From an optimization exercise on the open Yosys and OpenROAD flow, aimed at small area, a short achievable clock period and few clock cycles per item; shortcuts taken in it are not production practice.
At most, simulation tests tie the RTL to the original design; equivalence was not proved.
The series may have gaps, and a smaller design here may also do less where the tests do not look.
Only the layout flow was run in runs 3 to 9; the RTL was not checked for function there.

### run.sh
#!/bin/bash
# synth_recipe.tcl (not shown) runs the flow's synth.tcl, then flattens the netlist and writes it again
# the make line also repeats each setting of config.mk as NAME=value (left out here)
make -C /OpenROAD-flow-scripts/flow DESIGN_CONFIG=/design/flow/config.mk WORK_HOME=/design/flow/orfs CLKGATE_MAP_FILE= SYNTH_SCRIPT=/design/flow/synth_recipe.tcl finish
### config.mk
export PLATFORM = sky130hd
export DESIGN_NAME = sa_top
export DESIGN_NICKNAME = sa_top
export VERILOG_FILES = /design/flow/design.v
export SDC_FILE = /design/flow/constraint.sdc
export NUM_CORES = 4
export LEC_CHECK = 0
export CAP_MARGIN = 20
export CORE_MARGIN = 2
export CORE_UTILIZATION = 40
export PLACE_DENSITY = 0.6
export SLEW_MARGIN = 20
### constraint.sdc
create_clock -name core_clock -period 4.2 [get_ports {clk_i}]
set_input_delay 0.8400 -clock core_clock [delete_from_list [all_inputs] [get_ports {clk_i}]]
set_output_delay 0.8400 -clock core_clock [all_outputs]
set_load 0.01 [all_outputs]
### design.v
module n_delay #(
    parameter  int unsigned Latency    = 1,
    parameter  int unsigned Width      = 8,
    localparam int unsigned LatencyMin = Latency == 0 ? 1 : Latency
) (
    input  logic                        clk_i,
    input  logic                        en_i,
    input  logic                        rst_ni,
    input  logic [           Width-1:0] data_i,
    output logic [           Width-1:0] data_o,
    output logic [LatencyMin*Width-1:0] buffer_o
);
  logic [(Latency+1)-1:0][Width-1:0] buffer_temp;
  assign buffer_temp[0] = data_i;
  assign data_o = buffer_temp[(Latency+1)-1];
  for (genvar n = 0; n < Latency; n++) begin : gen_buffer
    always_ff @(posedge clk_i)
      if (!rst_ni) buffer_temp[n+1] <= '0;
      else if (en_i) buffer_temp[n+1] <= buffer_temp[n];
  end
  if (Latency == 0) assign buffer_o = data_i;
  else if (Latency == 1) assign buffer_o = buffer_temp[0];
  else assign buffer_o = buffer_temp[Latency-1:0];
endmodule
(* use_dsp = "yes" *)
module integer_multiplier #(
    parameter  int unsigned WidthX  = 4,
    parameter  int unsigned WidthK  = 8,
    parameter  int unsigned Latency = 1,
    localparam int unsigned WidthY  = WidthX + WidthK
) (
    input  logic                     clk_i,
    input  logic                     rst_ni,
    input  logic                     en_i,
    input  logic signed [WidthX-1:0] x_i,
    input  logic signed [WidthK-1:0] k_i,
    output logic signed [WidthY-1:0] y_o
);
  logic signed [WidthY-1:0] temp_mul;
  always_ff @(posedge clk_i)
    if (!rst_ni) temp_mul <= '0;
    else if (en_i) temp_mul <= $signed(x_i) * $signed(k_i);
  n_delay #(
      .Latency(Latency - 1),
      .Width  (WidthY)
  ) i_mac_delay (
      .clk_i   (clk_i),
      .en_i    (en_i),
      .rst_ni  (rst_ni),
      .data_i  (temp_mul),
      .data_o  (y_o),
      .buffer_o()
  );
endmodule
(* use_dsp = "yes" *)
module minifloat_multiplier #(
    parameter  int unsigned ExpWidthX   = 4,
    parameter  int unsigned ExpWidthK   = 4,
    parameter  int unsigned ManWidthX   = 3,
    parameter  int unsigned ManWidthK   = 3,
    parameter  int unsigned Latency     = 1,
    localparam int unsigned WidthX      = 1 + ExpWidthX + ManWidthX,
    localparam int unsigned WidthK      = 1 + ExpWidthK + ManWidthK,
    localparam int unsigned ManWidthMax = ((ManWidthX > ManWidthK) ? ManWidthX : ManWidthK),
    localparam int unsigned ExpWidthMax = ((ExpWidthX > ExpWidthK) ? ExpWidthX : ExpWidthK),
    localparam int unsigned WidthY      = 2 * (ManWidthMax + (2 ** ExpWidthMax))
) (
    input  logic                     clk_i,
    input  logic                     rst_ni,
    input  logic                     en_i,
    input  logic        [WidthX-1:0] x_i,
    input  logic        [WidthK-1:0] k_i,
    output logic signed [WidthY-1:0] y_o
);
  logic sign_x, sign_k;
  logic [ExpWidthX-1:0] exp_x;
  logic [ExpWidthK-1:0] exp_k;
  logic [ManWidthX-1:0] man_x;
  logic [ManWidthK-1:0] man_k;
  logic norm_x, norm_k;
  logic [(ManWidthX+1)-1:0] ext_man_x;   
  logic [(ManWidthK+1)-1:0] ext_man_k;   
  logic signed [(ManWidthX-1)+2:0] signed_man_x;   
  logic signed [(ManWidthK-1)+2:0] signed_man_k;   
  logic signed [WidthY-1:0] fixed_product;
  always_comb begin
    {sign_x, exp_x, man_x} = x_i;
    {sign_k, exp_k, man_k} = k_i;
    {norm_x, norm_k} = {|exp_x, |exp_k};
    ext_man_x = {norm_x, man_x};   
    ext_man_k = {norm_k, man_k};   
    signed_man_x = sign_x ? -ext_man_x : ext_man_x;   
    signed_man_k = sign_k ? -ext_man_k : ext_man_k;   
    fixed_product = ($signed(signed_man_x) * $signed(signed_man_k)) <<
        ($unsigned({1'b0, exp_x} + {1'b0, exp_k}) - $unsigned(norm_x) - $unsigned(norm_k));
  end
  logic signed [WidthY-1:0] temp_mul;
  always_ff @(posedge clk_i) begin
    if (!rst_ni) temp_mul <= '0;
    else if (en_i) temp_mul <= fixed_product;
  end
  n_delay #(
      .Latency(Latency - 1),
      .Width  (WidthY)
  ) i_mac_delay (
      .clk_i   (clk_i),
      .en_i    (en_i),
      .rst_ni  (rst_ni),
      .data_i  (temp_mul),
      .data_o  (y_o),
      .buffer_o()
  );
endmodule
module acc #(
    parameter int unsigned WidthX  = 4,
    parameter int unsigned WidthY  = 16,
    parameter int unsigned Latency = 1
) (
    input  logic                     clk_i,
    input  logic                     rst_ni,
    input  logic                     en_i,
    input  logic                     x_valid_i,
    input  logic                     first_i,
    input  logic signed [WidthX-1:0] x_i,
    output logic signed [WidthY-1:0] y_o
);
  logic signed [WidthY-1:0] temp_acc;
  always_ff @(posedge clk_i)
    if (!rst_ni) temp_acc <= '0;
    else if (en_i && x_valid_i) begin
      temp_acc <= WidthY'($signed(x_i)) + $signed(first_i ? WidthY'(0) : temp_acc);
    end
  n_delay #(
      .Latency(Latency - 1),
      .Width  (WidthY)
  ) i_mac_delay (
      .clk_i   (clk_i),
      .en_i    (en_i),
      .rst_ni  (rst_ni),
      .data_i  (temp_acc),
      .data_o  (y_o),
      .buffer_o()
  );
endmodule
module tri_buffer #(
    parameter int unsigned Width = 8,
    parameter int unsigned Size  = 4
) (
    input  logic                       clk_i,
    input  logic                       rst_ni,
    input  logic                       en_i,
    input  logic [Size-1:0][Width-1:0] x_i,
    output logic [Size-1:0][Width-1:0] y_o
);
  logic signed [Size-1:0][Size-1:0][Width-1:0] buffer;  
  assign buffer[0] = x_i;   
  for (genvar row = 1; row < Size; row++) begin : gen_row   
    for (genvar col = row; col < Size; col++) begin : gen_col   
      always_ff @(posedge clk_i)
        if (!rst_ni) buffer[row][col] <= 0;
        else if (en_i) buffer[row][col] <= buffer[row-1][col];
    end
  end
  for (genvar col = 0; col < Size; col++) begin : gen_output   
    assign y_o[col] = buffer[col][col];   
  end
endmodule
module axis_sa #(
    parameter int unsigned LatencyMul = 1,
    parameter int unsigned LatencyAcc = 1,
    parameter int unsigned Rows = 4,
    parameter int unsigned Cols = 8,
    parameter int unsigned WidthY = 16,   
    parameter int unsigned MacType = 0,   
    parameter int unsigned WidthX = 4,
    parameter int unsigned WidthK = 8,
    parameter int unsigned ExpWidthX = 4,
    parameter int unsigned ExpWidthK = 4,
    parameter int unsigned ManWidthX = 3,
    parameter int unsigned ManWidthK = 3,
    parameter int unsigned WidthM = WidthX + WidthK,   
    localparam int unsigned FpWidthX = 1 + ExpWidthX + ManWidthX,
    localparam int unsigned FpWidthK = 1 + ExpWidthK + ManWidthK,
    localparam int unsigned ManWidthMax = ((ManWidthX > ManWidthK) ? ManWidthX : ManWidthK),
    localparam int unsigned ExpWidthMax = ((ExpWidthX > ExpWidthK) ? ExpWidthX : ExpWidthK),
    localparam int unsigned FpWidthM = 2 * (ManWidthMax + (2 ** ExpWidthMax)),
    localparam int unsigned DiagLen = (Rows + Cols) - 1,
    localparam int unsigned ActualWidthX = (MacType == 0) ? WidthX : FpWidthX,
    localparam int unsigned ActualWidthK = (MacType == 0) ? WidthK : FpWidthK,
    localparam int unsigned ActualWidthM = (MacType == 0) ? WidthY : FpWidthM
) (
    input  logic                              clk_i,
    input  logic                              rst_ni,
    input  logic                              s_valid_i,
    input  logic                              s_last_i,
    input  logic                              m_ready_i,
    output logic                              s_ready_o,
    output logic                              m_valid_o,
    output logic                              m_last_o,
    input  logic [Rows-1:0][ActualWidthX-1:0] sx_data_i,
    input  logic [Cols-1:0][ActualWidthK-1:0] sk_data_i,
    output logic [Rows-1:0][      WidthY-1:0] m_data_o
);
  logic en_mac, en_shift;
  logic [Rows-1:0][ActualWidthX-1:0] xi_delayed;
  logic [Cols-1:0][ActualWidthK-1:0] ki_delayed, sk_reversed;
  logic [Rows-1:0][Cols-1:0][ActualWidthX-1:0] xi;
  logic [Rows-1:0][Cols-1:0][ActualWidthK-1:0] ki;
  logic [Rows-1:0][Cols-1:0][ActualWidthM-1:0] mo;
  logic [Rows-1:0][Cols-1:0][WidthY-1:0] ao, ro;
  logic [DiagLen-1:0] r_valid, r_last, r_copy, r_clear, conflict, a_valid, m_first;
  logic [LatencyMul+LatencyAcc+DiagLen-1:0] valid, vlast;
  assign en_mac   = !(|conflict);  
  assign en_shift = r_valid[DiagLen-1] && m_ready_i;   
  logic busy, s_fire;
  assign s_ready_o = en_mac && !busy;
  assign s_fire = s_valid_i && s_ready_o;
  always_ff @(posedge clk_i)
    if (!rst_ni) busy <= 1'b0;
    else if (s_fire && s_last_i) busy <= 1'b1;
    else if (m_valid_o && m_ready_i && m_last_o) busy <= 1'b0;
  for (genvar c = 0; c < Cols; c++) assign sk_reversed[c] = sk_data_i[Cols-1-c];
  tri_buffer #(
      .Width(ActualWidthX),
      .Size (Rows)
  ) i_tri_x (
      .clk_i (clk_i),
      .rst_ni(rst_ni),
      .en_i  (en_mac),
      .x_i   (sx_data_i),
      .y_o   (xi_delayed)
  );
  tri_buffer #(
      .Width(ActualWidthK),
      .Size (Cols)
  ) i_tri_k (
      .clk_i (clk_i),
      .rst_ni(rst_ni),
      .en_i  (en_mac),
      .x_i   (sk_reversed),
      .y_o   (ki_delayed)
  );
  n_delay #(
      .Latency(LatencyMul + LatencyAcc + DiagLen),
      .Width  (1)
  ) i_valid (
      .clk_i   (clk_i),
      .en_i    (en_mac),
      .rst_ni  (rst_ni),
      .data_i  (s_valid_i && !busy),
      .data_o  (),
      .buffer_o(valid)
  );
  n_delay #(
      .Latency(LatencyMul + LatencyAcc + DiagLen),
      .Width  (1)
  ) i_vlast (
      .clk_i   (clk_i),
      .en_i    (en_mac),
      .rst_ni  (rst_ni),
      .data_i  (s_valid_i && !busy && s_last_i),
      .data_o  (),
      .buffer_o(vlast)
  );
  for (genvar r = 0; r < Rows; r++) begin
    for (genvar c = 0; c < Cols; c++) begin
      if (c == 0) assign xi[r][c] = xi_delayed[r];
      else   
        always_ff @(posedge clk_i)
          if (!rst_ni) xi[r][c] <= '0;
          else if (en_mac) xi[r][c] <= xi[r][c-1];
      if (r == 0) assign ki[r][c] = ki_delayed[c];
      else   
        always_ff @(posedge clk_i)
          if (!rst_ni) ki[r][c] <= '0;
          else if (en_mac) ki[r][c] <= ki[r-1][c];
    end
  end
  for (genvar r = 0; r < Rows; r++) begin : MR
    for (genvar c = 0; c < Cols; c++) begin : MC
      if (MacType == 0) begin
        logic signed [WidthM-1:0] mul_y;
        assign mo[r][c] = ActualWidthM'(mul_y);
        integer_multiplier #(
            .WidthX (WidthX),
            .WidthK (WidthK),
            .Latency(LatencyMul)
        ) MUL (
            .clk_i (clk_i),
            .rst_ni(rst_ni),
            .en_i  (en_mac),
            .x_i   (xi[r][c]),
            .k_i   (ki[r][c]),
            .y_o   (mul_y)
        );
      end else begin
        minifloat_multiplier #(
            .ExpWidthX(ExpWidthX),
            .ExpWidthK(ExpWidthK),
            .ManWidthX(ManWidthX),
            .ManWidthK(ManWidthK),
            .Latency  (LatencyMul)
        ) MUL (
            .clk_i (clk_i),
            .rst_ni(rst_ni),
            .en_i  (en_mac),
            .x_i   (xi[r][c]),
            .k_i   (ki[r][c]),
            .y_o   (mo[r][c])
        );
      end
    end
  end
  for (genvar d = 0; d < DiagLen; d++) begin
    always_ff @(posedge clk_i)
      if (!rst_ni) m_first[d] <= 1'b1;
      else if (valid[LatencyMul+d]) m_first[d] <= vlast[LatencyMul+d];
  end
  for (genvar r = 0; r < Rows; r++) begin : AR
    for (genvar c = 0; c < Cols; c++) begin : AC
      localparam d = (r + c);
      acc #(
          .WidthX (ActualWidthM),
          .WidthY (WidthY),
          .Latency(LatencyAcc)
      ) ACC (
          .clk_i    (clk_i),
          .rst_ni   (rst_ni),
          .en_i     (en_mac),
          .x_valid_i(valid[LatencyMul+d]),
          .first_i  (m_first[d]),
          .x_i      (mo[r][c]),
          .y_o      (ao[r][c])
      );
    end
  end
  for (genvar d = 0; d < DiagLen; d++) begin
    if (d == 0) assign r_last[0] = r_valid[0];
    else
      always_ff @(posedge clk_i)
        if (!rst_ni) r_last[d] <= 0;
        else if (en_shift)
          if ((d >= (Cols - 1)) && m_last_o)
            r_last[d] <= 0;   
          else r_last[d] <= r_last[d-1];   
    always_ff @(posedge clk_i)
      if (!rst_ni) a_valid[d] <= 0;
      else if (en_mac) a_valid[d] <= vlast[LatencyMul+LatencyAcc+d-1];
    assign conflict [d] = a_valid[d]  &&  r_valid[d];  
    assign r_copy   [d] = a_valid[d]  && !r_valid[d];  
    assign r_clear[d] = en_shift && r_last[d];   
    always_ff @(posedge clk_i)
      if (!rst_ni) r_valid[d] <= 0;
      else if ((d >= (Cols - 1)) && en_shift && m_last_o)
        r_valid[d] <= 0;   
      else if (r_copy[d]) r_valid[d] <= 1;
      else if (r_clear[d]) r_valid[d] <= 0;
  end
  for (genvar r = 0; r < Rows; r++) begin
    for (genvar c = 0; c < Cols; c++) begin
      if (c == 0) begin
        always_ff @(posedge clk_i)
          if (!rst_ni) ro[r][0] <= '0;
          else if (r_copy[(r + 0)]) ro[r][0] <= ao[r][0];
      end else begin
        always_ff @(posedge clk_i)
          if (!rst_ni) ro[r][c] <= '0;
          else if (r_copy[(r + c)]) ro[r][c] <= ao[r][c];
          else if (en_shift) ro[r][c] <= ro[r][c-1];
      end
    end
  end
  assign m_valid_o = r_valid[DiagLen-1];
  assign m_last_o  = r_last[Cols-1];
  for (genvar r = 0; r < Rows; r++) assign m_data_o[r] = ro[r][Cols-1];
endmodule
module sa_top (
    input  logic          clk_i,
    input  logic          rst_ni,
    input  logic          s_valid_i,
    input  logic          s_last_i,
    input  logic          m_ready_i,
    output logic          s_ready_o,
    output logic          m_valid_o,
    output logic          m_last_o,
    input  logic [ 15:0]  sx_data_i,
    input  logic [ 63:0]  sk_data_i,
    output logic [ 63:0]  m_data_o
);
  axis_sa #(
      .LatencyMul(1),
      .LatencyAcc(1),
      .Rows      (4),
      .Cols      (8),
      .WidthY    (16),
      .MacType   (0),
      .WidthX    (4),
      .WidthK    (8)
  ) i_sa (
      .clk_i    (clk_i),
      .rst_ni   (rst_ni),
      .s_valid_i(s_valid_i),
      .s_last_i (s_last_i),
      .m_ready_i(m_ready_i),
      .s_ready_o(s_ready_o),
      .m_valid_o(m_valid_o),
      .m_last_o (m_last_o),
      .sx_data_i(sx_data_i),
      .sk_data_i(sk_data_i),
      .m_data_o (m_data_o)
  );
endmodule
run_1/cts_layout.png
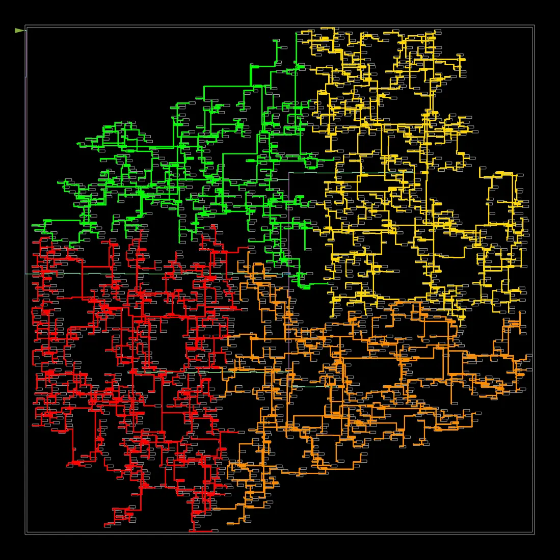
CTS HTree Levels: 4
total CTS buffers: 231
clk sinks: 2,013
root buffer cell: clkbuf_16

run_1/met3.png
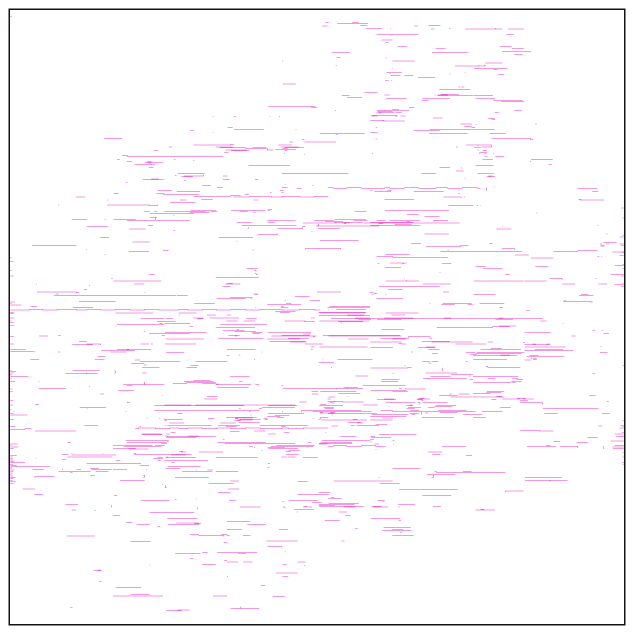
- longest straight run: 199 µm
- main direction: horizontal
- share of all routed wire: 4.4%
- wire length on this layer: 15,700 µm
- nets with wire on the layer: 636

run_1/met4.png
Supply wires on this layer in gray.
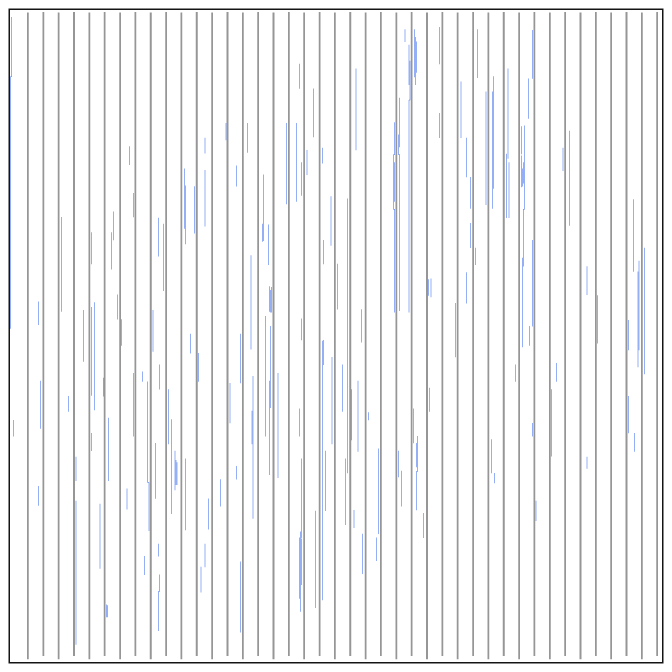
- wire length on this layer: 8,140 µm
- share of all routed wire: 2.3%
- longest straight run: 243 µm

==> key figures, run 1 <==
Outcome
  – Status: complete, no violations

Global route
  – GRT overflow: 0
  – First-pass GRT wire length: approximately 580,000 µm
  – Largest net degree at the start of global routing: 155
  – All-Layer GR Usage: 0.2123
  – Vias in the first global route: around 100k
  – Initial antenna violation count: 8

Timing
  – Final Critical Period: about 4 ns
  – Unrepaired setup endpoints after global routing: yes
  – Final hold violation count: 0
  – Fin Setup TNS: 0 ns
  – Final hold slack: approximately 0.30 ns
  – Worst-Margin Slew: between 1 and 1.5 ns
  – Fin. max-slew vios: 0
  – Fin crit share: 0.9646
  – Final WS setup: ~0.15 ns
  – Final Skew: approximately 0.10 ns
  – Peak Freq: 246.8 MHz
  – Final setup viols: 0
  – Max_slew headroom: 0.3111

Synthesis
  – Syn Nets: about 18k
  – Post-Syn Area: 131,100 µm²
  – Dominant cell type by area after synthesis: dfxtp_1
  – Yosys cell types: between 80 and 90
  – Mux contribution to synthesized area: 0.004686
  – Top cell type's share of synthesized area: 0.3074
  – Synth Warn #: 9
  – FFs w/ async S/R, synth: 0
  – Post-synthesis sequential area ratio: 0.3074
  – Top cells by area, synth: dfxtp_1, ha_1, nand2_1
  – Most common cell in the synthesized netlist: nand2_1
  – Post-synth EDFFs: 0
  – Synth Area in Compound Gates: 0.1625
  – Seq cells post-synth: 2,013
  – Synth Flop Type: dfxtp_1
  – Adder-Cell Fraction of Synth Area: 0.1949
  – Synth Instances: 16.26k
  – Largest family of logic cells by synthesized area: simple AND/OR/NAND/NOR gates
  – Syn avg cell area: 8.062 µm²
  – Post-Synth XOR/XNOR Area: 0.04176
  – Synth cell count leaders: nand2_1, dfxtp_1, a21oi_1, ha_1, nor2_1
  – Post-Synth Simple-Gate Area: 0.2337

Routing
  – Antenna-violating nets left: 0
  – Wire per inst: about 17 µm
  – Vias/cell: between 5 and 6
  – Via count: 108.5k
  – Detailed Route Iter0 Violations: 6,873
  – TritonRoute pass-1 iters: 5
  – Final wirelength: 360,400 µm
  – DRC viols: 0

Worst hold path
  – Hold crit path type: input pin to register
  – Hold endpoint: i_sa.m_first[9]$_SDFFE_PN1P_
  – Hold Crit Start: rst_ni
  – Worst Hold Depth: 2

Floorplanning
  – Number of core rows: 210
  – Initial core utilization: 0.4014
  – CORE AREA: 326,600 µm²
  – Die area: about 330,000 µm²
  – DIE WIDTH: between 500 and 600 µm
  – Io pins: between 150 and 200
  – Die Ht: between 500 and 600 µm

Worst setup path
  – Crit Path Category: register to output port
  – Setup slack, reg-to-reg: roughly 0.20 ns
  – CP Data Arrival Time: ~3.2 ns
  – Worst Setup SP: i_sa.a_valid[3]$_SDFFE_PN0N_
  – Max FO, Critical Path: 6
  – Critical Path End: s_ready_o
  – Setup crit start kind: register
  – R2r startpoint: i_sa.i_tri_k.buffer[144]$_SDFFE_PN0N_
  – R2r endpoint: i_sa.MR[0].MC[2].genblk1.MUL.temp_mul[11]$_SDFFE_PN0N_
  – FF-to-FF path depth: 15
  – Worst Path Required: 3.36 ns
  – CP Capture Type: output port

Placement
  – Buffers on Ports: 151
  – Placed Area: around 140,000 µm²
  – Placed cells: between 20k and 25k
  – HPWL after detailed placement: about 270,000 µm
  – Routability congestion estimate: a little under 0.9
  – Place WS: -0.6766 ns

Clock tree
  – Clk pin slew, worst setup/hold paths: around 0.060 ns
  – CTS tree: done
  – Max Root-Sink Buffers: 4
  – Later-pin clock latency in the skew report: ~0.95 ns

Final layout
  – Fin util: 0.4473
  – Fraction of layout cells with a size suffix above 1: 0.06379
  – Layout area overhead: 11.44%
  – Post-route cell area: around 150,000 µm²
  – Non-filler cells, final: between 20k and 25k
  – Final #Nets: 17.90k

Flow run
  – Max_cap viols: 0
Testbench counts for the RTL of run 1, summed over its fixed seeds: cycles 12,893, items 384.
==> run 1: layout by cell type, fill, tap and decap left out, types with 405 or more instances in the layout <==
cell      instances
nand2_1        3711
ha_1           1119
and2_1          615
nor2_1          817
fa_1            575
a311oi_1        459
a21oi_1        1663
dfxtp_1        1990
nor2b_1         686
buf_4           405
inv_1           780
xnor2_1         515
==> run 1: layer usage <==
| layer | GRT usage | up-vias | wire length [µm] |
|---|---|---|---|
| met4 | 0.04833 | 0 | 8138 |
| met1 | 0.3069 | 51730 | 177400 |
| li1 | - | 54470 | - |
| met2 | 0.3397 | 1918 | 159100 |
| met3 | 0.02065 | 406 | 15720 |
| met5 | 0 | - | 0 |
==> run 1: sequential cells by signal (all words and copies together), names as in the netlist <==
register and count:
i_sa.i_vlast.buffer_temp 3, i_sa.m_first 11, i_sa.i_valid.buffer_temp 11, i_sa.MR.MC.genblk1.MUL.temp_mul 384, i_sa.busy 1, i_sa.r_valid 11
i_sa.i_tri_k.buffer 224, i_sa.ro 512, i_sa.i_tri_x.buffer 24, i_sa.a_valid 9, i_sa.AR.AC.ACC.temp_acc 512, i_sa.r_last 7
i_sa.ki 192, i_sa.xi 112
==> run 1: critical path, stage by stage, from the launching register on <==
cell and delay, ns:
dfxtp_1 0.39, a22oi_1 0.42, nand2_1 0.18, or3_4 0.51
nor2_1 0.18, clkdlybuf4s50_1 0.56
==> run 1: timing repair <==
action / in CTS / in global routing
hold buffers: 0 / 0
resized for setup: 0 / 47
setup endpoints to repair: 0 / 25
buffers inserted: 0 / 0
==> run 1: layout make-up <==
cell class | instances | area (µm²)
antenna | 4 | 10.01
clock buffer | 327 | 6673
clock inverter | 95 | 1249
fill | 32680 | 180500
inverter | 782 | 2943
multi-input combinational | 12470 | 83770
sequential | 2013 | 40330
tap | 4346 | 5438
timing repair buffer | 612 | 5678
==> run 2, diff against run 1 <==
==> design.v (replaced) <==
module sa_top (
    input  logic          clk_i,
    input  logic          rst_ni,
    input  logic          s_valid_i,
    input  logic          s_last_i,
    input  logic          m_ready_i,
    output logic          s_ready_o,
    output logic          m_valid_o,
    output logic          m_last_o,
    input  logic [ 15:0]  sx_data_i,
    input  logic [ 63:0]  sk_data_i,
    output logic [ 63:0]  m_data_o
);
  localparam int R = 4;
  localparam int C = 8;
  logic        m_valid_q, m_last_q;
  logic [63:0] m_data_q;
  wire en = !m_valid_q || m_ready_i;
  logic [15:0] x0;
  logic [63:0] w0;
  logic        v0, l0;
  logic [2:0]  cnt;   
  wire hold = l0 && (cnt != 3'd7);
  wire go0  = v0 && !hold;             
  assign s_ready_o = en && !(v0 && hold);
  always_ff @(posedge clk_i)
    if (s_valid_i && s_ready_o) begin
      x0 <= sx_data_i;
      w0 <= sk_data_i;
      l0 <= s_last_i;
    end
  always_ff @(posedge clk_i)
    if (!rst_ni) v0 <= 1'b0;
    else if (s_ready_o) v0 <= s_valid_i;
  always_ff @(posedge clk_i)
    if (!rst_ni) cnt <= 3'd7;
    else if (en) begin
      if (go0 && l0) cnt <= 3'd0;
      else if (cnt != 3'd7) cnt <= cnt + 3'd1;
    end
  logic [C:1]        vs, ls;
  logic [15:0]       xs [1:C-1];
  logic [7:0]        ws [1:C-1][1:C-1];   
  always_ff @(posedge clk_i)
    if (!rst_ni) vs <= '0;
    else if (en) vs <= {vs[C-1:1], go0};
  always_ff @(posedge clk_i)
    if (en) ls <= {ls[C-1:1], l0};
  for (genvar j = 1; j < C; j++) begin : g_stage
    always_ff @(posedge clk_i)
      if (en) xs[j] <= (j == 1) ? x0 : xs[j-1];
    for (genvar c = j; c < C; c++) begin : g_w
      always_ff @(posedge clk_i)
        if (en) ws[j][c] <= (j == 1) ? w0[8*c +: 8] : ws[j-1][c];
    end
  end
  logic [15:0] acc [C][R];
  logic [C-1:0] fc;   
  for (genvar c = 0; c < C; c++) begin : g_col
    wire        vc = (c == 0) ? go0 : vs[c];
    wire        lc = (c == 0) ? l0 : ls[c];
    wire [15:0] xc = (c == 0) ? x0 : xs[c];
    wire [7:0]  wc = (c == 0) ? w0[7:0] : ws[c][c];
    always_ff @(posedge clk_i)
      if (!rst_ni) fc[c] <= 1'b1;
      else if (en && vc) fc[c] <= lc;
    for (genvar r = 0; r < R; r++) begin : g_row
      wire signed [11:0] p = $signed(xc[4*r +: 4]) * $signed(wc);
      always_ff @(posedge clk_i)
        if (en && vc) acc[c][r] <= (fc[c] ? 16'd0 : acc[c][r]) + {{4{p[11]}}, p};
    end
  end
  wire [C-1:0] sel = vs[C:1] & ls[C:1];
  logic [63:0] omux;
  always_comb begin
    omux = '0;
    for (int c = 0; c < C; c++)
      for (int r = 0; r < R; r++)
        omux[16*r +: 16] = omux[16*r +: 16] | ({16{sel[c]}} & acc[c][r]);
  end
  always_ff @(posedge clk_i)
    if (!rst_ni) m_valid_q <= 1'b0;
    else if (en) m_valid_q <= |sel;
  always_ff @(posedge clk_i)
    if (en) begin
      m_last_q <= sel[C-1];
      m_data_q <= omux;
    end
  assign m_valid_o = m_valid_q;
  assign m_last_o  = m_last_q;
  assign m_data_o  = m_data_q;
endmodule
run_2/met3.png
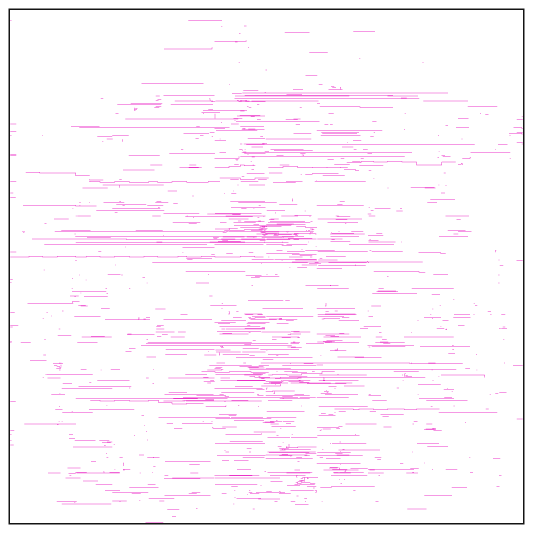
- share of all routed wire: 5.9%
- nets with wire on the layer: 697
- wire length on this layer: 18,400 µm
- main direction: horizontal
- longest straight run: 216 µm

run_2/met2.png
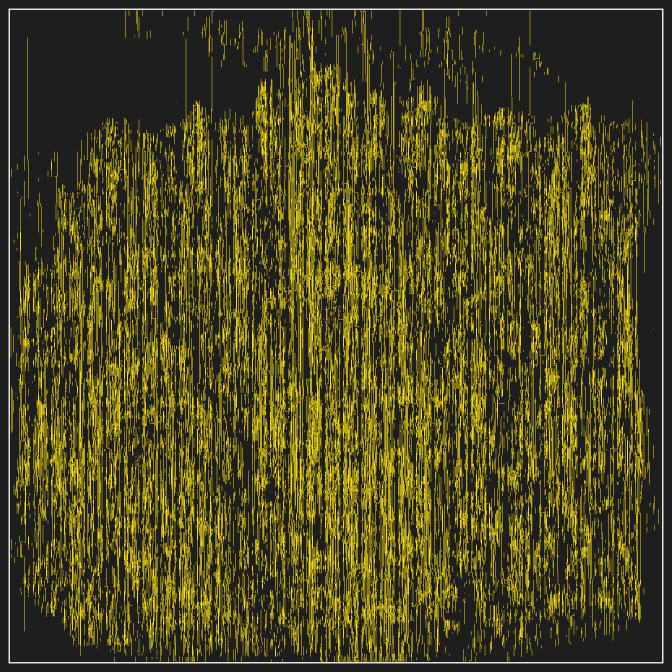
- nets with wire on the layer: 11,126
- share of all routed wire: 46%
- longest straight run: 140 µm

==> key figures, run 2 <==
Timing
  – Final Critical Period: 5.417 ns (was 4.051 ns)
  – Final setup viols: 300 (was 0)
  – Unrepaired setup endpoints after global routing: yes (unchanged)
  – Fin. max-slew vios: 0 (unchanged)
  – Final WS setup: -1.217 ns (was 0.1488 ns)
  – Worst-Margin Slew: 1.045 ns (was 1.033 ns)
  – Peak Freq: 184.6 MHz (was 246.8 MHz)

Clock tree
  – CTS tree: done (unchanged)
  – Total CTS buffers: 135 (was 231)
  – Later-pin clock latency in the skew report: 0.82 ns (was 0.95 ns)
  – CTS HTree Levels: 4 (unchanged)
  – Max Root-Sink Buffers: 3 (was 4)

Floorplanning
  – Initial core utilization: 0.4021 (was 0.4014)
  – Die area: 235,000 µm² (was 332,300 µm²)
  – Die Ht: 484.7 µm (was 576.5 µm)
  – CORE AREA: 229,900 µm² (was 326,600 µm²)
  – DIE WIDTH: 484.7 µm (was 576.5 µm)

Final layout
  – Fillers: 19.44k (was 32.68k)
  – Multi-input gate area: 67,670 µm² (was 83,770 µm²)
  – Final #Nets: 12.52k (was 17.90k)
  – Top Registers: acc: 512 flops, ws: 224 flops, xs: 112 flops (was i_sa.AR.AC.ACC.temp_acc: 512 flops, i_sa.ro: 512 flops, i_sa.MR.MC.genblk1.MUL.temp_mul: 384 flops)
  – Max FFs per register: between 500 and 600
  – Layout area overhead: 38.12% (was 11.44%)

Worst setup path
  – Slowest cell delay on critical path: 0.53 ns (was 0.56 ns)
  – Max FO, Critical Path: 5 (was 6)
  – Crit-path cells: buf_6 -> buf_12 -> buf_6 -> nand2b_4 -> fa_1 -> fa_1 -> inv_1 -> fa_2 -> ha_4 -> fa_2 -> a21o_1 -> a211oi_2 -> nor2_2 -> nor2_2 -> xnor2_2 -> ha_4 -> and3_4 -> nand2_4 -> nor3_4 -> o21ai_4 -> o211a_1 -> o31ai_2 -> xnor2_1 (was a22oi_1 -> nand2_1 -> or3_4 -> nor2_1 -> clkdlybuf4s50_1)
  – CP Data Arrival Time: 5.97 ns (was 3.21 ns)

Placement
  – HPWL after detailed placement: 244,000 µm (was 266,500 µm)
  – Placed Area: 113,700 µm² (was 138,000 µm²)
  – Buffers on Ports: 151 (unchanged)

Outcome
  – Failing Checks: negative setup slack
  – Status: complete, but fails checks (was complete, no violations)

Synthesis
  – Mux contribution to synthesized area: 0.006307 (was 0.004686)
  – Most common cell in the synthesized netlist: ha_1 (was nand2_1)
  – Post-Syn Area: 92,440 µm² (was 131,100 µm²)
  – Synth Flop Type: edfxtp_1 (was dfxtp_1)
  – Dominant cell type by area after synthesis: edfxtp_1 (was dfxtp_1)
  – Top cell type's share of synthesized area: 0.3255 (was 0.3074)
  – Synth Warn #: 4 (was 9)
  – Post-Synth XOR/XNOR Area: 0.08499 (was 0.04176)
  – Synth cell count leaders: ha_1, edfxtp_1, nor2b_1, and2_1, xnor2_1 (was nand2_1, dfxtp_1, a21oi_1, ha_1, nor2_1)
  – Synth Instances: 8,445 (was 16.26k)

Global route
  – First-pass GRT wire length: 455,300 µm (was 575,200 µm)
  – GRT overflow: 0 (unchanged)
  – Largest net degree at the start of global routing: 111 (was 155)

Routing
  – Final wirelength: 310,500 µm (was 360,400 µm)
  – Detailed Route Iter0 Violations: 5,091 (was 6,873)
  – Vias/cell: 5.343 (was 5.255)
  – TritonRoute pass-1 iters: 7 (was 5)
  – DRC viols: 0 (unchanged)
Testbench counts for the RTL of run 2, summed over its fixed seeds: cycles 5,480, items 384.
run 2: worst paths after layout:
check	cells past startpoint	startpoint	slack, ns	endpoint
hold reg to reg	0	w0[26]$_DFFE_PP_	0.41	ws[2][2]$_DFFE_PN_
setup / recovery	23	ws[24][0]$_DFFE_PN_	-1.22	acc[17][15]$_DFFE_PP_
setup reg to reg	23	ws[24][0]$_DFFE_PN_	-1.22	acc[17][15]$_DFFE_PP_
hold / removal	0	w0[26]$_DFFE_PP_	0.41	ws[2][2]$_DFFE_PN_
run 2: layer usage:
metal,up-vias,global-route usage,wire length (µm)
li1,34720,-,-
met1,37160,0.3460,134000
met2,1919,0.4075,143000
met3,494,0.03754,18400
met4,0,0.1074,15120
met5,-,0,0
run 2: cell type report:
class	count	area share
Inverter	498	0.01489
Clock inverter	79	0.005870
Tap cell	3026	0.02965
Clock buffer	164	0.02861
Sequential cell	1023	0.2390
Multi-Input combinational cell	6736	0.5300
Timing Repair Buffer	2347	0.1513
Antenna cell	33	0.0006468
run 2: logic make-up after synthesis:
| family | count (synthesis) |
|---|---|
| xor gates and xnor gates | 850 |
| AOI/OAI and AO/OA | 1685 |
| muxes | 54 |
| DFF | 1023 |
| buffers and inverters | 686 |
| adders and majority gates | 1697 |
| and+or+nand+nor | 2450 |
run 2: through the flow:
step	setup WS [ns]	instances	hold WS (ns)	util	TNS [ns]
3_5_place_dp	-1.318	13360	0.4045	0.4944	-225.14
3_3_place_gp	-1.298	13360	0.4012	0.4944	-211.54
5_1_grt	-1.405	13890	0.4214	0.5552	-234.88
2_1_floorplan	-0.9609	8445	0.4003	-	-98.08
4_1_cts	-1.183	13730	0.4140	0.5264	-197.84
6_report	-1.217	13910	0.4117	0.5554	-185.08
run 2: what timing repair did:
item | in CTS | in global routing
pin swaps | 411 | 706
endpoints found under the setup margin | 306 | 314
gates resized for setup | 370 | 1065
buffers inserted | 127 | 188
gates cloned | 1 | 1
==> run 3: a larger rewrite; changed files in full <==
==> design.v <==
module mac_cell #(
    parameter int CW = 4,                
    localparam int NC = 16 / CW          
) (
    input  logic              clk_i,
    input  logic              v_i,       
    input  logic              clr_i,     
    input  logic [3:0]        x_i,
    input  logic [7:0]        w_i,
    output logic [15:0]       acc_o,     
    output logic [NC-1:0]     cy_o       
);
  wire one0 = v_i & x_i[0];
  wire two0 = v_i & x_i[1] & ~x_i[0];
  wire neg0 = v_i & x_i[1];
  wire one1 = v_i & (x_i[2] ^ x_i[1]);
  wire two1 = v_i & ((x_i[3] & ~x_i[2] & ~x_i[1]) | (~x_i[3] & x_i[2] & x_i[1]));
  wire neg1 = v_i & x_i[3];
  wire [8:0] ws = {w_i[7], w_i};
  wire [8:0] m0 = ({9{one0}} & ws) | ({9{two0}} & {w_i, 1'b0});
  wire [8:0] m1 = ({9{one1}} & ws) | ({9{two1}} & {w_i, 1'b0});
  wire [9:0] p0 = {m0[8], m0} ^ {10{neg0}};   
  wire [9:0] p1 = {m1[8], m1} ^ {10{neg1}};   
  wire [15:0] xa = {{6{p0[9]}}, p0};
  wire [15:0] ya = {{4{p1[9]}}, p1, 2'b00};
  logic [15:0]   acc_q;
  logic [NC-1:0] cy_q;
  wire  [15:0]   a  = clr_i ? 16'd0 : acc_q;
  wire  [NC-1:0] ci = clr_i ? '0 : cy_q;
  logic [15:0] s, c;
  always_comb begin
    s = '0;
    c = '0;
    s[0] = a[0]; c[0] = xa[0];
    s[1] = a[1]; c[1] = xa[1];
    c[2] = neg1;
    for (int i = 2; i < 16; i++) begin
      s[i] = a[i] ^ xa[i] ^ ya[i];
      if (i < 15) c[i+1] = (a[i] & xa[i]) | (a[i] & ya[i]) | (xa[i] & ya[i]);
    end
  end
  logic [15:0]   sum;
  logic [NC-1:0] co;
  always_comb begin
    for (int k = 0; k < NC; k++) begin
      logic cc;
      cc = (k == 0) ? neg0 : ci[k];
      for (int i = k * CW; i < (k + 1) * CW; i++) begin
        sum[i] = s[i] ^ c[i] ^ cc;
        cc     = (s[i] & c[i]) | (s[i] & cc) | (c[i] & cc);
      end
      co[k] = cc;
    end
  end
  always_ff @(posedge clk_i) begin
    acc_q <= sum;
    cy_q  <= {co[NC-2:0], 1'b0};
  end
  assign acc_o = acc_q;
  assign cy_o  = cy_q;
endmodule
module mac_resolve #(
    parameter int CW = 4,
    localparam int NC = 16 / CW
) (
    input  logic [15:0]   acc_i,
    input  logic [NC-1:0] cy_i,
    output logic [15:0]   y_o
);
  logic [15:0] cv;
  always_comb begin
    cv = '0;
    for (int k = 1; k < NC; k++) cv[k*CW] = cy_i[k];
  end
  assign y_o = acc_i + cv;
endmodule
module sa_top (
    input  logic          clk_i,
    input  logic          rst_ni,
    input  logic          s_valid_i,
    input  logic          s_last_i,
    input  logic          m_ready_i,
    output logic          s_ready_o,
    output logic          m_valid_o,
    output logic          m_last_o,
    input  logic [ 15:0]  sx_data_i,
    input  logic [ 63:0]  sk_data_i,
    output logic [ 63:0]  m_data_o
);
  localparam int R  = 4;
  localparam int C  = 8;
  localparam int CW = 2;   
  localparam int NC = 16 / CW;
  logic adv_q;   
  wire  adv_n;
  logic [15:0] x0;
  logic [63:0] w0;
  logic        v0, l0;
  logic [2:0]  cnt;   
  wire hold = l0 && (cnt != 3'd7);
  wire go0  = v0 && !hold;   
  assign s_ready_o = adv_q && !(v0 && hold);
  always_ff @(posedge clk_i)
    if (s_ready_o) begin
      x0 <= sx_data_i;
      w0 <= sk_data_i;
      l0 <= s_last_i;
    end
  always_ff @(posedge clk_i)
    if (!rst_ni) v0 <= 1'b0;
    else if (s_ready_o) v0 <= s_valid_i;
  always_ff @(posedge clk_i)
    if (!rst_ni) cnt <= 3'd7;
    else if (adv_q) begin
      if (go0 && l0) cnt <= 3'd0;
      else if (cnt != 3'd7) cnt <= cnt + 3'd1;
    end
  logic [C:1]  vs, ls;
  logic [15:0] xs [1:C-1];
  logic [7:0]  ws [1:C-1][1:C-1];   
  always_ff @(posedge clk_i)
    if (!rst_ni) vs <= '0;
    else if (adv_q) vs <= {vs[C-1:1], go0};
  always_ff @(posedge clk_i)
    if (adv_q) ls <= {ls[C-1:1], l0};
  for (genvar j = 1; j < C; j++) begin : g_stage
    always_ff @(posedge clk_i)
      if (adv_q) xs[j] <= (j == 1) ? x0 : xs[j-1];
    for (genvar c = j; c < C; c++) begin : g_w
      always_ff @(posedge clk_i)
        if (adv_q) ws[j][c] <= (j == 1) ? w0[8*c +: 8] : ws[j-1][c];
    end
  end
  logic [15:0]   acc [C][R];
  logic [NC-1:0] cy  [C][R];
  logic [C-1:0]  fc;   
  logic [C-1:0] act_q;
  wire       v0_n   = s_ready_o ? s_valid_i : v0;
  wire       l0_n   = s_ready_o ? s_last_i : l0;
  wire [2:0] cnt_n  = !adv_q ? cnt : (go0 && l0) ? 3'd0 : (cnt != 3'd7) ? cnt + 3'd1 : cnt;
  wire       go0_n  = v0_n && !(l0_n && (cnt_n != 3'd7));
  wire [C-1:1] vs_n = adv_q ? {vs[C-2:1], go0} : vs[C-1:1];
  always_ff @(posedge clk_i)
    if (!rst_ni) act_q <= '0;
    else act_q <= {C{adv_n}} & {vs_n, go0_n};
  for (genvar c = 0; c < C; c++) begin : g_col
    wire        vc = act_q[c];
    wire        lc = (c == 0) ? l0 : ls[c];
    wire [15:0] xc = (c == 0) ? x0 : xs[c];
    wire [7:0]  wc = (c == 0) ? w0[7:0] : ws[c][c];
    always_ff @(posedge clk_i)
      if (!rst_ni) fc[c] <= 1'b1;
      else if (vc) fc[c] <= lc;
    for (genvar r = 0; r < R; r++) begin : g_row
      mac_cell #(.CW(CW)) u_mac (
          .clk_i(clk_i),
          .v_i  (vc),
          .clr_i(vc && fc[c]),
          .x_i  (xc[4*r +: 4]),
          .w_i  (wc),
          .acc_o(acc[c][r]),
          .cy_o (cy[c][r])
      );
    end
  end
  wire [C-1:0] sel = vs[C:1] & ls[C:1];
  logic [15:0]   macc [R];
  logic [NC-1:0] mcy  [R];
  logic [63:0]   pd;
  always_comb begin
    for (int r = 0; r < R; r++) begin
      macc[r] = '0;
      mcy[r]  = '0;
      for (int c = 0; c < C; c++) begin
        macc[r] = macc[r] | ({16{sel[c]}} & acc[c][r]);
        mcy[r]  = mcy[r]  | ({NC{sel[c]}} & cy[c][r]);
      end
    end
  end
  for (genvar r = 0; r < R; r++) begin : g_res
    mac_resolve #(.CW(CW)) u_res (.acc_i(macc[r]), .cy_i(mcy[r]), .y_o(pd[16*r +: 16]));
  end
  wire push = adv_q && |sel;
  wire pl   = sel[C-1];
  wire pop  = m_valid_o && m_ready_i;
  logic        hv, sv, hl, sl;
  logic [63:0] hd, sd;
  wire take = !hv || pop;   
  always_ff @(posedge clk_i)
    if (!rst_ni) begin
      hv <= 1'b0;
      sv <= 1'b0;
    end else if (take) begin
      hv <= sv || push;
      sv <= sv && push;
    end else begin
      sv <= sv || push;
    end
  always_ff @(posedge clk_i)
    if (take) begin
      hd <= sv ? sd : pd;
      hl <= sv ? sl : pl;
    end
  always_ff @(posedge clk_i)
    if (push && !(take && !sv)) begin
      sd <= pd;
      sl <= pl;
    end
  wire hv_n = take ? (sv || push) : hv;
  wire sv_n = take ? (sv && push) : (sv || push);
  assign adv_n = !(hv_n && sv_n);
  always_ff @(posedge clk_i)
    if (!rst_ni) adv_q <= 1'b1;
    else adv_q <= adv_n;
  assign m_valid_o = hv;
  assign m_last_o  = hl;
  assign m_data_o  = hd;
endmodule
run_3/met2.png
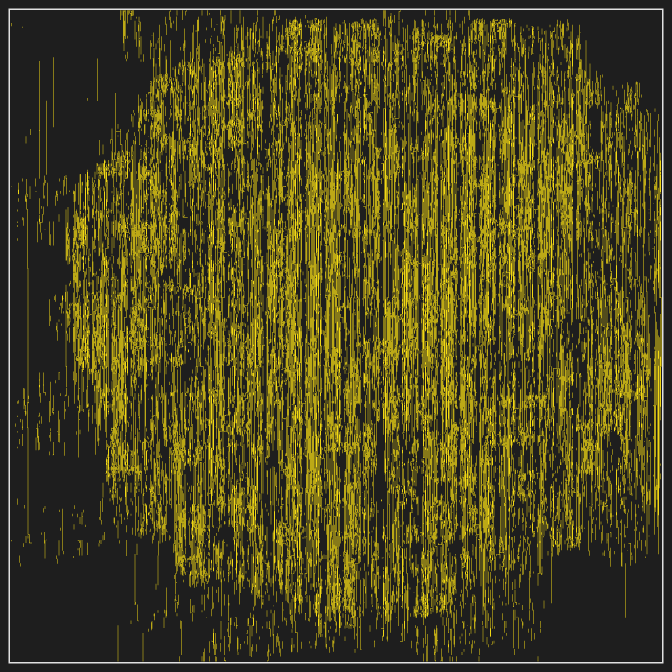
- main direction: vertical
- nets with wire on the layer: 7,602
- share of all routed wire: 42%
- wire length on this layer: 136 mm

run_3/met1.png
Supply wires on this layer in gray.
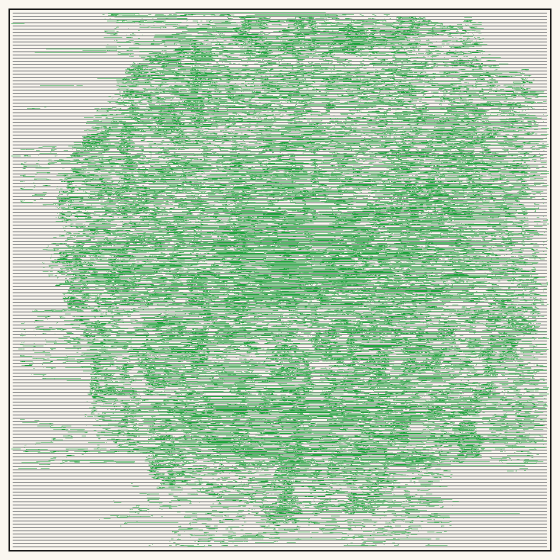
- share of all routed wire: 41%
- wire length on this layer: 133 mm
- main direction: horizontal
- nets with wire on the layer: 8,548
- longest straight run: 190 µm

==> key figures, run 3 <==
Synthesis
  – Top cells by area, synth: fa_1, edfxtp_1, dfxtp_1 (was edfxtp_1, ha_1, fa_1)
  – Top cell type's share of synthesized area: 0.2108 (was 0.3255)
  – Post-Syn Area: 82,050 µm² (was 92,440 µm²)
  – Dominant cell type by area after synthesis: fa_1 (was edfxtp_1)
  – Synth Flop Type: dfxtp_1 (was edfxtp_1)
  – Seq cells post-synth: 1,322 (was 1,023)
  – Synth Warn #: 13 (was 4)
  – Yosys cell types: 76 (was 92)
  – Synth Instances: 8,060 (was 8,445)
  – Synth cell count leaders: fa_1, nand2_1, dfxtp_1, inv_1, o21ai_0 (was ha_1, edfxtp_1, nor2b_1, and2_1, xnor2_1)
  – FFs w/ async S/R, synth: 0 (unchanged)
  – Post-synth EDFFs: 554 (was 1,002)
  – Post-synthesis sequential area ratio: 0.3901 (was 0.3300)
  – Syn Nets: 9,042 (was 10.23k)

Placement
  – Routability congestion estimate: 1.036 (was 0.9688)
  – Buffers on Ports: 151 (unchanged)
  – HPWL after detailed placement: 254,400 µm (was 244,000 µm)

Worst setup path
  – Setup crit start kind: register (unchanged)
  – Crit Path Category: register to register (unchanged)
  – Setup slack, reg-to-reg: 0.26 ns (was -1.22 ns)
  – Max FO, Critical Path: 30 (was 5)
  – CP Data Arrival Time: 4.49 ns (was 5.97 ns)
  – FF-to-FF path depth: 10 (was 23)
  – R2r startpoint: ls[5]$_DFFE_PP_ (was ws[24][0]$_DFFE_PN_)
  – Worst Setup SP: ls[5]$_DFFE_PP_ (was ws[24][0]$_DFFE_PN_)
  – Worst Path Required: 4.75 ns (about the same)

Timing
  – Worst-Margin Slew: 1.196 ns (was 1.045 ns)
  – Max_slew headroom: 0.2010 (was 0.3034)
  – Final hold violation count: 0 (unchanged)
  – Final Skew: 0.06349 ns (was 0.03867 ns)
  – Final setup viols: 0 (was 300)
  – Peak Freq: 253.9 MHz (was 184.6 MHz)

Worst hold path
  – Worst Hold Depth: 0 (unchanged)
  – Hold crit path type: register to register (unchanged)

Final layout
  – Non-clock buffer share: 0.04972 (was 0.1513)
  – Commonest non-fill, non-tap cell in the layout: fa_1 (was buf_4)
  – Layout area overhead: 13.66% (was 38.12%)
  – Clock buffer count: 218 (was 164)
  – Largest register by flop count: g_col.g_row.u_mac.acc_q (was acc)
  – Fillers: 18.97k (was 19.44k)
  – Fraction of area in multi-input gates: 0.4859 (was 0.5300)
  – Non-clock buffers: 533 (was 2,347)
  – Top cell category: multi-input gates (unchanged)
  – Most frequent cells in the layout: fa_1, nand2_1, dfxtp_1 (was buf_4, edfxtp_1, ha_1)
  – Max FFs per register: 512 (unchanged)
  – FF+latch count: 1,322 (was 1,023)
  – Register area: 32,020 µm² (was 30,520 µm²)
  – Top Registers: g_col.g_row.u_mac.acc_q: 512 flops, g_col.g_row.u_mac.cy_q: 224 flops, ws: 224 flops (was acc: 512 flops, ws: 224 flops, xs: 112 flops)
  – Seq/total area: 0.3434 (was 0.2390)
  – Final #Nets: 9,135 (was 12.52k)
  – #MultiIn Comb: 5,484 (was 6,736)

Routing
  – Final wirelength: 320,900 µm (was 310,500 µm)
  – TritonRoute pass-1 iters: 10 (was 7)
  – Wire per inst: 29.18 µm (was 22.33 µm)
  – Antenna-violating nets left: 0 (unchanged)
  – Vias/cell: 5.702 (was 5.343)
  – Via count: 62.70k (was 74.30k)

Outcome
  – Status: complete, no violations (was complete, but fails checks)

Clock tree
  – Clk sinks: 1,322 (was 1,023)
  – Later-pin clock latency in the skew report: 0.87 ns (was 0.82 ns)
  – Hold bufs inserted after CTS: 0 (unchanged)
  – CTS tree: done (unchanged)
  – Root buffer cell: clkbuf_16 (unchanged)
  – Clk pin slew, worst setup/hold paths: 0.06 ns (about the same)
  – CTS HTree Levels: 4 (unchanged)

Floorplanning
  – Number of core rows: 166 (was 176)
  – Die area: 208,800 µm² (was 235,000 µm²)
  – DIE WIDTH: 456.9 µm (was 484.7 µm)
  – Die Ht: 456.9 µm (was 484.7 µm)
  – Tap Cells: 2,688 (was 3,026)
  – Io pins: 152 (unchanged)
  – CORE AREA: 204,200 µm² (was 229,900 µm²)

Global route
  – Initial antenna violation count: 37 (was 32)
  – Largest net degree at the start of global routing: 152 (was 111)
  – Vias in the first global route: 61.11k (was 75.82k)
  – GRT overflow: 0 (unchanged)
  – First-pass GRT wire length: 454,900 µm (was 455,300 µm)
==> run 3: cell count changes after synthesis, moves of 326 or more <==
cell	change
clkbuf_1	+326
dfxtp_1	+747
edfxtp_1	-448
ha_1	-1088
nand2_1	+554
nor2b_1	-458
o21ai_0	+490
==> run 3: critical path, cell delays in order (launching register included) <==
cell and delay (ns):
edfxtp_1 0.38, and2_4 0.31, a22oi_1 0.56, nand4_1 0.23, ha_1 0.41, a21o_1 0.14, nand2_1 0.08, o31ai_1 0.39
nand2_1 0.22, nor3b_1 0.21, o41ai_1 0.70
==> run 3: stage by stage <==
step                cell area (µm²)  setup TNS (ns)  setup slack, ns  hold slack (ns)  instances
floorplan                     82070          -74.25          -0.8883           0.4003       8060
global placement              87760               0           0.4429           0.4002      10680
detailed placement            87760               0           0.4166           0.4045      10680
CTS                           93180               0          0.08022           0.3872      10980
global route                  93220               0           0.1390           0.4103      10980
finish                        93260               0           0.2608           0.3782      11000
==> run 3: worst min-delay path by stage <==
stage	endpoint	startpoint	slack (ns)
after floorplan	ws[0][0]$_DFFE_PP_	w0[8]$_DFFE_PP_	0.40
after global placement	ws[9][4]$_DFFE_PP_	ws[2][4]$_DFFE_PP_	0.40
after detailed placement	ws[11][1]$_DFFE_PP_	ws[4][1]$_DFFE_PP_	0.40
after CTS	ws[48][6]$_DFFE_PP_	ws[41][6]$_DFFE_PP_	0.39
after global routing	ws[10][4]$_DFFE_PP_	ws[3][4]$_DFFE_PP_	0.41
final	ws[48][6]$_DFFE_PP_	ws[41][6]$_DFFE_PP_	0.38
==> run 3: routing by layer <==
| metal | share of wire | vias to the layer above | global-route usage |
|---|---|---|---|
| li1 | - | 27240 | - |
| met1 | 0.41 | 31670 | 0.4152 |
| met2 | 0.42 | 3152 | 0.4462 |
| met3 | 0.099 | 625 | 0.07630 |
| met4 | 0.063 | 12 | 0.1645 |
| met5 | 0.00022 | - | 0 |
==> run 3: what timing repair did <==
item | 4_1_cts | 5_1_grt
resized for setup | 0 | 0
buffers inserted | 0 | 1
setup endpoints to repair | 0 | 1
==> run 3: cell families after synthesis <==
group | count (synthesis) | synth area share
fa+ha+maj | 899 | 0.2161
buf+inv | 1254 | 0.05834
xor+xnor | 408 | 0.04355
mux | 120 | 0.01558
compound gates | 1786 | 0.1383
flops | 1322 | 0.3901
simple gates | 2271 | 0.1380
==> run 4, diff against run 3 <==
--- a/design.v
+++ b/design.v
@@ -89,7 +89,7 @@
 );
   localparam int R  = 4;
   localparam int C  = 8;
-  localparam int CW = 2;   
+  localparam int CW = 1;   
   localparam int NC = 16 / CW;
   logic adv_q;   
   wire  adv_n;
run_4/met3.png
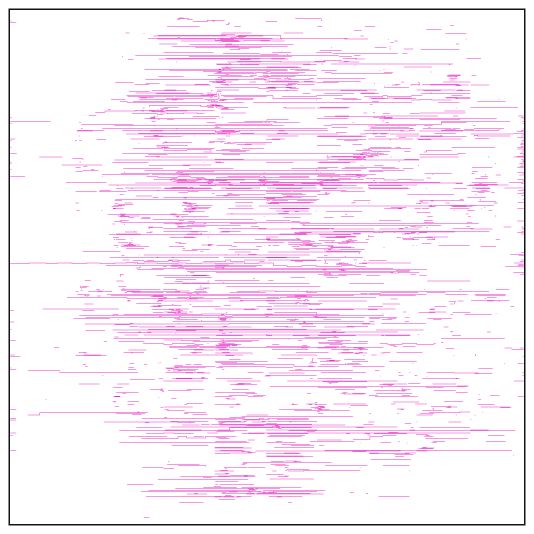
final wirelength: 350,200 µm
met3 global-route usage: 0.09110
via count: 70.70k

run_4/met1.png
Supply wires on this layer in gray.
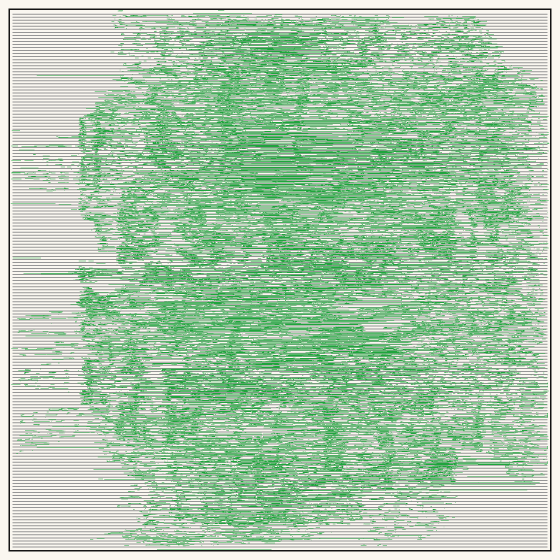
- share of all routed wire: 44%
- wire length on this layer: 154 mm
- main direction: horizontal

==> key figures, run 4 <==
Synthesis
  – Top cells by area, synth: dfxtp_1, fa_1, edfxtp_1 (was fa_1, edfxtp_1, dfxtp_1)
  – Syn avg cell area: 10.01 µm² (was 10.18 µm²)
  – Synth Flop Type: dfxtp_1 (unchanged)
  – Synth cell count leaders: nand2_1, dfxtp_1, fa_1, inv_1, a22oi_1 (was fa_1, nand2_1, dfxtp_1, inv_1, o21ai_0)
  – Syn Nets: 10.26k (was 9,042)
  – Yosys cell types: 68 (was 76)
  – Post-synth EDFFs: 554 (unchanged)
  – Synth Warn #: 13 (unchanged)
  – Dominant cell type by area after synthesis: dfxtp_1 (was fa_1)
  – Synth Instances: 9,254 (was 8,060)
  – FFs w/ async S/R, synth: 0 (unchanged)
  – Seq cells post-synth: 1,578 (was 1,322)
  – Post-Syn Area: 92,640 µm² (was 82,050 µm²)
  – Top cell type's share of synthesized area: 0.2213 (was 0.2108)
  – Post-synthesis sequential area ratio: 0.4009 (was 0.3901)
  – Most common cell in the synthesized netlist: nand2_1 (was fa_1)

Floorplanning
  – Initial core utilization: 0.4026 (was 0.4019)
  – Io pins: 152 (unchanged)
  – Number of core rows: 176 (was 166)
  – Die area: 235,500 µm² (was 208,800 µm²)
  – CORE AREA: 230,100 µm² (was 204,200 µm²)
  – Die Ht: 485.3 µm (was 456.9 µm)
  – DIE WIDTH: 485.3 µm (was 456.9 µm)

Final layout
  – Layout area overhead: 12.53% (was 13.66%)
  – Fin util: 0.4530 (was 0.4568)
  – Most frequent cells in the layout: nand2_1, dfxtp_1, fa_1 (was fa_1, nand2_1, dfxtp_1)
  – Commonest non-fill, non-tap cell in the layout: nand2_1 (was fa_1)
  – Fillers: 21.45k (was 18.97k)
  – Fraction of layout cells with a size suffix above 1: 0.07864 (was 0.09228)
  – Max FFs per register: 512 (unchanged)
  – Final #Nets: 10.20k (was 9,135)
  – Top Registers: g_col.g_row.u_mac.acc_q: 512 flops, g_col.g_row.u_mac.cy_q: 480 flops, ws: 224 flops (was g_col.g_row.u_mac.acc_q: 512 flops, g_col.g_row.u_mac.cy_q: 224 flops, ws: 224 flops)
  – Post-route cell area: 104,200 µm² (was 93,260 µm²)
  – Largest register by flop count: g_col.g_row.u_mac.acc_q (unchanged)

Flow run
  – Max_cap viols: 0 (unchanged)

Timing
  – Final hold violation count: 0 (unchanged)
  – Max_slew headroom: 0.1893 (was 0.2010)
  – Final Skew: 0.05451 ns (was 0.06349 ns)
  – Final Critical Period: 3.999 ns (was 3.939 ns)
  – Worst-Margin Slew: 1.203 ns (was 1.196 ns)
  – Final hold slack: 0.3700 ns (was 0.3782 ns)
  – Final setup viols: 0 (unchanged)
  – Fin Setup TNS: 0 ns (unchanged)
  – Fin. max-slew vios: 0 (unchanged)
  – Peak Freq: 250.0 MHz (was 253.9 MHz)
  – Unrepaired setup endpoints after global routing: no (unchanged)
  – Fin crit share: 0.9522 (was 0.9379)

Global route
  – Largest net degree at the start of global routing: 144 (was 152)
  – Initial antenna violation count: 34 (was 37)
  – All-Layer GR Usage: 0.2938 (was 0.3052)
  – Vias in the first global route: 67.21k (was 61.11k)
  – GRT overflow: 0 (unchanged)
  – First-pass GRT wire length: 496,200 µm (was 454,900 µm)

Clock tree
  – Number of gates resized after CTS: 0 (unchanged)
  – Later-pin clock latency in the skew report: 0.89 ns (was 0.87 ns)
  – CTS tree: done (unchanged)
  – Max Root-Sink Buffers: 3 (unchanged)
  – Clk pin slew, worst setup/hold paths: 0.06 ns (about the same)
  – Hold bufs inserted after CTS: 0 (unchanged)
  – Post-CTS setup buffers: 0 (unchanged)
  – Clk sinks: 1,578 (was 1,322)
  – Total CTS buffers: 180 (was 159)
  – CTS HTree Levels: 4 (unchanged)
  – Root buffer cell: clkbuf_16 (unchanged)

Worst setup path
  – Setup crit start kind: register (unchanged)
  – CP Capture Type: register (unchanged)
  – Crit Path Category: register to register (unchanged)
  – CP Data Arrival Time: 4.62 ns (was 4.49 ns)
  – Max FO, Critical Path: 30 (unchanged)
  – Worst Path Required: 4.82 ns (was 4.75 ns)
  – Setup slack, reg-to-reg: 0.20 ns (was 0.26 ns)

Outcome
  – Status: complete, no violations (unchanged)

Worst hold path
  – Hold crit path type: register to register (unchanged)

Routing
  – Wire per inst: 28.28 µm (was 29.18 µm)
  – TritonRoute pass-1 iters: 9 (was 10)
  – Detailed Route Iter0 Violations: 8,704 (was 8,344)
  – Antenna-violating nets left: 0 (unchanged)
  – DRC viols: 0 (unchanged)
  – Vias/cell: 5.708 (was 5.702)

Placement
  – Routability congestion estimate: 0.9986 (was 1.036)
  – Placed Area: 97,870 µm² (was 87,760 µm²)
  – Buffers on Ports: 151 (unchanged)
  – HPWL after detailed placement: 276,200 µm (was 254,400 µm)
[run 4: layout make-up]
type,count,area (µm²),area share
Multi-Input combinational cell,6132,49800,0.4777
Sequential cell,1578,37150,0.3564
Clock buffer,240,4962,0.04760
Timing Repair Buffer,471,4118,0.03950
Tap cell,3026,3786,0.03632
Inverter,823,3093,0.02967
Clock inverter,102,1303,0.01249
Antenna cell,14,35.03,0.0003361
[run 4: metrics by stage]
step	std cells	setup WS, ns
2_1_floorplan	9254	-0.8938
3_3_place_gp	12020	0.2993
3_5_place_dp	12030	0.1897
4_1_cts	12370	0.1824
5_1_grt	12370	0.02309
6_report	12390	0.2007
[run 4: routing by layer]
metal	global-route usage	routed length (µm)	up-vias
met1	0.4258	153700	35700
met5	0	121	-
met3	0.09110	40050	532
met4	0.1099	14830	18
li1	-	-	31070
met2	0.4072	141500	3384
[run 4: worst max-delay path: stages, from the launching register on]
cell	delay, ns
dfxtp_1	0.36
and2_4	0.38
buf_6	0.37
buf_4	0.40
a22oi_1	0.17
nand4_1	0.16
ha_1	0.28
o21a_1	0.20
o31a_1	0.15
o31ai_2	0.30
nand3b_1	0.19
a221oi_2	0.32
xnor2_1	0.13
mux2_2	0.28
[run 4: final timing paths]
kind                                     startpoint                   to  cells after the start
worst min-delay path            ws[27][1]$_DFFE_PP_  ws[34][1]$_DFFE_PP_                      0
worst min register to register  ws[27][1]$_DFFE_PP_  ws[34][1]$_DFFE_PP_                      0
worst max-delay path             vs[5]$_SDFFE_PN0P_     hd[31]$_DFFE_PN_                     13
worst max register to register   vs[5]$_SDFFE_PN0P_     hd[31]$_DFFE_PN_                     13
[run 4: logic make-up (layout without fill, tap and decap cells)]
logic type               count (synthesis)  count (layout)  share of synthesized area
AO/OA/AOI/OAI                         2111            2111                     0.1506
XOR/XNOR                               299             299                    0.02827
adder cells (fa/ha/maj)               1087            1087                     0.2128
buffers and inverters                 1544            1636                    0.06295
flip-flops                            1578            1578                     0.4009
multiplexers                            88              88                    0.01037
other                                    0              14                          0
AND/OR/NAND/NOR                       2547            2547                     0.1342
==> run 5, diff against run 4 <==
--- a/config.mk
+++ b/config.mk
@@ -5,8 +5,10 @@
 export SDC_FILE = /design/flow/constraint.sdc
 export NUM_CORES = 4
 export LEC_CHECK = 0
+export ABC_CLOCK_PERIOD_IN_PS = 2200
 export CAP_MARGIN = 20
 export CORE_MARGIN = 2
 export CORE_UTILIZATION = 40
 export PLACE_DENSITY = 0.6
+export SETUP_SLACK_MARGIN = 1.9
 export SLEW_MARGIN = 20
run_5/met3.png
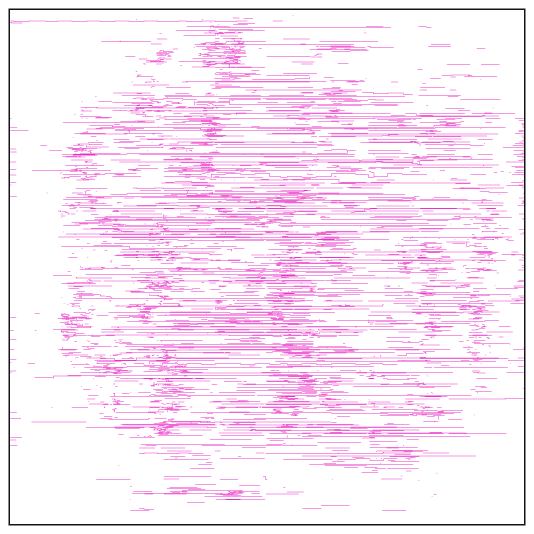
final wirelength: 417,100 µm
via count: 80.66k
met3 global-route usage: 0.1078

run_5/met2.png
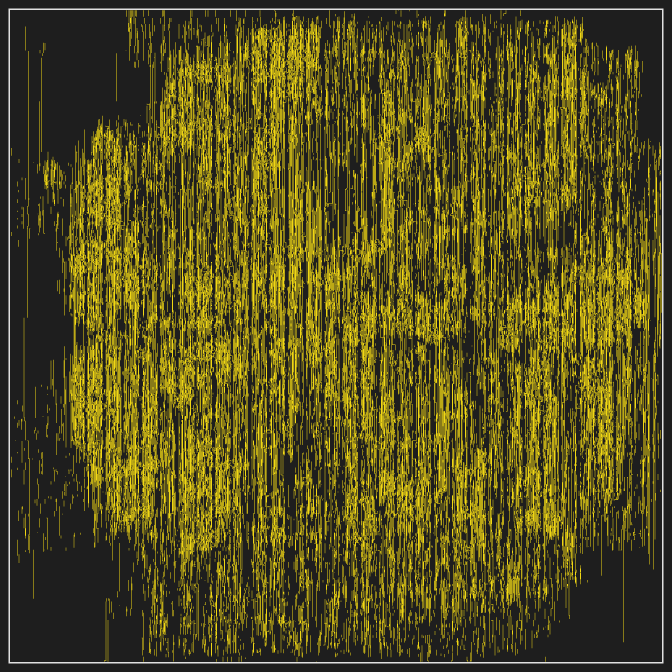
- nets with wire on the layer: 10,160
- longest straight run: 162 µm
- main direction: vertical
- wire length on this layer: 170 mm
- share of all routed wire: 41%

==> key figures, run 5 <==
Outcome
  – Status: complete, no violations (unchanged)

Clock tree
  – Root buffer cell: clkbuf_16 (unchanged)
  – CTS tree: done (unchanged)
  – Clk pin slew, worst setup/hold paths: 0.06 ns (about the same)
  – CTS HTree Levels: 4 (unchanged)
  – Later-pin clock latency in the skew report: 0.91 ns (was 0.89 ns)
  – Max Root-Sink Buffers: 3 (unchanged)
  – Total CTS buffers: 183 (was 180)
  – Clk sinks: 1,578 (unchanged)

Synthesis
  – Synth Flop Type: dfxtp_1 (unchanged)
  – FFs w/ async S/R, synth: 0 (unchanged)
  – Syn avg cell area: 10.01 µm² (unchanged)
  – Synth Warn #: 13 (unchanged)
  – Top cells by area, synth: dfxtp_1, fa_1, edfxtp_1 (unchanged)
  – Dominant cell type by area after synthesis: dfxtp_1 (unchanged)
  – Top cell type's share of synthesized area: 0.2213 (unchanged)
  – Synth Instances: 9,254 (unchanged)
  – Post-synthesis sequential area ratio: 0.4009 (unchanged)
  – Post-Syn Area: 92,640 µm² (unchanged)
  – Most common cell in the synthesized netlist: nand2_1 (unchanged)
  – Post-synth EDFFs: 554 (unchanged)
  – Syn Nets: 10.26k (unchanged)
  – Seq cells post-synth: 1,578 (unchanged)
  – Synth cell count leaders: nand2_1, dfxtp_1, fa_1, inv_1, a22oi_1 (unchanged)
  – Yosys cell types: 68 (unchanged)

Timing
  – Fin crit share: 0.8715 (was 0.9522)
  – Peak Freq: 273.2 MHz (was 250.0 MHz)
  – Max_slew headroom: 0.2891 (was 0.1893)
  – Final hold slack: 0.3974 ns (was 0.3700 ns)
  – Final setup viols: 0 (unchanged)
  – Final Critical Period: 3.661 ns (was 3.999 ns)
  – Final Skew: 0.06342 ns (was 0.05451 ns)
  – Fin. max-slew vios: 0 (unchanged)
  – Final WS setup: 0.5395 ns (was 0.2007 ns)
  – Worst-Margin Slew: 1.066 ns (was 1.203 ns)
  – Final hold violation count: 0 (unchanged)
  – Fin Setup TNS: 0 ns (unchanged)
  – Unrepaired setup endpoints after global routing: yes (was no)

Final layout
  – Max FFs per register: 512 (unchanged)
  – Layout area overhead: 38.63% (was 12.53%)
  – Final #Nets: 11.51k (was 10.20k)
  – Commonest non-fill, non-tap cell in the layout: dfxtp_1 (was nand2_1)
  – Largest register by flop count: g_col.g_row.u_mac.acc_q (unchanged)
  – Top Registers: g_col.g_row.u_mac.acc_q: 512 flops, g_col.g_row.u_mac.cy_q: 480 flops, ws: 224 flops (unchanged)
  – Non-filler cells, final: 13.70k (was 12.39k)
  – Fraction of layout cells with a size suffix above 1: 0.3917 (was 0.07864)
  – Most frequent cells in the layout: dfxtp_1, nand2_1, buf_4 (was nand2_1, dfxtp_1, fa_1)

Routing
  – DRC viols: 0 (unchanged)
  – Wire per inst: 30.44 µm (was 28.28 µm)
  – Vias/cell: 5.886 (was 5.708)
  – Detailed Route Iter0 Violations: 10.56k (was 8,704)
  – TritonRoute pass-1 iters: 7 (was 9)
  – Antenna-violating nets left: 0 (unchanged)

Worst setup path
  – CP Data Arrival Time: 4.32 ns (was 4.62 ns)
  – R2r endpoint: hd[47]$_DFFE_PN_ (was hd[31]$_DFFE_PN_)
  – CP Capture Type: register (unchanged)
  – Setup slack, reg-to-reg: 0.54 ns (was 0.20 ns)
  – Worst Setup SP: ls[4]$_DFFE_PP_ (was vs[5]$_SDFFE_PN0P_)
  – Setup crit start kind: register (unchanged)
  – R2r startpoint: ls[4]$_DFFE_PP_ (was vs[5]$_SDFFE_PN0P_)
  – FF-to-FF path depth: 16 (was 13)
  – Worst Path Required: 4.86 ns (was 4.82 ns)
  – Max FO, Critical Path: 6 (was 30)
  – Crit Path Category: register to register (unchanged)

Global route
  – Vias in the first global route: 76.37k (was 67.21k)
  – GRT overflow: 0 (unchanged)
  – Initial antenna violation count: 46 (was 34)
  – Largest net degree at the start of global routing: 132 (was 144)
  – First-pass GRT wire length: 569,000 µm (was 496,200 µm)
  – All-Layer GR Usage: 0.3387 (was 0.2938)

Placement
  – Routability congestion estimate: 1.025 (was 0.9986)
  – Placed cells: 12.02k (was 12.03k)
  – Buffers on Ports: 151 (unchanged)
  – Place WS: 0.3490 ns (was 0.1897 ns)
  – HPWL after detailed placement: 284,200 µm (was 276,200 µm)

Worst hold path
  – Hold endpoint: ws[6][7]$_DFFE_PP_ (was ws[34][1]$_DFFE_PP_)
  – Hold crit path type: register to register (unchanged)
  – Worst Hold Depth: 0 (unchanged)
  – Hold Crit Start: w0[63]$_DFFE_PP_ (was ws[27][1]$_DFFE_PP_)

Floorplanning
  – Io pins: 152 (unchanged)
  – DIE WIDTH: 485.3 µm (unchanged)
  – Die area: 235,500 µm² (unchanged)
  – Initial core utilization: 0.4026 (unchanged)
  – CORE AREA: 230,100 µm² (unchanged)
  – Number of core rows: 176 (unchanged)
  – Die Ht: 485.3 µm (unchanged)

Flow run
  – Max_cap viols: 0 (unchanged)
-- run 5: final cells by class --
class	instances	area, µm²
Inverter	823	3281
Clock buffer	241	5065
Fill cell	19020	101700
Tap cell	3026	3786
Timing Repair Buffer	1769	19850
Sequential cell	1578	37190
Clock inverter	106	1164
Antenna cell	11	27.53
Multi-Input combinational cell	6149	58070
-- run 5: cells by family after synthesis --
| logic type | share of synthesized area |
|---|---|
| xor+xnor | 0.02827 |
| mux | 0.01037 |
| buf+inv | 0.06295 |
| flops | 0.4009 |
| fa+ha+maj | 0.2128 |
| simple gates | 0.1342 |
| compound gates | 0.1506 |
-- run 5: timing repair --
item,CTS,global route
hold buffers,0,0
pin swaps,1116,873
setup endpoints to repair,1261,1191
resized for setup,2764,1234
gates cloned,83,17
setup buffers,919,309
-- run 5: per-layer routing --
metal / up-vias / wire length (µm) / GRT usage / share of wire
met4: 26 / 25020 / 0.1475 / 0.060
met3: 1128 / 52340 / 0.1078 / 0.13
li1: 33820 / - / - / -
met2: 4998 / 170300 / 0.4787 / 0.41
met5: - / 179 / 0 / 0.00043
met1: 40690 / 169300 / 0.4731 / 0.41
-- run 5: worst max path at each step --
stage                       end  slack [ns]
2_1_floorplan         s_ready_o       -0.89
3_3_place_gp   hd[59]$_DFFE_PN_        0.40
3_5_place_dp   hd[59]$_DFFE_PN_        0.35
4_1_cts        hd[59]$_DFFE_PN_        0.63
5_1_grt        hd[31]$_DFFE_PN_        0.48
6_report       hd[47]$_DFFE_PN_        0.54
-- run 5: worst max-delay path, cell delays in order, from the launching register on --
cell,delay (ns)
edfxtp_1,0.45
buf_6,0.16
and2_4,0.20
buf_12,0.15
buf_12,0.13
buf_12,0.13
a22oi_2,0.12
nand4_1,0.25
ha_4,0.37
buf_6,0.10
o211a_1,0.17
o31ai_4,0.10
a311oi_2,0.38
o31ai_2,0.12
a31oi_1,0.21
xnor2_1,0.12
mux2_4,0.29
-- run 5: through the flow --
stage	instance area (µm²)	utilization
5_1_grt	128400	0.5580
3_5_place_dp	98080	0.4262
6_report	128400	0.5581
3_3_place_gp	98060	0.4261
2_1_floorplan	93390	-
4_1_cts	121200	0.5265
==> run 6, diff against run 5 <==
--- a/design.v
+++ b/design.v
@@ -89,7 +89,7 @@
 );
   localparam int R  = 4;
   localparam int C  = 8;
-  localparam int CW = 1;   
+  localparam int CW = 2;   
   localparam int NC = 16 / CW;
   logic adv_q;   
   wire  adv_n;
run_6/met3.png
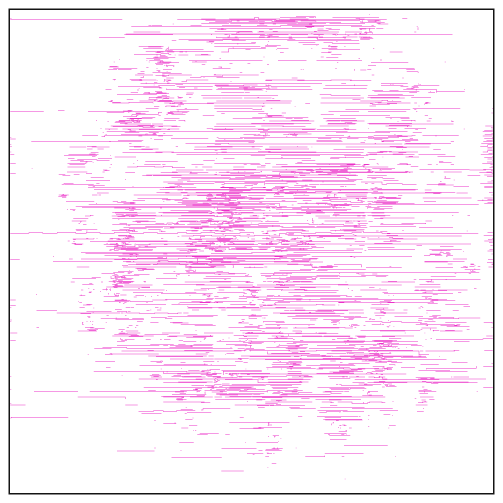
- share of all routed wire: 12%
- nets with wire on the layer: 1,480

run_6/met2.png
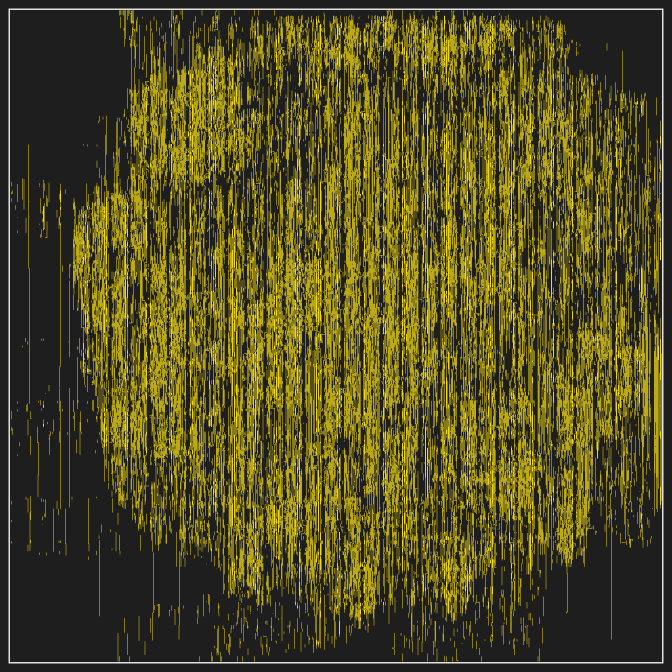
- main direction: vertical
- share of all routed wire: 42%
- longest straight run: 231 µm

==> key figures, run 6 <==
Synthesis
  – Yosys cell types: 76 (was 68)
  – Largest family of logic cells by synthesized area: adder cells (unchanged)
  – Post-Synth Simple-Gate Area: 0.1380 (was 0.1342)
  – Post-Syn Area: 82,050 µm² (was 92,640 µm²)
  – Syn Nets: 9,042 (was 10.26k)
  – Syn avg cell area: 10.18 µm² (was 10.01 µm²)
  – Post-synthesis sequential area ratio: 0.3901 (was 0.4009)
  – Synth cell count leaders: fa_1, nand2_1, dfxtp_1, inv_1, o21ai_0 (was nand2_1, dfxtp_1, fa_1, inv_1, a22oi_1)
  – Synth Warn #: 13 (unchanged)
  – FFs w/ async S/R, synth: 0 (unchanged)
  – Dominant cell type by area after synthesis: fa_1 (was dfxtp_1)

Routing
  – Detailed Route Iter0 Violations: 8,900 (was 10.56k)
  – Vias/cell: 5.829 (was 5.886)
  – Via count: 71.55k (was 80.66k)
  – Final wirelength: 359,300 µm (was 417,100 µm)
  – Wire per inst: 29.27 µm (was 30.44 µm)

Global route
  – Largest net degree at the start of global routing: 130 (was 132)
  – All-Layer GR Usage: 0.3301 (was 0.3387)
  – First-pass GRT wire length: 496,500 µm (was 569,000 µm)
  – GRT overflow: 0 (unchanged)

Clock tree
  – Max Root-Sink Buffers: 3 (unchanged)
  – CTS HTree Levels: 4 (unchanged)
  – Clk sinks: 1,322 (was 1,578)
  – Root buffer cell: clkbuf_16 (unchanged)

Placement
  – Routability congestion estimate: 1.025 (about the same)
  – HPWL after detailed placement: 240,700 µm (was 284,200 µm)
  – Buffers on Ports: 151 (unchanged)

Final layout
  – Max FFs per register: 512 (unchanged)
  – Top Registers: g_col.g_row.u_mac.acc_q: 512 flops, g_col.g_row.u_mac.cy_q: 224 flops, ws: 224 flops (was g_col.g_row.u_mac.acc_q: 512 flops, g_col.g_row.u_mac.cy_q: 480 flops, ws: 224 flops)
  – Largest register by flop count: g_col.g_row.u_mac.acc_q (unchanged)
  – Non-filler cells, final: 12.27k (was 13.70k)
  – Most frequent cells in the layout: buf_4, dfxtp_1, nand2_1 (was dfxtp_1, nand2_1, buf_4)
  – Commonest non-fill, non-tap cell in the layout: buf_4 (was dfxtp_1)
  – Final #Nets: 10.42k (was 11.51k)

Timing
  – Fin crit share: 0.8323 (was 0.8715)
  – Max_slew headroom: 0.2431 (was 0.2891)
  – Final setup viols: 0 (unchanged)
  – Fin. max-slew vios: 0 (unchanged)

Floorplanning
  – Initial core utilization: 0.4019 (was 0.4026)
  – Number of core rows: 166 (was 176)

Worst setup path
  – CP Capture Type: register (unchanged)
  – Setup crit start kind: register (unchanged)
  – Worst Path Required: 4.78 ns (was 4.86 ns)
  – Max FO, Critical Path: 4 (was 6)

Outcome
  – Status: complete, no violations (unchanged)
-- run 6: cell types whose count changed after synthesis, sizes merged, moves of 149 or more --
cell   change
dfxtp    -256
maj3     -160
inv      -154
xnor2    +179
nand2    -259
a22o     -149
-- run 6: cell type report --
type | instances | area, µm²
inverter | 653 | 2674
clock buffer | 230 | 4491
fill | 16580 | 88300
sequential | 1322 | 32080
clock inverter | 62 | 716.9
tap | 2688 | 3363
timing repair buffer | 1805 | 18680
multi-input combinational | 5500 | 53830
antenna | 14 | 35.03
-- run 6: path summary, 6_finish.rpt --
check                      startpoint                   to  slack, ns  cells past startpoint
setup / recovery      ls[4]$_DFFE_PP_     hd[62]$_DFFE_PN_       0.70                     13
hold / removal                 rst_ni   vs[1]$_SDFFE_PN0P_       0.34                      2
setup reg to reg      ls[4]$_DFFE_PP_     hd[62]$_DFFE_PN_       0.70                     13
hold reg to reg   ws[25][6]$_DFFE_PP_  ws[32][6]$_DFFE_PP_       0.39                      0
-- run 6: worst max-delay path, cell delays in order (launching register included) --
cell	delay, ns
edfxtp_1	0.42
buf_6	0.16
and2_4	0.19
buf_4	0.17
a22oi_2	0.43
nand4_1	0.31
ha_4	0.27
ha_4	0.16
a21oi_4	0.21
o311ai_4	0.14
buf_6	0.17
a22oi_2	0.16
xnor2_2	0.12
mux2_2	0.30
-- run 6: routing by layer --
metal | up-vias | GRT usage | share of wire
met2 | 4544 | 0.4831 | 0.42
met3 | 1210 | 0.09689 | 0.12
li1 | 29950 | - | -
met1 | 35830 | 0.4277 | 0.37
met4 | 14 | 0.2078 | 0.086
met5 | - | 0 | 0.00038
-- run 6: stage by stage --
stage / hold slack, ns / setup TNS (ns) / setup slack, ns / area (µm²)
finish: 0.3440 / 0 / 0.7045 / 115900
global route: 0.3179 / 0 / 0.6989 / 115800
CTS: 0.2826 / 0 / 0.9230 / 110100
detailed placement: 0.4045 / 0 / 0.3246 / 88240
global placement: 0.4023 / 0 / 0.3902 / 88240
floorplan: 0.4003 / -73.98 / -0.8857 / 83270
==> run 7: a larger rewrite; changed files in full <==
==> design.v <==
module booth_enc (
    input  logic [3:0] x_i,
    output logic [5:0] xe_o
);
  assign xe_o[0] = x_i[1];
  assign xe_o[1] = x_i[0];
  assign xe_o[2] = x_i[1] & ~x_i[0];
  assign xe_o[3] = x_i[3];
  assign xe_o[4] = x_i[2] ^ x_i[1];
  assign xe_o[5] = (x_i[3] & ~x_i[2] & ~x_i[1]) | (~x_i[3] & x_i[2] & x_i[1]);
endmodule
module mac_cell #(
    parameter int CW = 4,                
    localparam int NC = 16 / CW          
) (
    input  logic              clk_i,
    input  logic              v_i,       
    input  logic              clr_i,     
    input  logic [5:0]        xe_i,      
    input  logic [7:0]        w_i,
    output logic [15:0]       acc_o,     
    output logic [NC-1:0]     cy_o       
);
  wire neg0 = xe_i[0];
  wire one0 = v_i & xe_i[1];
  wire two0 = v_i & xe_i[2];
  wire neg1 = xe_i[3];
  wire one1 = v_i & xe_i[4];
  wire two1 = v_i & xe_i[5];
  wire [8:0] ws = {w_i[7], w_i};
  wire [8:0] m0 = ({9{one0}} & ws) | ({9{two0}} & {w_i, 1'b0});
  wire [8:0] m1 = ({9{one1}} & ws) | ({9{two1}} & {w_i, 1'b0});
  wire [9:0] p0 = {m0[8], m0} ^ {10{neg0}};   
  wire [9:0] p1 = {m1[8], m1} ^ {10{neg1}};   
  wire [15:0] xa = {{6{p0[9]}}, p0};
  wire [15:0] ya = {{4{p1[9]}}, p1, 2'b00};
  logic [15:0]   acc_q;
  logic [NC-1:0] cy_q;
  wire  [15:0]   a  = clr_i ? 16'd0 : acc_q;
  wire  [NC-1:0] ci = clr_i ? '0 : cy_q;
  logic [15:0] s, c;
  always_comb begin
    s = '0;
    c = '0;
    s[0] = a[0]; c[0] = xa[0];
    s[1] = a[1]; c[1] = xa[1];
    c[2] = neg1;
    for (int i = 2; i < 16; i++) begin
      s[i] = a[i] ^ xa[i] ^ ya[i];
      if (i < 15) c[i+1] = (a[i] & xa[i]) | (a[i] & ya[i]) | (xa[i] & ya[i]);
    end
  end
  logic [15:0]   sum;
  logic [NC-1:0] co;
  always_comb begin
    for (int k = 0; k < NC; k++) begin
      logic cc;
      cc = (k == 0) ? neg0 : ci[k];
      for (int i = k * CW; i < (k + 1) * CW; i++) begin
        sum[i] = s[i] ^ c[i] ^ cc;
        cc     = (s[i] & c[i]) | (s[i] & cc) | (c[i] & cc);
      end
      co[k] = cc;
    end
  end
  always_ff @(posedge clk_i) begin
    acc_q <= sum;
    cy_q  <= {co[NC-2:0], 1'b0};
  end
  assign acc_o = acc_q;
  assign cy_o  = cy_q;
endmodule
module mac_resolve #(
    parameter int CW = 4,
    localparam int NC = 16 / CW
) (
    input  logic [15:0]   acc_i,
    input  logic [NC-1:0] cy_i,
    output logic [15:0]   y_o
);
  logic [15:0] cv;
  always_comb begin
    cv = '0;
    for (int k = 1; k < NC; k++) cv[k*CW] = cy_i[k];
  end
  assign y_o = acc_i + cv;
endmodule
module sa_top (
    input  logic          clk_i,
    input  logic          rst_ni,
    input  logic          s_valid_i,
    input  logic          s_last_i,
    input  logic          m_ready_i,
    output logic          s_ready_o,
    output logic          m_valid_o,
    output logic          m_last_o,
    input  logic [ 15:0]  sx_data_i,
    input  logic [ 63:0]  sk_data_i,
    output logic [ 63:0]  m_data_o
);
  localparam int R  = 4;
  localparam int C  = 8;
  localparam int CW = 2;   
  localparam int NC = 16 / CW;
  logic adv_q;   
  wire  adv_n;
  logic [23:0] x0;   
  logic [63:0] w0;
  logic        v0, l0;
  logic [2:0]  cnt;   
  wire hold = l0 && (cnt != 3'd7);
  wire go0  = v0 && !hold;   
  logic rdy_q;   
  assign s_ready_o = rdy_q;
  logic [23:0] xenc;
  for (genvar r = 0; r < R; r++) begin : g_enc
    booth_enc u_enc (.x_i(sx_data_i[4*r +: 4]), .xe_o(xenc[6*r +: 6]));
  end
  always_ff @(posedge clk_i)
    if (s_ready_o) begin
      x0 <= xenc;
      w0 <= sk_data_i;
      l0 <= s_last_i;
    end
  always_ff @(posedge clk_i)
    if (!rst_ni) v0 <= 1'b0;
    else if (s_ready_o) v0 <= s_valid_i;
  always_ff @(posedge clk_i)
    if (!rst_ni) cnt <= 3'd7;
    else if (adv_q) begin
      if (go0 && l0) cnt <= 3'd0;
      else if (cnt != 3'd7) cnt <= cnt + 3'd1;
    end
  logic [C:1]  vs, ls;
  logic [23:0] xs [1:C-1];
  logic [7:0]  ws [1:C-1][1:C-1];   
  always_ff @(posedge clk_i)
    if (!rst_ni) vs <= '0;
    else if (adv_q) vs <= {vs[C-1:1], go0};
  always_ff @(posedge clk_i)
    if (adv_q) ls <= {ls[C-1:1], l0};
  for (genvar j = 1; j < C; j++) begin : g_stage
    always_ff @(posedge clk_i)
      if (adv_q) xs[j] <= (j == 1) ? x0 : xs[j-1];
    for (genvar c = j; c < C; c++) begin : g_w
      always_ff @(posedge clk_i)
        if (adv_q) ws[j][c] <= (j == 1) ? w0[8*c +: 8] : ws[j-1][c];
    end
  end
  logic [15:0]   acc [C][R];
  logic [NC-1:0] cy  [C][R];
  logic [C-1:0]  fc;   
  logic [C-1:0] act_q;
  wire       v0_n   = s_ready_o ? s_valid_i : v0;
  wire       l0_n   = s_ready_o ? s_last_i : l0;
  wire [2:0] cnt_n  = !adv_q ? cnt : (go0 && l0) ? 3'd0 : (cnt != 3'd7) ? cnt + 3'd1 : cnt;
  wire       hold_n = l0_n && (cnt_n != 3'd7);
  wire       go0_n  = v0_n && !hold_n;
  wire [C-1:1] vs_n = adv_q ? {vs[C-2:1], go0} : vs[C-1:1];
  wire [C-1:0] act_n = {C{adv_n}} & {vs_n, go0_n};
  logic [C-1:0] clr_q;
  always_ff @(posedge clk_i)
    if (!rst_ni) act_q <= '0;
    else act_q <= act_n;
  for (genvar c = 0; c < C; c++) begin : g_col
    wire        vc = act_q[c];
    wire        lc = (c == 0) ? l0 : ls[c];
    wire [23:0] xc = (c == 0) ? x0 : xs[c];
    wire [7:0]  wc = (c == 0) ? w0[7:0] : ws[c][c];
    always_ff @(posedge clk_i)
      if (!rst_ni) fc[c] <= 1'b1;
      else if (vc) fc[c] <= lc;
    wire fc_n = vc ? lc : fc[c];
    always_ff @(posedge clk_i)
      if (!rst_ni) clr_q[c] <= 1'b0;
      else clr_q[c] <= act_n[c] && fc_n;
    for (genvar r = 0; r < R; r++) begin : g_row
      mac_cell #(.CW(CW)) u_mac (
          .clk_i(clk_i),
          .v_i  (vc),
          .clr_i(clr_q[c]),
          .xe_i (xc[6*r +: 6]),
          .w_i  (wc),
          .acc_o(acc[c][r]),
          .cy_o (cy[c][r])
      );
    end
  end
  wire [C-1:0] sel = vs[C:1] & ls[C:1];
  logic [15:0]   macc [R];
  logic [NC-1:0] mcy  [R];
  always_comb begin
    for (int r = 0; r < R; r++) begin
      macc[r] = '0;
      mcy[r]  = '0;
      for (int c = 0; c < C; c++) begin
        macc[r] = macc[r] | ({16{sel[c]}} & acc[c][r]);
        mcy[r]  = mcy[r]  | ({NC{sel[c]}} & cy[c][r]);
      end
    end
  end
  wire push = adv_q && |sel;
  logic          pv, pl;
  logic [15:0]   pacc [R];
  logic [NC-1:0] pcy  [R];
  logic [63:0]   pres;
  for (genvar r = 0; r < R; r++) begin : g_res
    mac_resolve #(.CW(CW)) u_res (.acc_i(pacc[r]), .cy_i(pcy[r]), .y_o(pres[16*r +: 16]));
  end
  always_ff @(posedge clk_i)
    if (push)
      for (int r = 0; r < R; r++) begin
        pacc[r] <= macc[r];
        pcy[r]  <= mcy[r];
      end
  always_ff @(posedge clk_i)
    if (push) pl <= sel[C-1];
  logic        hv, sv, hl, sl;
  logic [63:0] hd, sd;
  wire take  = !hv || m_ready_i;     
  wire pmove = pv && (take || !sv);  
  always_ff @(posedge clk_i)
    if (take) begin
      hd <= sv ? sd : pres;
      hl <= sv ? sl : pl;
    end
  always_ff @(posedge clk_i)
    if (pmove && !(take && !sv)) begin
      sd <= pres;
      sl <= pl;
    end
  wire pv_n = push || (pv && !pmove);
  wire hv_n = take ? (sv || pv) : hv;
  wire sv_n = take ? (sv && pv) : (sv || pv);
  always_ff @(posedge clk_i)
    if (!rst_ni) begin
      pv <= 1'b0;
      hv <= 1'b0;
      sv <= 1'b0;
    end else begin
      pv <= pv_n;
      hv <= hv_n;
      sv <= sv_n;
    end
  assign adv_n = !(pv_n && sv_n);
  always_ff @(posedge clk_i)
    if (!rst_ni) adv_q <= 1'b1;
    else adv_q <= adv_n;
  assign m_valid_o = hv;
  assign m_last_o  = hl;
  assign m_data_o  = hd;
  always_ff @(posedge clk_i)
    if (!rst_ni) rdy_q <= 1'b1;
    else rdy_q <= adv_n && !(v0_n && hold_n);
endmodule
==> config.mk <==
export PLATFORM = sky130hd
export DESIGN_NAME = sa_top
export DESIGN_NICKNAME = sa_top
export VERILOG_FILES = /design/flow/design.v
export SDC_FILE = /design/flow/constraint.sdc
export NUM_CORES = 4
export LEC_CHECK = 0
export CAP_MARGIN = 20
export CORE_MARGIN = 2
export CORE_UTILIZATION = 40
export PLACE_DENSITY = 0.6
export SETUP_SLACK_MARGIN = 1.4
export SLEW_MARGIN = 20
run_7/met3.png
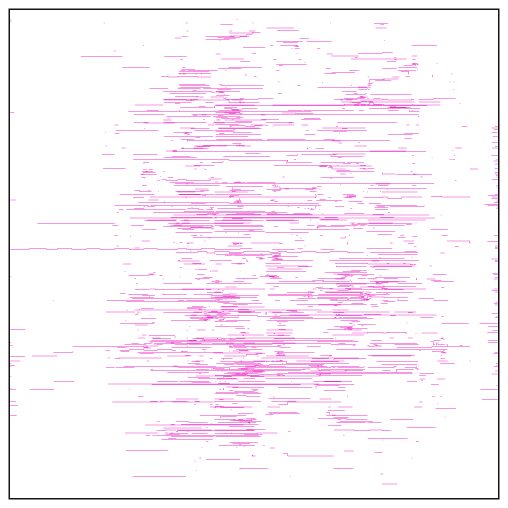
- main direction: horizontal
- longest straight run: 245 µm

run_7/met1.png
Supply wires on this layer in gray.
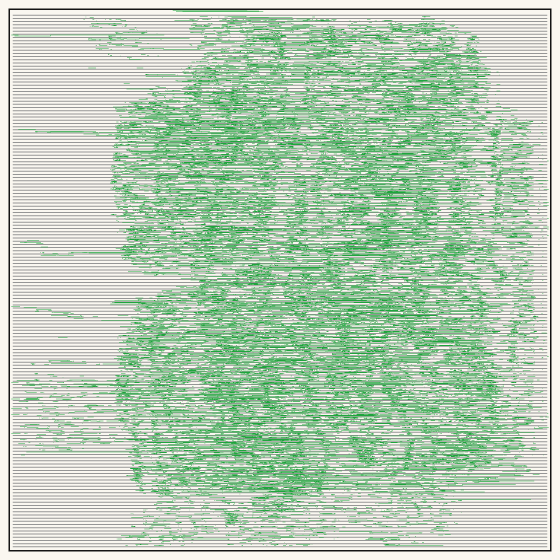
final wirelength: 269,000 µm
via count: 56.63k
met1 usage in global routing: 0.3252

==> key figures, run 7 <==
Synthesis
  – Synth Area in Compound Gates: 0.1221 (was 0.1383)
  – Synth cell count leaders: nand2_1, dfxtp_1, xnor2_1, edfxtp_1, fa_1 (was fa_1, nand2_1, dfxtp_1, inv_1, o21ai_0)
  – Top cells by area, synth: edfxtp_1, dfxtp_1, fa_1 (was fa_1, edfxtp_1, dfxtp_1)
  – Post-Synth Simple-Gate Area: 0.09662 (was 0.1380)
  – Post-synthesis sequential area ratio: 0.4412 (was 0.3901)
  – Yosys cell types: 67 (was 76)
  – Post-Synth XOR/XNOR Area: 0.1077 (was 0.04355)
  – Top cell type's share of synthesized area: 0.2551 (was 0.2108)
  – Seq cells post-synth: 1,489 (was 1,322)
  – Syn avg cell area: 11.50 µm² (was 10.18 µm²)
  – Syn Nets: 8,102 (was 9,042)
  – Synth Flop Type: dfxtp_1 (unchanged)
  – Synth Instances: 7,280 (was 8,060)
  – Synth Warn #: 17 (was 13)
  – Mux contribution to synthesized area: 0.01386 (was 0.01558)
  – Most common cell in the synthesized netlist: nand2_1 (was fa_1)
  – Largest family of logic cells by synthesized area: adder cells (unchanged)
  – Dominant cell type by area after synthesis: edfxtp_1 (was fa_1)
  – Adder-Cell Fraction of Synth Area: 0.1693 (was 0.2161)
  – FFs w/ async S/R, synth: 0 (unchanged)
  – Post-synth EDFFs: 711 (was 554)

Flow run
  – Max_cap viols: 0 (unchanged)

Placement
  – HPWL after detailed placement: 193,700 µm (was 240,700 µm)
  – Placed Area: 88,110 µm² (was 88,240 µm²)
  – Routability congestion estimate: 0.9328 (was 1.025)
  – Buffers on Ports: 151 (unchanged)
  – Place WS: 0.9522 ns (was 0.3246 ns)
  – Placed cells: 9,890 (was 10.65k)

Outcome
  – Status: complete, no violations (unchanged)

Worst setup path
  – R2r endpoint: pacc[3][14]$_DFFE_PP_ (was hd[62]$_DFFE_PN_)
  – Crit Path Category: register to register (unchanged)
  – CP Capture Type: register (unchanged)
  – R2r startpoint: ls[2]$_DFFE_PP_ (was ls[4]$_DFFE_PP_)
  – Worst Path Required: 4.64 ns (was 4.78 ns)
  – Worst Setup SP: ls[2]$_DFFE_PP_ (was ls[4]$_DFFE_PP_)
  – Setup crit start kind: register (unchanged)
  – Max FO, Critical Path: 93 (was 4)
  – Setup slack, reg-to-reg: 1.38 ns (was 0.70 ns)
  – Critical Path End: pacc[3][14]$_DFFE_PP_ (was hd[62]$_DFFE_PN_)
  – FF-to-FF path depth: 5 (was 13)
  – CP Data Arrival Time: 3.26 ns (was 4.07 ns)

Clock tree
  – Clk sinks: 1,489 (was 1,322)
  – CTS HTree Levels: 4 (unchanged)
  – Later-pin clock latency in the skew report: 0.86 ns (about the same)
  – Clk pin slew, worst setup/hold paths: 0.06 ns (about the same)
  – CTS tree: done (unchanged)
  – Hold bufs inserted after CTS: 0 (unchanged)
  – Number of gates resized after CTS: 70 (was 2,737)
  – Root buffer cell: clkbuf_16 (unchanged)
  – Total CTS buffers: 171 (was 157)
  – Post-CTS setup buffers: 83 (was 977)
  – Max Root-Sink Buffers: 3 (unchanged)

Timing
  – Final hold slack: 0.4136 ns (was 0.3440 ns)
  – Fin Setup TNS: 0 ns (unchanged)
  – Worst-Margin Slew: 1.029 ns (was 1.135 ns)
  – Final Skew: 0.04344 ns (was 0.04509 ns)
  – Fin. max-slew vios: 0 (unchanged)
  – Max_slew headroom: 0.3142 (was 0.2431)
  – Final WS setup: 1.383 ns (was 0.7045 ns)
  – Final hold violation count: 0 (unchanged)
  – Final setup viols: 0 (unchanged)
  – Final Critical Period: 2.817 ns (was 3.496 ns)
  – Unrepaired setup endpoints after global routing: yes (unchanged)
  – Fin crit share: 0.6708 (was 0.8323)

Global route
  – Initial antenna violation count: 29 (was 30)
  – First-pass GRT wire length: 386,100 µm (was 496,500 µm)
  – GRT overflow: 0 (unchanged)
  – Vias in the first global route: 56.63k (was 68.88k)
  – Gr busiest metal: met2 (unchanged)
  – Met3 global-route usage: 0.05596 (was 0.09689)
  – All-Layer GR Usage: 0.2503 (was 0.3301)
  – M2 GR Usage: 0.3868 (was 0.4831)

Routing
  – Detailed Route Iter0 Violations: 5,479 (was 8,900)
  – Vias/cell: 5.432 (was 5.829)
  – Wire per inst: 25.81 µm (was 29.27 µm)
  – Antenna-violating nets left: 0 (unchanged)
  – TritonRoute pass-1 iters: 6 (was 9)
  – DRC viols: 0 (unchanged)

Final layout
  – Non-filler cells, final: 10.43k (was 12.27k)
  – Largest register by flop count: g_col.g_row.u_mac.acc_q (unchanged)
  – Most frequent cells in the layout: nand2_1, dfxtp_1, xnor2_1 (was buf_4, dfxtp_1, nand2_1)
  – Top Registers: g_col.g_row.u_mac.acc_q: 512 flops, g_col.g_row.u_mac.cy_q: 224 flops, ws: 224 flops (unchanged)
  – Layout area overhead: 15.76% (was 41.21%)
  – Commonest non-fill, non-tap cell in the layout: nand2_1 (was buf_4)
  – Max FFs per register: 512 (unchanged)
  – Post-route cell area: 96,890 µm² (was 115,900 µm²)
  – Fraction of layout cells with a size suffix above 1: 0.1395 (was 0.4222)

Floorplanning
  – CORE AREA: 207,500 µm² (was 204,200 µm²)
  – Die area: 212,900 µm² (was 208,800 µm²)
  – DIE WIDTH: 461.4 µm (was 456.9 µm)
  – Die Ht: 461.4 µm (was 456.9 µm)
  – Number of core rows: 167 (was 166)
  – Initial core utilization: 0.4034 (was 0.4019)

Worst hold path
  – Hold crit path type: register to register (was input pin to register)
[run 7: cell count changes after synthesis, moves of 229 or more]
cell and delta:
a21oi_1 -272, inv_1 -229, and2_1 -430, xnor2_1 +392
a22o_1 +413, o21ai_0 -544
[run 7: per-stage QoR]
step | util
after global routing | 0.4669
after detailed placement | 0.4247
after global placement | 0.4247
after CTS | 0.4595
after floorplan | -
final | 0.4670
[run 7: layer usage]
metal / share of wire / wire length [µm]
met1: 0.40 / 106700
met2: 0.45 / 120100
met3: 0.093 / 25100
met4: 0.064 / 17170
met5: 0.00012 / 31
[run 7: worst min path at each step]
stage,from,end,slack (ns),depth (start not counted)
3_5_place_dp,ws[3][0]$_DFFE_PP_,ws[10][0]$_DFFE_PP_,0.40,0
2_1_floorplan,w0[8]$_DFFE_PP_,ws[0][0]$_DFFE_PP_,0.40,0
6_report,w0[46]$_DFFE_PP_,ws[4][6]$_DFFE_PP_,0.41,0
3_3_place_gp,ws[20][4]$_DFFE_PP_,ws[27][4]$_DFFE_PP_,0.40,0
4_1_cts,ws[26][5]$_DFFE_PP_,ws[33][5]$_DFFE_PP_,0.41,0
5_1_grt,w0[47]$_DFFE_PP_,ws[4][7]$_DFFE_PP_,0.42,0
[run 7: kinds of logic after synthesis]
family                   after synthesis
AND/OR/NAND/NOR                     1725
flip-flops                          1489
AO/OA/AOI/OAI                       1235
buffers and inverters                993
XOR/XNOR                             983
adder cells (fa/ha/maj)              751
multiplexers                         104
[run 7: cell type report]
| class | count | area (µm²) |
|---|---|---|
| antenna | 8 | 20.02 |
| clock buffer | 240 | 4866 |
| clock inverter | 81 | 993.5 |
| fill | 18620 | 110600 |
| inverter | 465 | 1752 |
| multi-input combinational | 4798 | 43440 |
| sequential | 1489 | 36980 |
| tap | 2788 | 3488 |
| timing repair buffer | 556 | 5348 |
[run 7: worst max-delay path, stage by stage (launching register included)]
cell and delay [ns]:
edfxtp_1 0.46, and2_4 0.37, or4_1 0.59, o21ai_2 0.40, clkinvlp_4 0.19, buf_12 0.21
==> run 8, diff against run 7 <==
--- a/config.mk
+++ b/config.mk
@@ -9,5 +9,5 @@
 export CORE_MARGIN = 2
 export CORE_UTILIZATION = 40
 export PLACE_DENSITY = 0.6
-export SETUP_SLACK_MARGIN = 1.4
+export SETUP_SLACK_MARGIN = 1.7
 export SLEW_MARGIN = 20
run_8/cts_layout.png
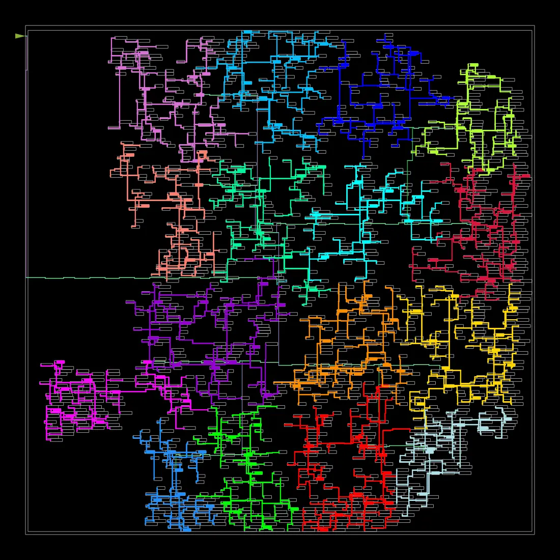
FF+latch count: 1,489
total CTS buffers: 166
clk sinks: 1,489

run_8/met3.png
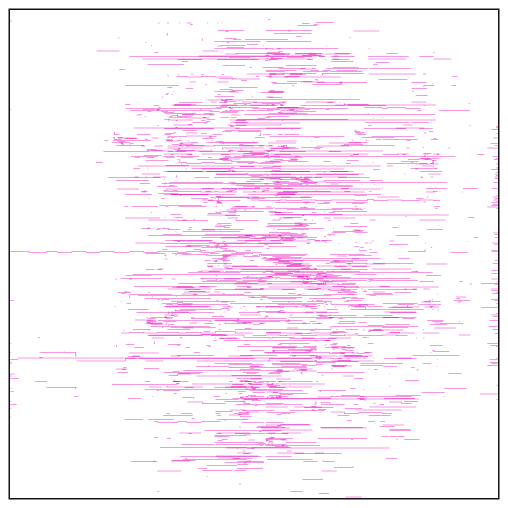
- wire length on this layer: 31.8 mm
- longest straight run: 229 µm
- share of all routed wire: 11%

==> key figures, run 8 <==
Worst setup path
  – Max FO, Critical Path: 5 (was 93)
  – Setup crit start kind: register (unchanged)
  – Crit Path Category: register to register (unchanged)
  – CP max stage cell: fa_2 (was or4_1)
  – Worst Path Required: 4.92 ns (was 4.64 ns)
  – Slowest cell delay on critical path: 0.49 ns (was 0.59 ns)
  – CP Data Arrival Time: 3.55 ns (was 3.26 ns)
  – Most used cell, CP: buf_12
  – CP Capture Type: register (unchanged)

Final layout
  – Commonest non-fill, non-tap cell in the layout: nand2_1 (unchanged)
  – Max FFs per register: 512 (unchanged)
  – Most frequent cells in the layout: nand2_1, dfxtp_1, edfxtp_1 (was nand2_1, dfxtp_1, xnor2_1)
  – Fraction of layout cells with a size suffix above 1: 0.3363 (was 0.1395)
  – Non-filler cells, final: 11.08k (was 10.43k)
  – Layout area overhead: 31.41% (was 15.76%)

Timing
  – Final WS setup: 1.375 ns (was 1.383 ns)
  – Max_slew headroom: 0.3618 (was 0.3142)
  – Fin. max-slew vios: 0 (unchanged)
  – Worst-Margin Slew: 0.9574 ns (was 1.029 ns)
  – Final Critical Period: 2.825 ns (was 2.817 ns)
  – Peak Freq: 354.0 MHz (was 355.0 MHz)
  – Final Skew: 0.05502 ns (was 0.04344 ns)
  – Final setup viols: 0 (unchanged)
  – Fin crit share: 0.6726 (was 0.6708)
  – Final hold violation count: 0 (unchanged)

Placement
  – Place WS: 0.7129 ns (was 0.9522 ns)
  – Buffers on Ports: 151 (unchanged)
  – Routability congestion estimate: 0.9550 (was 0.9328)
  – Placed Area: 88,650 µm² (was 88,110 µm²)

Synthesis
  – Synth cell count leaders: nand2_1, dfxtp_1, xnor2_1, edfxtp_1, fa_1 (unchanged)
  – Synth Warn #: 17 (unchanged)
  – Top cells by area, synth: edfxtp_1, dfxtp_1, fa_1 (unchanged)
  – Seq cells post-synth: 1,489 (unchanged)
  – Top cell type's share of synthesized area: 0.2551 (unchanged)
  – Most common cell in the synthesized netlist: nand2_1 (unchanged)
  – Yosys cell types: 67 (unchanged)
  – Synth Flop Type: dfxtp_1 (unchanged)
  – FFs w/ async S/R, synth: 0 (unchanged)
  – Syn avg cell area: 11.50 µm² (unchanged)
  – Post-synth EDFFs: 711 (unchanged)
  – Post-Syn Area: 83,690 µm² (unchanged)

Clock tree
  – Root buffer cell: clkbuf_16 (unchanged)
  – Hold bufs inserted after CTS: 0 (unchanged)
  – Max Root-Sink Buffers: 3 (unchanged)
  – Later-pin clock latency in the skew report: 0.88 ns (was 0.86 ns)
  – CTS HTree Levels: 4 (unchanged)
  – CTS tree: done (unchanged)
  – Clk pin slew, worst setup/hold paths: 0.06 ns (about the same)

Flow run
  – Max_cap viols: 0 (unchanged)

Floorplanning
  – Io pins: 152 (unchanged)
  – Initial core utilization: 0.4034 (unchanged)
  – Number of core rows: 167 (unchanged)
  – Die area: 212,900 µm² (unchanged)

Global route
  – Initial antenna violation count: 30 (was 29)
  – Vias in the first global route: 59.54k (was 56.63k)

Routing
  – Detailed Route Iter0 Violations: 6,806 (was 5,479)
  – TritonRoute pass-1 iters: 6 (unchanged)
  – Via count: 61.32k (was 56.63k)
  – Antenna-violating nets left: 0 (unchanged)
  – DRC viols: 0 (unchanged)

Outcome
  – Status: complete, no violations (unchanged)
==> run 8: cell counts after synthesis <==
Identical to the previous run, type by type.
==> run 8: metal layers <==
layer,up-vias,track usage,wire length (µm)
met4,4,0.1262,17800
li1,26400,-,-
met3,718,0.07346,31790
met5,-,0,28
met2,3262,0.3851,125900
met1,30930,0.3586,117300
==> run 8: final cells by class <==
| class | count | area, µm² |
|---|---|---|
| Inverter | 465 | 1877 |
| Clock buffer | 210 | 4507 |
| Sequential cell | 1489 | 36990 |
| Timing Repair Buffer | 1214 | 12530 |
| Fill cell | 17080 | 97500 |
| Multi-Input combinational cell | 4805 | 49430 |
| Tap cell | 2788 | 3488 |
| Antenna cell | 11 | 27.53 |
| Clock inverter | 101 | 1130 |
| Timing Repair inverter | 1 | 7.507 |
==> run 8: stage by stage <==
stage | TNS, ns | hold WS (ns) | utilization
2_1_floorplan | -63.87 | 0.4003 | -
3_3_place_gp | 0 | 0.4007 | 0.4272
3_5_place_dp | 0 | 0.4045 | 0.4272
4_1_cts | 0 | 0.3892 | 0.5017
5_1_grt | 0 | 0.4021 | 0.5300
6_report | 0 | 0.3839 | 0.5301
==> run 8: path summary, 6_finish.rpt <==
check                           cells past startpoint                                         to  slack [ns]                 from
worst max-delay path                               13  g_col[3].g_row[3].u_mac.acc_q[13]$_DFF_P_        1.38  ws[16][7]$_DFFE_PP_
worst min register to register                      0                        ws[26][1]$_DFFE_PP_        0.38  ws[19][1]$_DFFE_PP_
worst min-delay path                                0                        ws[26][1]$_DFFE_PP_        0.38  ws[19][1]$_DFFE_PP_
worst max register to register                     13  g_col[3].g_row[3].u_mac.acc_q[13]$_DFF_P_        1.38  ws[16][7]$_DFFE_PP_
==> run 8: cells by family after synthesis <==
family                     Yosys count  synth area share
xor gates and xnor gates           983            0.1077
and+or+nand+nor                   1725           0.09662
adders and majority gates          751            0.1693
AOI/OAI and AO/OA                 1235            0.1221
DFF                               1489            0.4412
buffers and inverters              993           0.04932
muxes                              104           0.01386
==> run 8: what timing repair did <==
item / 4_1_cts / 5_1_grt
pin swaps: 490 / 583
gates cloned: 11 / 16
endpoints found under the setup margin: 834 / 460
resized for setup: 986 / 792
setup buffers: 599 / 235
==> run 9, diff against run 8 <==
--- a/design.v
+++ b/design.v
@@ -100,7 +100,7 @@
 );
   localparam int R  = 4;
   localparam int C  = 8;
-  localparam int CW = 2;   
+  localparam int CW = 1;   
   localparam int NC = 16 / CW;
   logic adv_q;   
   wire  adv_n;
--- a/config.mk
+++ b/config.mk
@@ -9,5 +9,5 @@
 export CORE_MARGIN = 2
 export CORE_UTILIZATION = 40
 export PLACE_DENSITY = 0.6
-export SETUP_SLACK_MARGIN = 1.7
+export SETUP_SLACK_MARGIN = 1.6
 export SLEW_MARGIN = 20
run_9/cts_layout.png
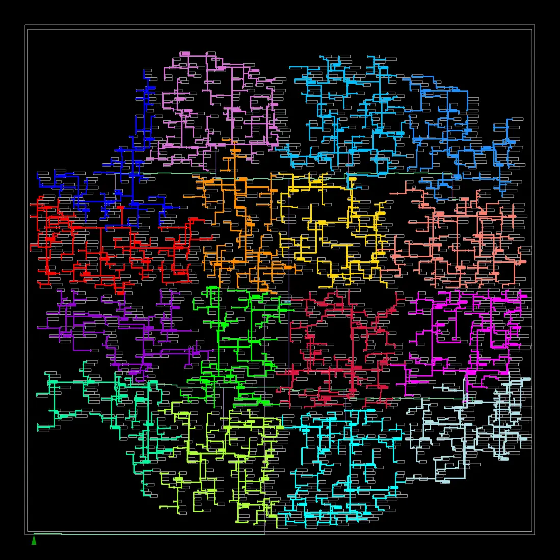
total CTS buffers: 197
clk sinks: 1,777
FF+latch count: 1,777

run_9/met1.png
Supply wires on this layer in gray.
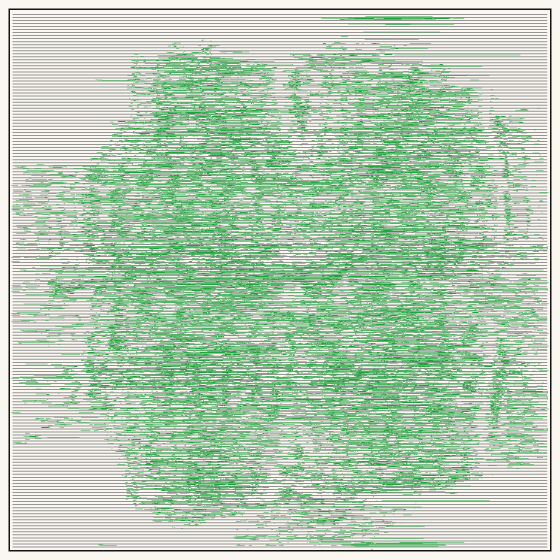
- main direction: horizontal
- nets with wire on the layer: 8,390

==> key figures, run 9 <==
Final layout
  – Fraction of layout cells with a size suffix above 1: 0.09926 (was 0.3363)
  – Layout area overhead: 14.82% (was 31.41%)
  – Commonest non-fill, non-tap cell in the layout: dfxtp_1 (was nand2_1)
  – Most frequent cells in the layout: dfxtp_1, fa_1, inv_1 (was nand2_1, dfxtp_1, edfxtp_1)
  – Top Registers: g_col.g_row.u_mac.acc_q: 512 flops, g_col.g_row.u_mac.cy_q: 480 flops, ws: 224 flops (was g_col.g_row.u_mac.acc_q: 512 flops, g_col.g_row.u_mac.cy_q: 224 flops, ws: 224 flops)
  – Largest register by flop count: g_col.g_row.u_mac.acc_q (unchanged)

Routing
  – TritonRoute pass-1 iters: 8 (was 6)
  – Antenna-violating nets left: 0 (unchanged)
  – Final wirelength: 281,800 µm (was 292,800 µm)
  – Via count: 59.85k (was 61.32k)
  – DRC viols: 0 (unchanged)
  – Vias/cell: 5.349 (was 5.532)

Synthesis
  – Post-synth EDFFs: 743 (was 711)
  – Top cells by area, synth: edfxtp_1, dfxtp_1, fa_1 (unchanged)
  – Syn Nets: 8,959 (was 8,102)
  – Yosys cell types: 59 (was 67)
  – Post-Synth XOR/XNOR Area: 0.07181 (was 0.1077)
  – Synth Flop Type: dfxtp_1 (unchanged)
  – Post-synthesis sequential area ratio: 0.4640 (was 0.4412)
  – Mux contribution to synthesized area: 0.008787 (was 0.01386)
  – Synth Instances: 7,949 (was 7,280)
  – Post-Synth Simple-Gate Area: 0.1045 (was 0.09662)
  – Most common cell in the synthesized netlist: dfxtp_1 (was nand2_1)
  – Syn avg cell area: 11.66 µm² (was 11.50 µm²)
  – Seq cells post-synth: 1,777 (was 1,489)
  – Synth Warn #: 17 (unchanged)
  – Dominant cell type by area after synthesis: edfxtp_1 (unchanged)

Floorplanning
  – CORE AREA: 230,100 µm² (was 207,500 µm²)
  – Die area: 235,600 µm² (was 212,900 µm²)
  – Die Ht: 485.4 µm (was 461.4 µm)
  – DIE WIDTH: 485.4 µm (was 461.4 µm)
  – Number of core rows: 176 (was 167)

Placement
  – HPWL after detailed placement: 200,900 µm (was 196,900 µm)
  – Place WS: 1.035 ns (was 0.7129 ns)

Worst setup path
  – Setup crit start kind: register (unchanged)
  – Max FO, Critical Path: 3 (was 5)
  – Crit Path Category: register to register (unchanged)
  – Worst Path Required: 4.77 ns (was 4.92 ns)

Timing
  – Final hold slack: 0.4091 ns (was 0.3839 ns)
  – Fin Setup TNS: 0 ns (unchanged)
  – Unrepaired setup endpoints after global routing: yes (unchanged)
  – Final Critical Period: 2.673 ns (was 2.825 ns)
  – Peak Freq: 374.1 MHz (was 354.0 MHz)
  – Final Skew: 0.04510 ns (was 0.05502 ns)
  – Max_slew headroom: 0.2942 (was 0.3618)
  – Worst-Margin Slew: 1.059 ns (was 0.9574 ns)
  – Fin. max-slew vios: 0 (unchanged)

Global route
  – Largest net degree at the start of global routing: 162 (was 150)
  – Vias in the first global route: 61.60k (was 59.54k)
  – All-Layer GR Usage: 0.2367 (was 0.2632)

Clock tree
  – CTS tree: done (unchanged)
  – Clk pin slew, worst setup/hold paths: 0.06 ns (about the same)
  – Max Root-Sink Buffers: 3 (unchanged)
  – CTS HTree Levels: 4 (unchanged)
  – Root buffer cell: clkbuf_16 (unchanged)

Worst hold path
  – Hold crit path type: register to register (unchanged)

Outcome
  – Status: complete, no violations (unchanged)
==> run 9: cell types whose count changed in the layout (fill, tap and decap cells not counted), sizes merged, moves of 133 or more <==
cell	delta
nand2b	+376
xor2	+337
a22oi	+133
inv	+334
nor2b	+141
nand2	-365
fa	+228
xnor2	-560
buf	-763
dfxtp	+256
==> run 9: path summary, 6_finish.rpt <==
path | from | endpoint | slack (ns) | cells after the start
hold reg to reg | ws[12][5]$_DFFE_PP_ | ws[19][5]$_DFFE_PP_ | 0.41 | 0
hold / removal | ws[12][5]$_DFFE_PP_ | ws[19][5]$_DFFE_PP_ | 0.41 | 0
setup reg to reg | pcy[1][1]$_DFFE_PP_ | hd[29]$_DFFE_PN_ | 1.53 | 8
setup / recovery | pcy[1][1]$_DFFE_PP_ | hd[29]$_DFFE_PN_ | 1.53 | 8
==> run 9: critical path, cell delays in order, from the launching register on <==
cell      delay (ns)
edfxtp_1        0.38
ha_2            0.20
fa_2            0.34
a21o_1          0.20
a311oi_4        0.40
nor3_2          0.08
or3b_1          0.38
xor2_1          0.17
mux2_2          0.26
==> run 9: metrics by stage <==
stage | cell area [µm²] | instances
final | 106400 | 11190
after global routing | 106400 | 11190
after CTS | 105900 | 11160
after detailed placement | 97930 | 10710
after global placement | 97930 | 10710
after floorplan | 93240 | 7949
==> run 9: final cells by class <==
type | count | area (µm²)
Antenna cell | 4 | 10.01
Fill cell | 20640 | 123700
Inverter | 797 | 2994
Clock inverter | 96 | 985.9
Sequential cell | 1777 | 43070
Tap cell | 3026 | 3786
Timing Repair Buffer | 438 | 4721
Multi-Input combinational cell | 4776 | 45220
Clock buffer | 276 | 5648
==> run 9: per-layer routing <==
layer / vias to the layer above / routed length (µm) / share of wire / global-route usage
met5: - / 48 / 0.00017 / 0
li1: 26230 / - / - / -
met1: 30470 / 121400 / 0.43 / 0.3362
met3: 525 / 29330 / 0.10 / 0.06116
met4: 8 / 10930 / 0.039 / 0.08152
met2: 2618 / 120100 / 0.43 / 0.3502
==> run 9: what timing repair did <==
item | in CTS | in global routing
buffers inserted | 81 | 20
cloned | 1 | 2
resized for setup | 107 | 63
setup endpoints to repair | 614 | 120
pin swaps | 20 | 18
==> run 10, diff against run 9 <==
--- a/design.v
+++ b/design.v
@@ -100,7 +100,7 @@
 );
   localparam int R  = 4;
   localparam int C  = 8;
-  localparam int CW = 1;   
+  localparam int CW = 2;   
   localparam int NC = 16 / CW;
   logic adv_q;   
   wire  adv_n;
@@ -131,14 +131,14 @@
       if (go0 && l0) cnt <= 3'd0;
       else if (cnt != 3'd7) cnt <= cnt + 3'd1;
     end
-  logic [C:1]  vs, ls;
+  logic [C-1:1] vs, ls;
   logic [23:0] xs [1:C-1];
   logic [7:0]  ws [1:C-1][1:C-1];   
   always_ff @(posedge clk_i)
     if (!rst_ni) vs <= '0;
-    else if (adv_q) vs <= {vs[C-1:1], go0};
-  always_ff @(posedge clk_i)
-    if (adv_q) ls <= {ls[C-1:1], l0};
+    else if (adv_q) vs <= {vs[C-2:1], go0};
+  always_ff @(posedge clk_i)
+    if (adv_q) ls <= {ls[C-2:1], l0};
   for (genvar j = 1; j < C; j++) begin : g_stage
     always_ff @(posedge clk_i)
       if (adv_q) xs[j] <= (j == 1) ? x0 : xs[j-1];
@@ -186,7 +186,17 @@
       );
     end
   end
-  wire [C-1:0] sel = vs[C:1] & ls[C:1];
+  logic [C-1:0] sel;
+  logic         push;
+  wire [C-1:0] sel_n = adv_q ? ({vs[C-1:1], go0} & {ls[C-1:1], l0}) : sel;
+  always_ff @(posedge clk_i)
+    if (!rst_ni) begin
+      sel  <= '0;
+      push <= 1'b0;
+    end else begin
+      sel  <= sel_n;
+      push <= adv_n && |sel_n;
+    end
   logic [15:0]   macc [R];
   logic [NC-1:0] mcy  [R];
   always_comb begin
@@ -199,7 +209,6 @@
       end
     end
   end
-  wire push = adv_q && |sel;
   logic          pv, pl;
   logic [15:0]   pacc [R];
   logic [NC-1:0] pcy  [R];
--- a/config.mk
+++ b/config.mk
@@ -8,6 +8,9 @@
 export CAP_MARGIN = 20
 export CORE_MARGIN = 2
 export CORE_UTILIZATION = 40
+export CTS_BUF_LIST = sky130_fd_sc_hd__clkbuf_8
+export CTS_CLUSTER_DIAMETER = 60
+export CTS_CLUSTER_SIZE = 20
 export PLACE_DENSITY = 0.6
-export SETUP_SLACK_MARGIN = 1.6
+export SETUP_SLACK_MARGIN = 1.45
 export SLEW_MARGIN = 20
run_10/met2.png
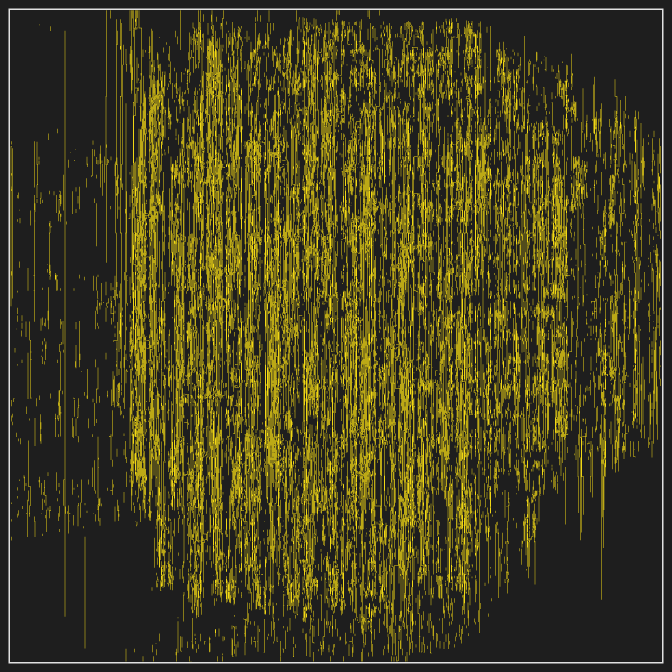
- main direction: vertical
- longest straight run: 415 µm

run_10/met3.png
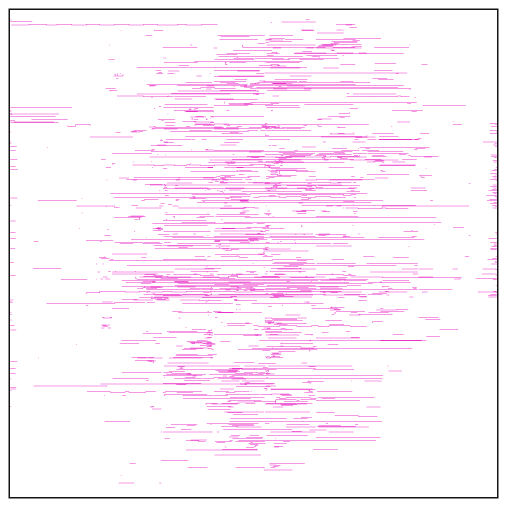
met3 global-route usage: 0.06431
via count: 56.89k
final wirelength: 262,200 µm

==> key figures, run 10 <==
Outcome
  – Status: complete, no violations (unchanged)

Final layout
  – Final #Nets: 8,459 (was 8,997)
  – Max FFs per register: 512 (unchanged)
  – Layout area overhead: 15.27% (was 14.82%)
  – Commonest non-fill, non-tap cell in the layout: nand2_1 (was dfxtp_1)
  – Fin util: 0.4647 (was 0.4625)
  – Fraction of layout cells with a size suffix above 1: 0.1702 (was 0.09926)
  – Most frequent cells in the layout: nand2_1, dfxtp_1, edfxtp_1 (was dfxtp_1, fa_1, inv_1)
  – Largest register by flop count: g_col.g_row.u_mac.acc_q (unchanged)
  – Top Registers: g_col.g_row.u_mac.acc_q: 512 flops, g_col.g_row.u_mac.cy_q: 224 flops, ws: 224 flops (was g_col.g_row.u_mac.acc_q: 512 flops, g_col.g_row.u_mac.cy_q: 480 flops, ws: 224 flops)

Placement
  – Buffers on Ports: 151 (unchanged)
  – HPWL after detailed placement: 196,700 µm (was 200,900 µm)
  – Routability congestion estimate: 0.9508 (was 0.9194)
  – Place WS: 0.8792 ns (was 1.035 ns)
  – Placed cells: 9,901 (was 10.71k)

Global route
  – GRT overflow: 0 (unchanged)
  – M2 GR Usage: 0.3545 (was 0.3502)
  – Vias in the first global route: 55.53k (was 61.60k)
  – First-pass GRT wire length: 377,300 µm (was 411,100 µm)
  – Met1 usage in global routing: 0.3509 (was 0.3362)
  – Largest net degree at the start of global routing: 118 (was 162)
  – All-Layer GR Usage: 0.2436 (was 0.2367)
  – Gr busiest metal: met2 (unchanged)
  – Initial antenna violation count: 24 (was 21)

Worst setup path
  – Setup crit start kind: register (unchanged)
  – Crit Path Category: register to register (unchanged)
  – Worst Path Required: 5.15 ns (was 4.77 ns)
  – CP Data Arrival Time: 3.73 ns (was 3.25 ns)
  – FF-to-FF path depth: 8 (unchanged)
  – Max FO, Critical Path: 7 (was 3)
  – CP Capture Type: register (unchanged)
  – R2r startpoint: ws[24][7]$_DFFE_PP_ (was pcy[1][1]$_DFFE_PP_)
  – R2r endpoint: g_col[4].g_row[0].u_mac.acc_q[11]$_DFF_P_ (was hd[29]$_DFFE_PN_)

Routing
  – Wire per inst: 24.83 µm (was 25.18 µm)
  – Vias/cell: 5.388 (was 5.349)
  – Antenna-violating nets left: 0 (unchanged)
  – Detailed Route Iter0 Violations: 6,466 (was 6,290)
  – DRC viols: 0 (unchanged)
  – TritonRoute pass-1 iters: 6 (was 8)

Synthesis
  – Post-Syn Area: 83,650 µm² (was 92,700 µm²)
  – Synth Instances: 7,301 (was 7,949)
  – Post-synth EDFFs: 710 (was 743)
  – Top cells by area, synth: edfxtp_1, dfxtp_1, fa_1 (unchanged)
  – Synth cell count leaders: nand2_1, dfxtp_1, xnor2_1, edfxtp_1, fa_1 (was dfxtp_1, fa_1, inv_1, edfxtp_1, nand2_1)
  – Synth Warn #: 17 (unchanged)
  – Synth Flop Type: dfxtp_1 (unchanged)
  – Top cell type's share of synthesized area: 0.2549 (was 0.2407)
  – Post-Synth Simple-Gate Area: 0.09655 (was 0.1045)
  – Synth Area in Compound Gates: 0.1217 (was 0.09911)
  – Adder-Cell Fraction of Synth Area: 0.1692 (was 0.1952)
  – Most common cell in the synthesized netlist: nand2_1 (was dfxtp_1)
  – Syn Nets: 8,123 (was 8,959)
  – Yosys cell types: 61 (was 59)
  – Largest family of logic cells by synthesized area: adder cells (unchanged)
  – Syn avg cell area: 11.46 µm² (was 11.66 µm²)
  – Mux contribution to synthesized area: 0.01363 (was 0.008787)
  – FFs w/ async S/R, synth: 0 (unchanged)
  – Dominant cell type by area after synthesis: edfxtp_1 (unchanged)
  – Post-Synth XOR/XNOR Area: 0.1071 (was 0.07181)

Flow run
  – Max_cap viols: 0 (unchanged)

Timing
  – Final WS setup: 1.420 ns (was 1.527 ns)
  – Worst-Margin Slew: 1.070 ns (was 1.059 ns)
  – Peak Freq: 359.7 MHz (was 374.1 MHz)
  – Unrepaired setup endpoints after global routing: yes (unchanged)
  – Fin. max-slew vios: 0 (unchanged)
  – Final setup viols: 0 (unchanged)
  – Final Critical Period: 2.780 ns (was 2.673 ns)
  – Fin Setup TNS: 0 ns (unchanged)
  – Fin crit share: 0.6620 (was 0.6364)
  – Final hold violation count: 0 (unchanged)
  – Final Skew: 0.07913 ns (was 0.04510 ns)
  – Max_slew headroom: 0.2863 (was 0.2942)

Worst hold path
  – Worst Hold Depth: 0 (unchanged)
  – Hold crit path type: register to register (unchanged)
  – Hold endpoint: ws[5][3]$_DFFE_PP_ (was ws[19][5]$_DFFE_PP_)
  – Hold Crit Start: w0[51]$_DFFE_PP_ (was ws[12][5]$_DFFE_PP_)

Floorplanning
  – Die area: 212,800 µm² (was 235,600 µm²)
  – Number of core rows: 167 (was 176)
  – Die Ht: 461.3 µm (was 485.4 µm)
  – DIE WIDTH: 461.3 µm (was 485.4 µm)
  – CORE AREA: 207,500 µm² (was 230,100 µm²)
  – Initial core utilization: 0.4032 (was 0.4028)
  – Io pins: 152 (unchanged)

Clock tree
  – Clk pin slew, worst setup/hold paths: 0.10 ns (was 0.06 ns)
  – Total CTS buffers: 144 (was 197)
  – Root buffer cell: clkbuf_8 (was clkbuf_16)
  – CTS HTree Levels: 4 (unchanged)
  – Max Root-Sink Buffers: 3 (unchanged)
  – Clk sinks: 1,496 (was 1,777)
  – CTS tree: done (unchanged)
  – Later-pin clock latency in the skew report: 1.02 ns (was 0.85 ns)
  – Hold bufs inserted after CTS: 0 (unchanged)
Testbench counts for the RTL of run 10, summed over its fixed seeds: cycles 5,488, items 384.
-- run 10: kinds of logic after synthesis --
logic type                 count (synthesis)
AOI/OAI and AO/OA                       1246
xor gates and xnor gates                 983
adders and majority gates                750
buffers and inverters                    997
DFF                                     1496
muxes                                    103
and+or+nand+nor                         1726
-- run 10: stage by stage --
step | area, µm² | hold WS, ns
finish | 96420 | 0.3715
global route | 96410 | 0.3017
CTS | 94230 | 0.2972
detailed placement | 87950 | 0.4045
global placement | 87950 | 0.4017
floorplan | 83710 | 0.4003
-- run 10: per-layer routing --
layer,wire (µm),vias up
met3,27590,406
met4,8509,2
met1,114100,28610
met5,13,-
li1,-,25360
met2,111900,2511
-- run 10: final cells by class --
cell class	instances	area, µm²
Clock inverter	115	1234
Tap cell	2788	3488
Inverter	464	1767
Sequential cell	1496	37140
Clock buffer	154	2120
Timing Repair Buffer	723	6691
Multi-Input combinational cell	4808	43950
Fill cell	18850	111100
Antenna cell	11	27.53
-- run 10: how the worst max path moves through the flow --
stage                         from                                         to  slack, ns
6_report       ws[24][7]$_DFFE_PP_  g_col[4].g_row[0].u_mac.acc_q[11]$_DFF_P_       1.42
5_1_grt         ws[8][6]$_DFFE_PP_   g_col[2].g_row[1].u_mac.acc_q[9]$_DFF_P_       1.26
4_1_cts           rdy_q$_SDFF_PN1_                                  s_ready_o       1.39
3_5_place_dp   act_q[6]$_SDFF_PN0_  g_col[6].g_row[1].u_mac.acc_q[11]$_DFF_P_       0.88
3_3_place_gp   ws[16][7]$_DFFE_PP_  g_col[3].g_row[1].u_mac.acc_q[11]$_DFF_P_       0.93
2_1_floorplan     adv_q$_SDFF_PN1_                        clr_q[0]$_SDFF_PN0_      -0.24
-- run 10: repair_timing --
item | in CTS | in global routing
pin swaps | 11 | 69
setup endpoints to repair | 534 | 195
resized for setup | 166 | 213
setup buffers | 239 | 137
hold endpoints to repair | 0 | 0
cloned | 0 | 2
-- run 10: critical path, cell delays in order (launching register included) --
cell,delay (ns)
edfxtp_1,0.50
buf_12,0.18
buf_4,0.12
o211ai_2,0.10
xnor2_2,0.53
buf_4,0.28
xnor2_2,0.08
fa_2,0.38
fa_1,0.53

re-timing with driven ports:
How much do the figures lean on ideal ports? The routed layouts below were timed once more, with nothing changed but the port constraints. Step 1 sets driving cells, clkbuf_16 on the clock port and buf_2 on the other inputs (assumed; they add their load-dependent delay and slew). Step 2 adds t to the input delays and takes it off the output delays; t is the mean of the earliest and latest rising clock arrival at the registers after step 1. Input paths then give back, and output paths get back, about the clock's delay inside the block. Three values: no drivers, after step 1, after step 2; two values: the first two.
run	t (ns)	setup slack, ns	worst setup path after step 2
run 1	1.000	0.149 / 0.046 / -0.640	input to register
run 2	0.889	-1.217 / -1.217 / -1.217	register to register
run 3	0.923	0.261 / 0.242 / 0.261	register to register
run 4	0.962	0.201 / 0.201 / 0.201	register to register
run 5	0.983	0.539 / 0.539 / 0.539	register to register
run 6	0.924	0.704 / 0.704 / 0.704	register to register
run 7	0.916	1.383 / 1.383 / 1.043	input to register
run 8	0.930	1.375 / 1.375 / 1.375	register to register
run 9	0.909	1.527 / 1.527 / 1.355	input to register
run 10	1.075	1.420 / 1.420 / 1.067	input to register
Met with ideal ports but missed after step 2: setup timing in run 1. The setup slack of run 1, which loses most, moves by -0.103 ns with the drivers and by -0.789 ns with both steps.
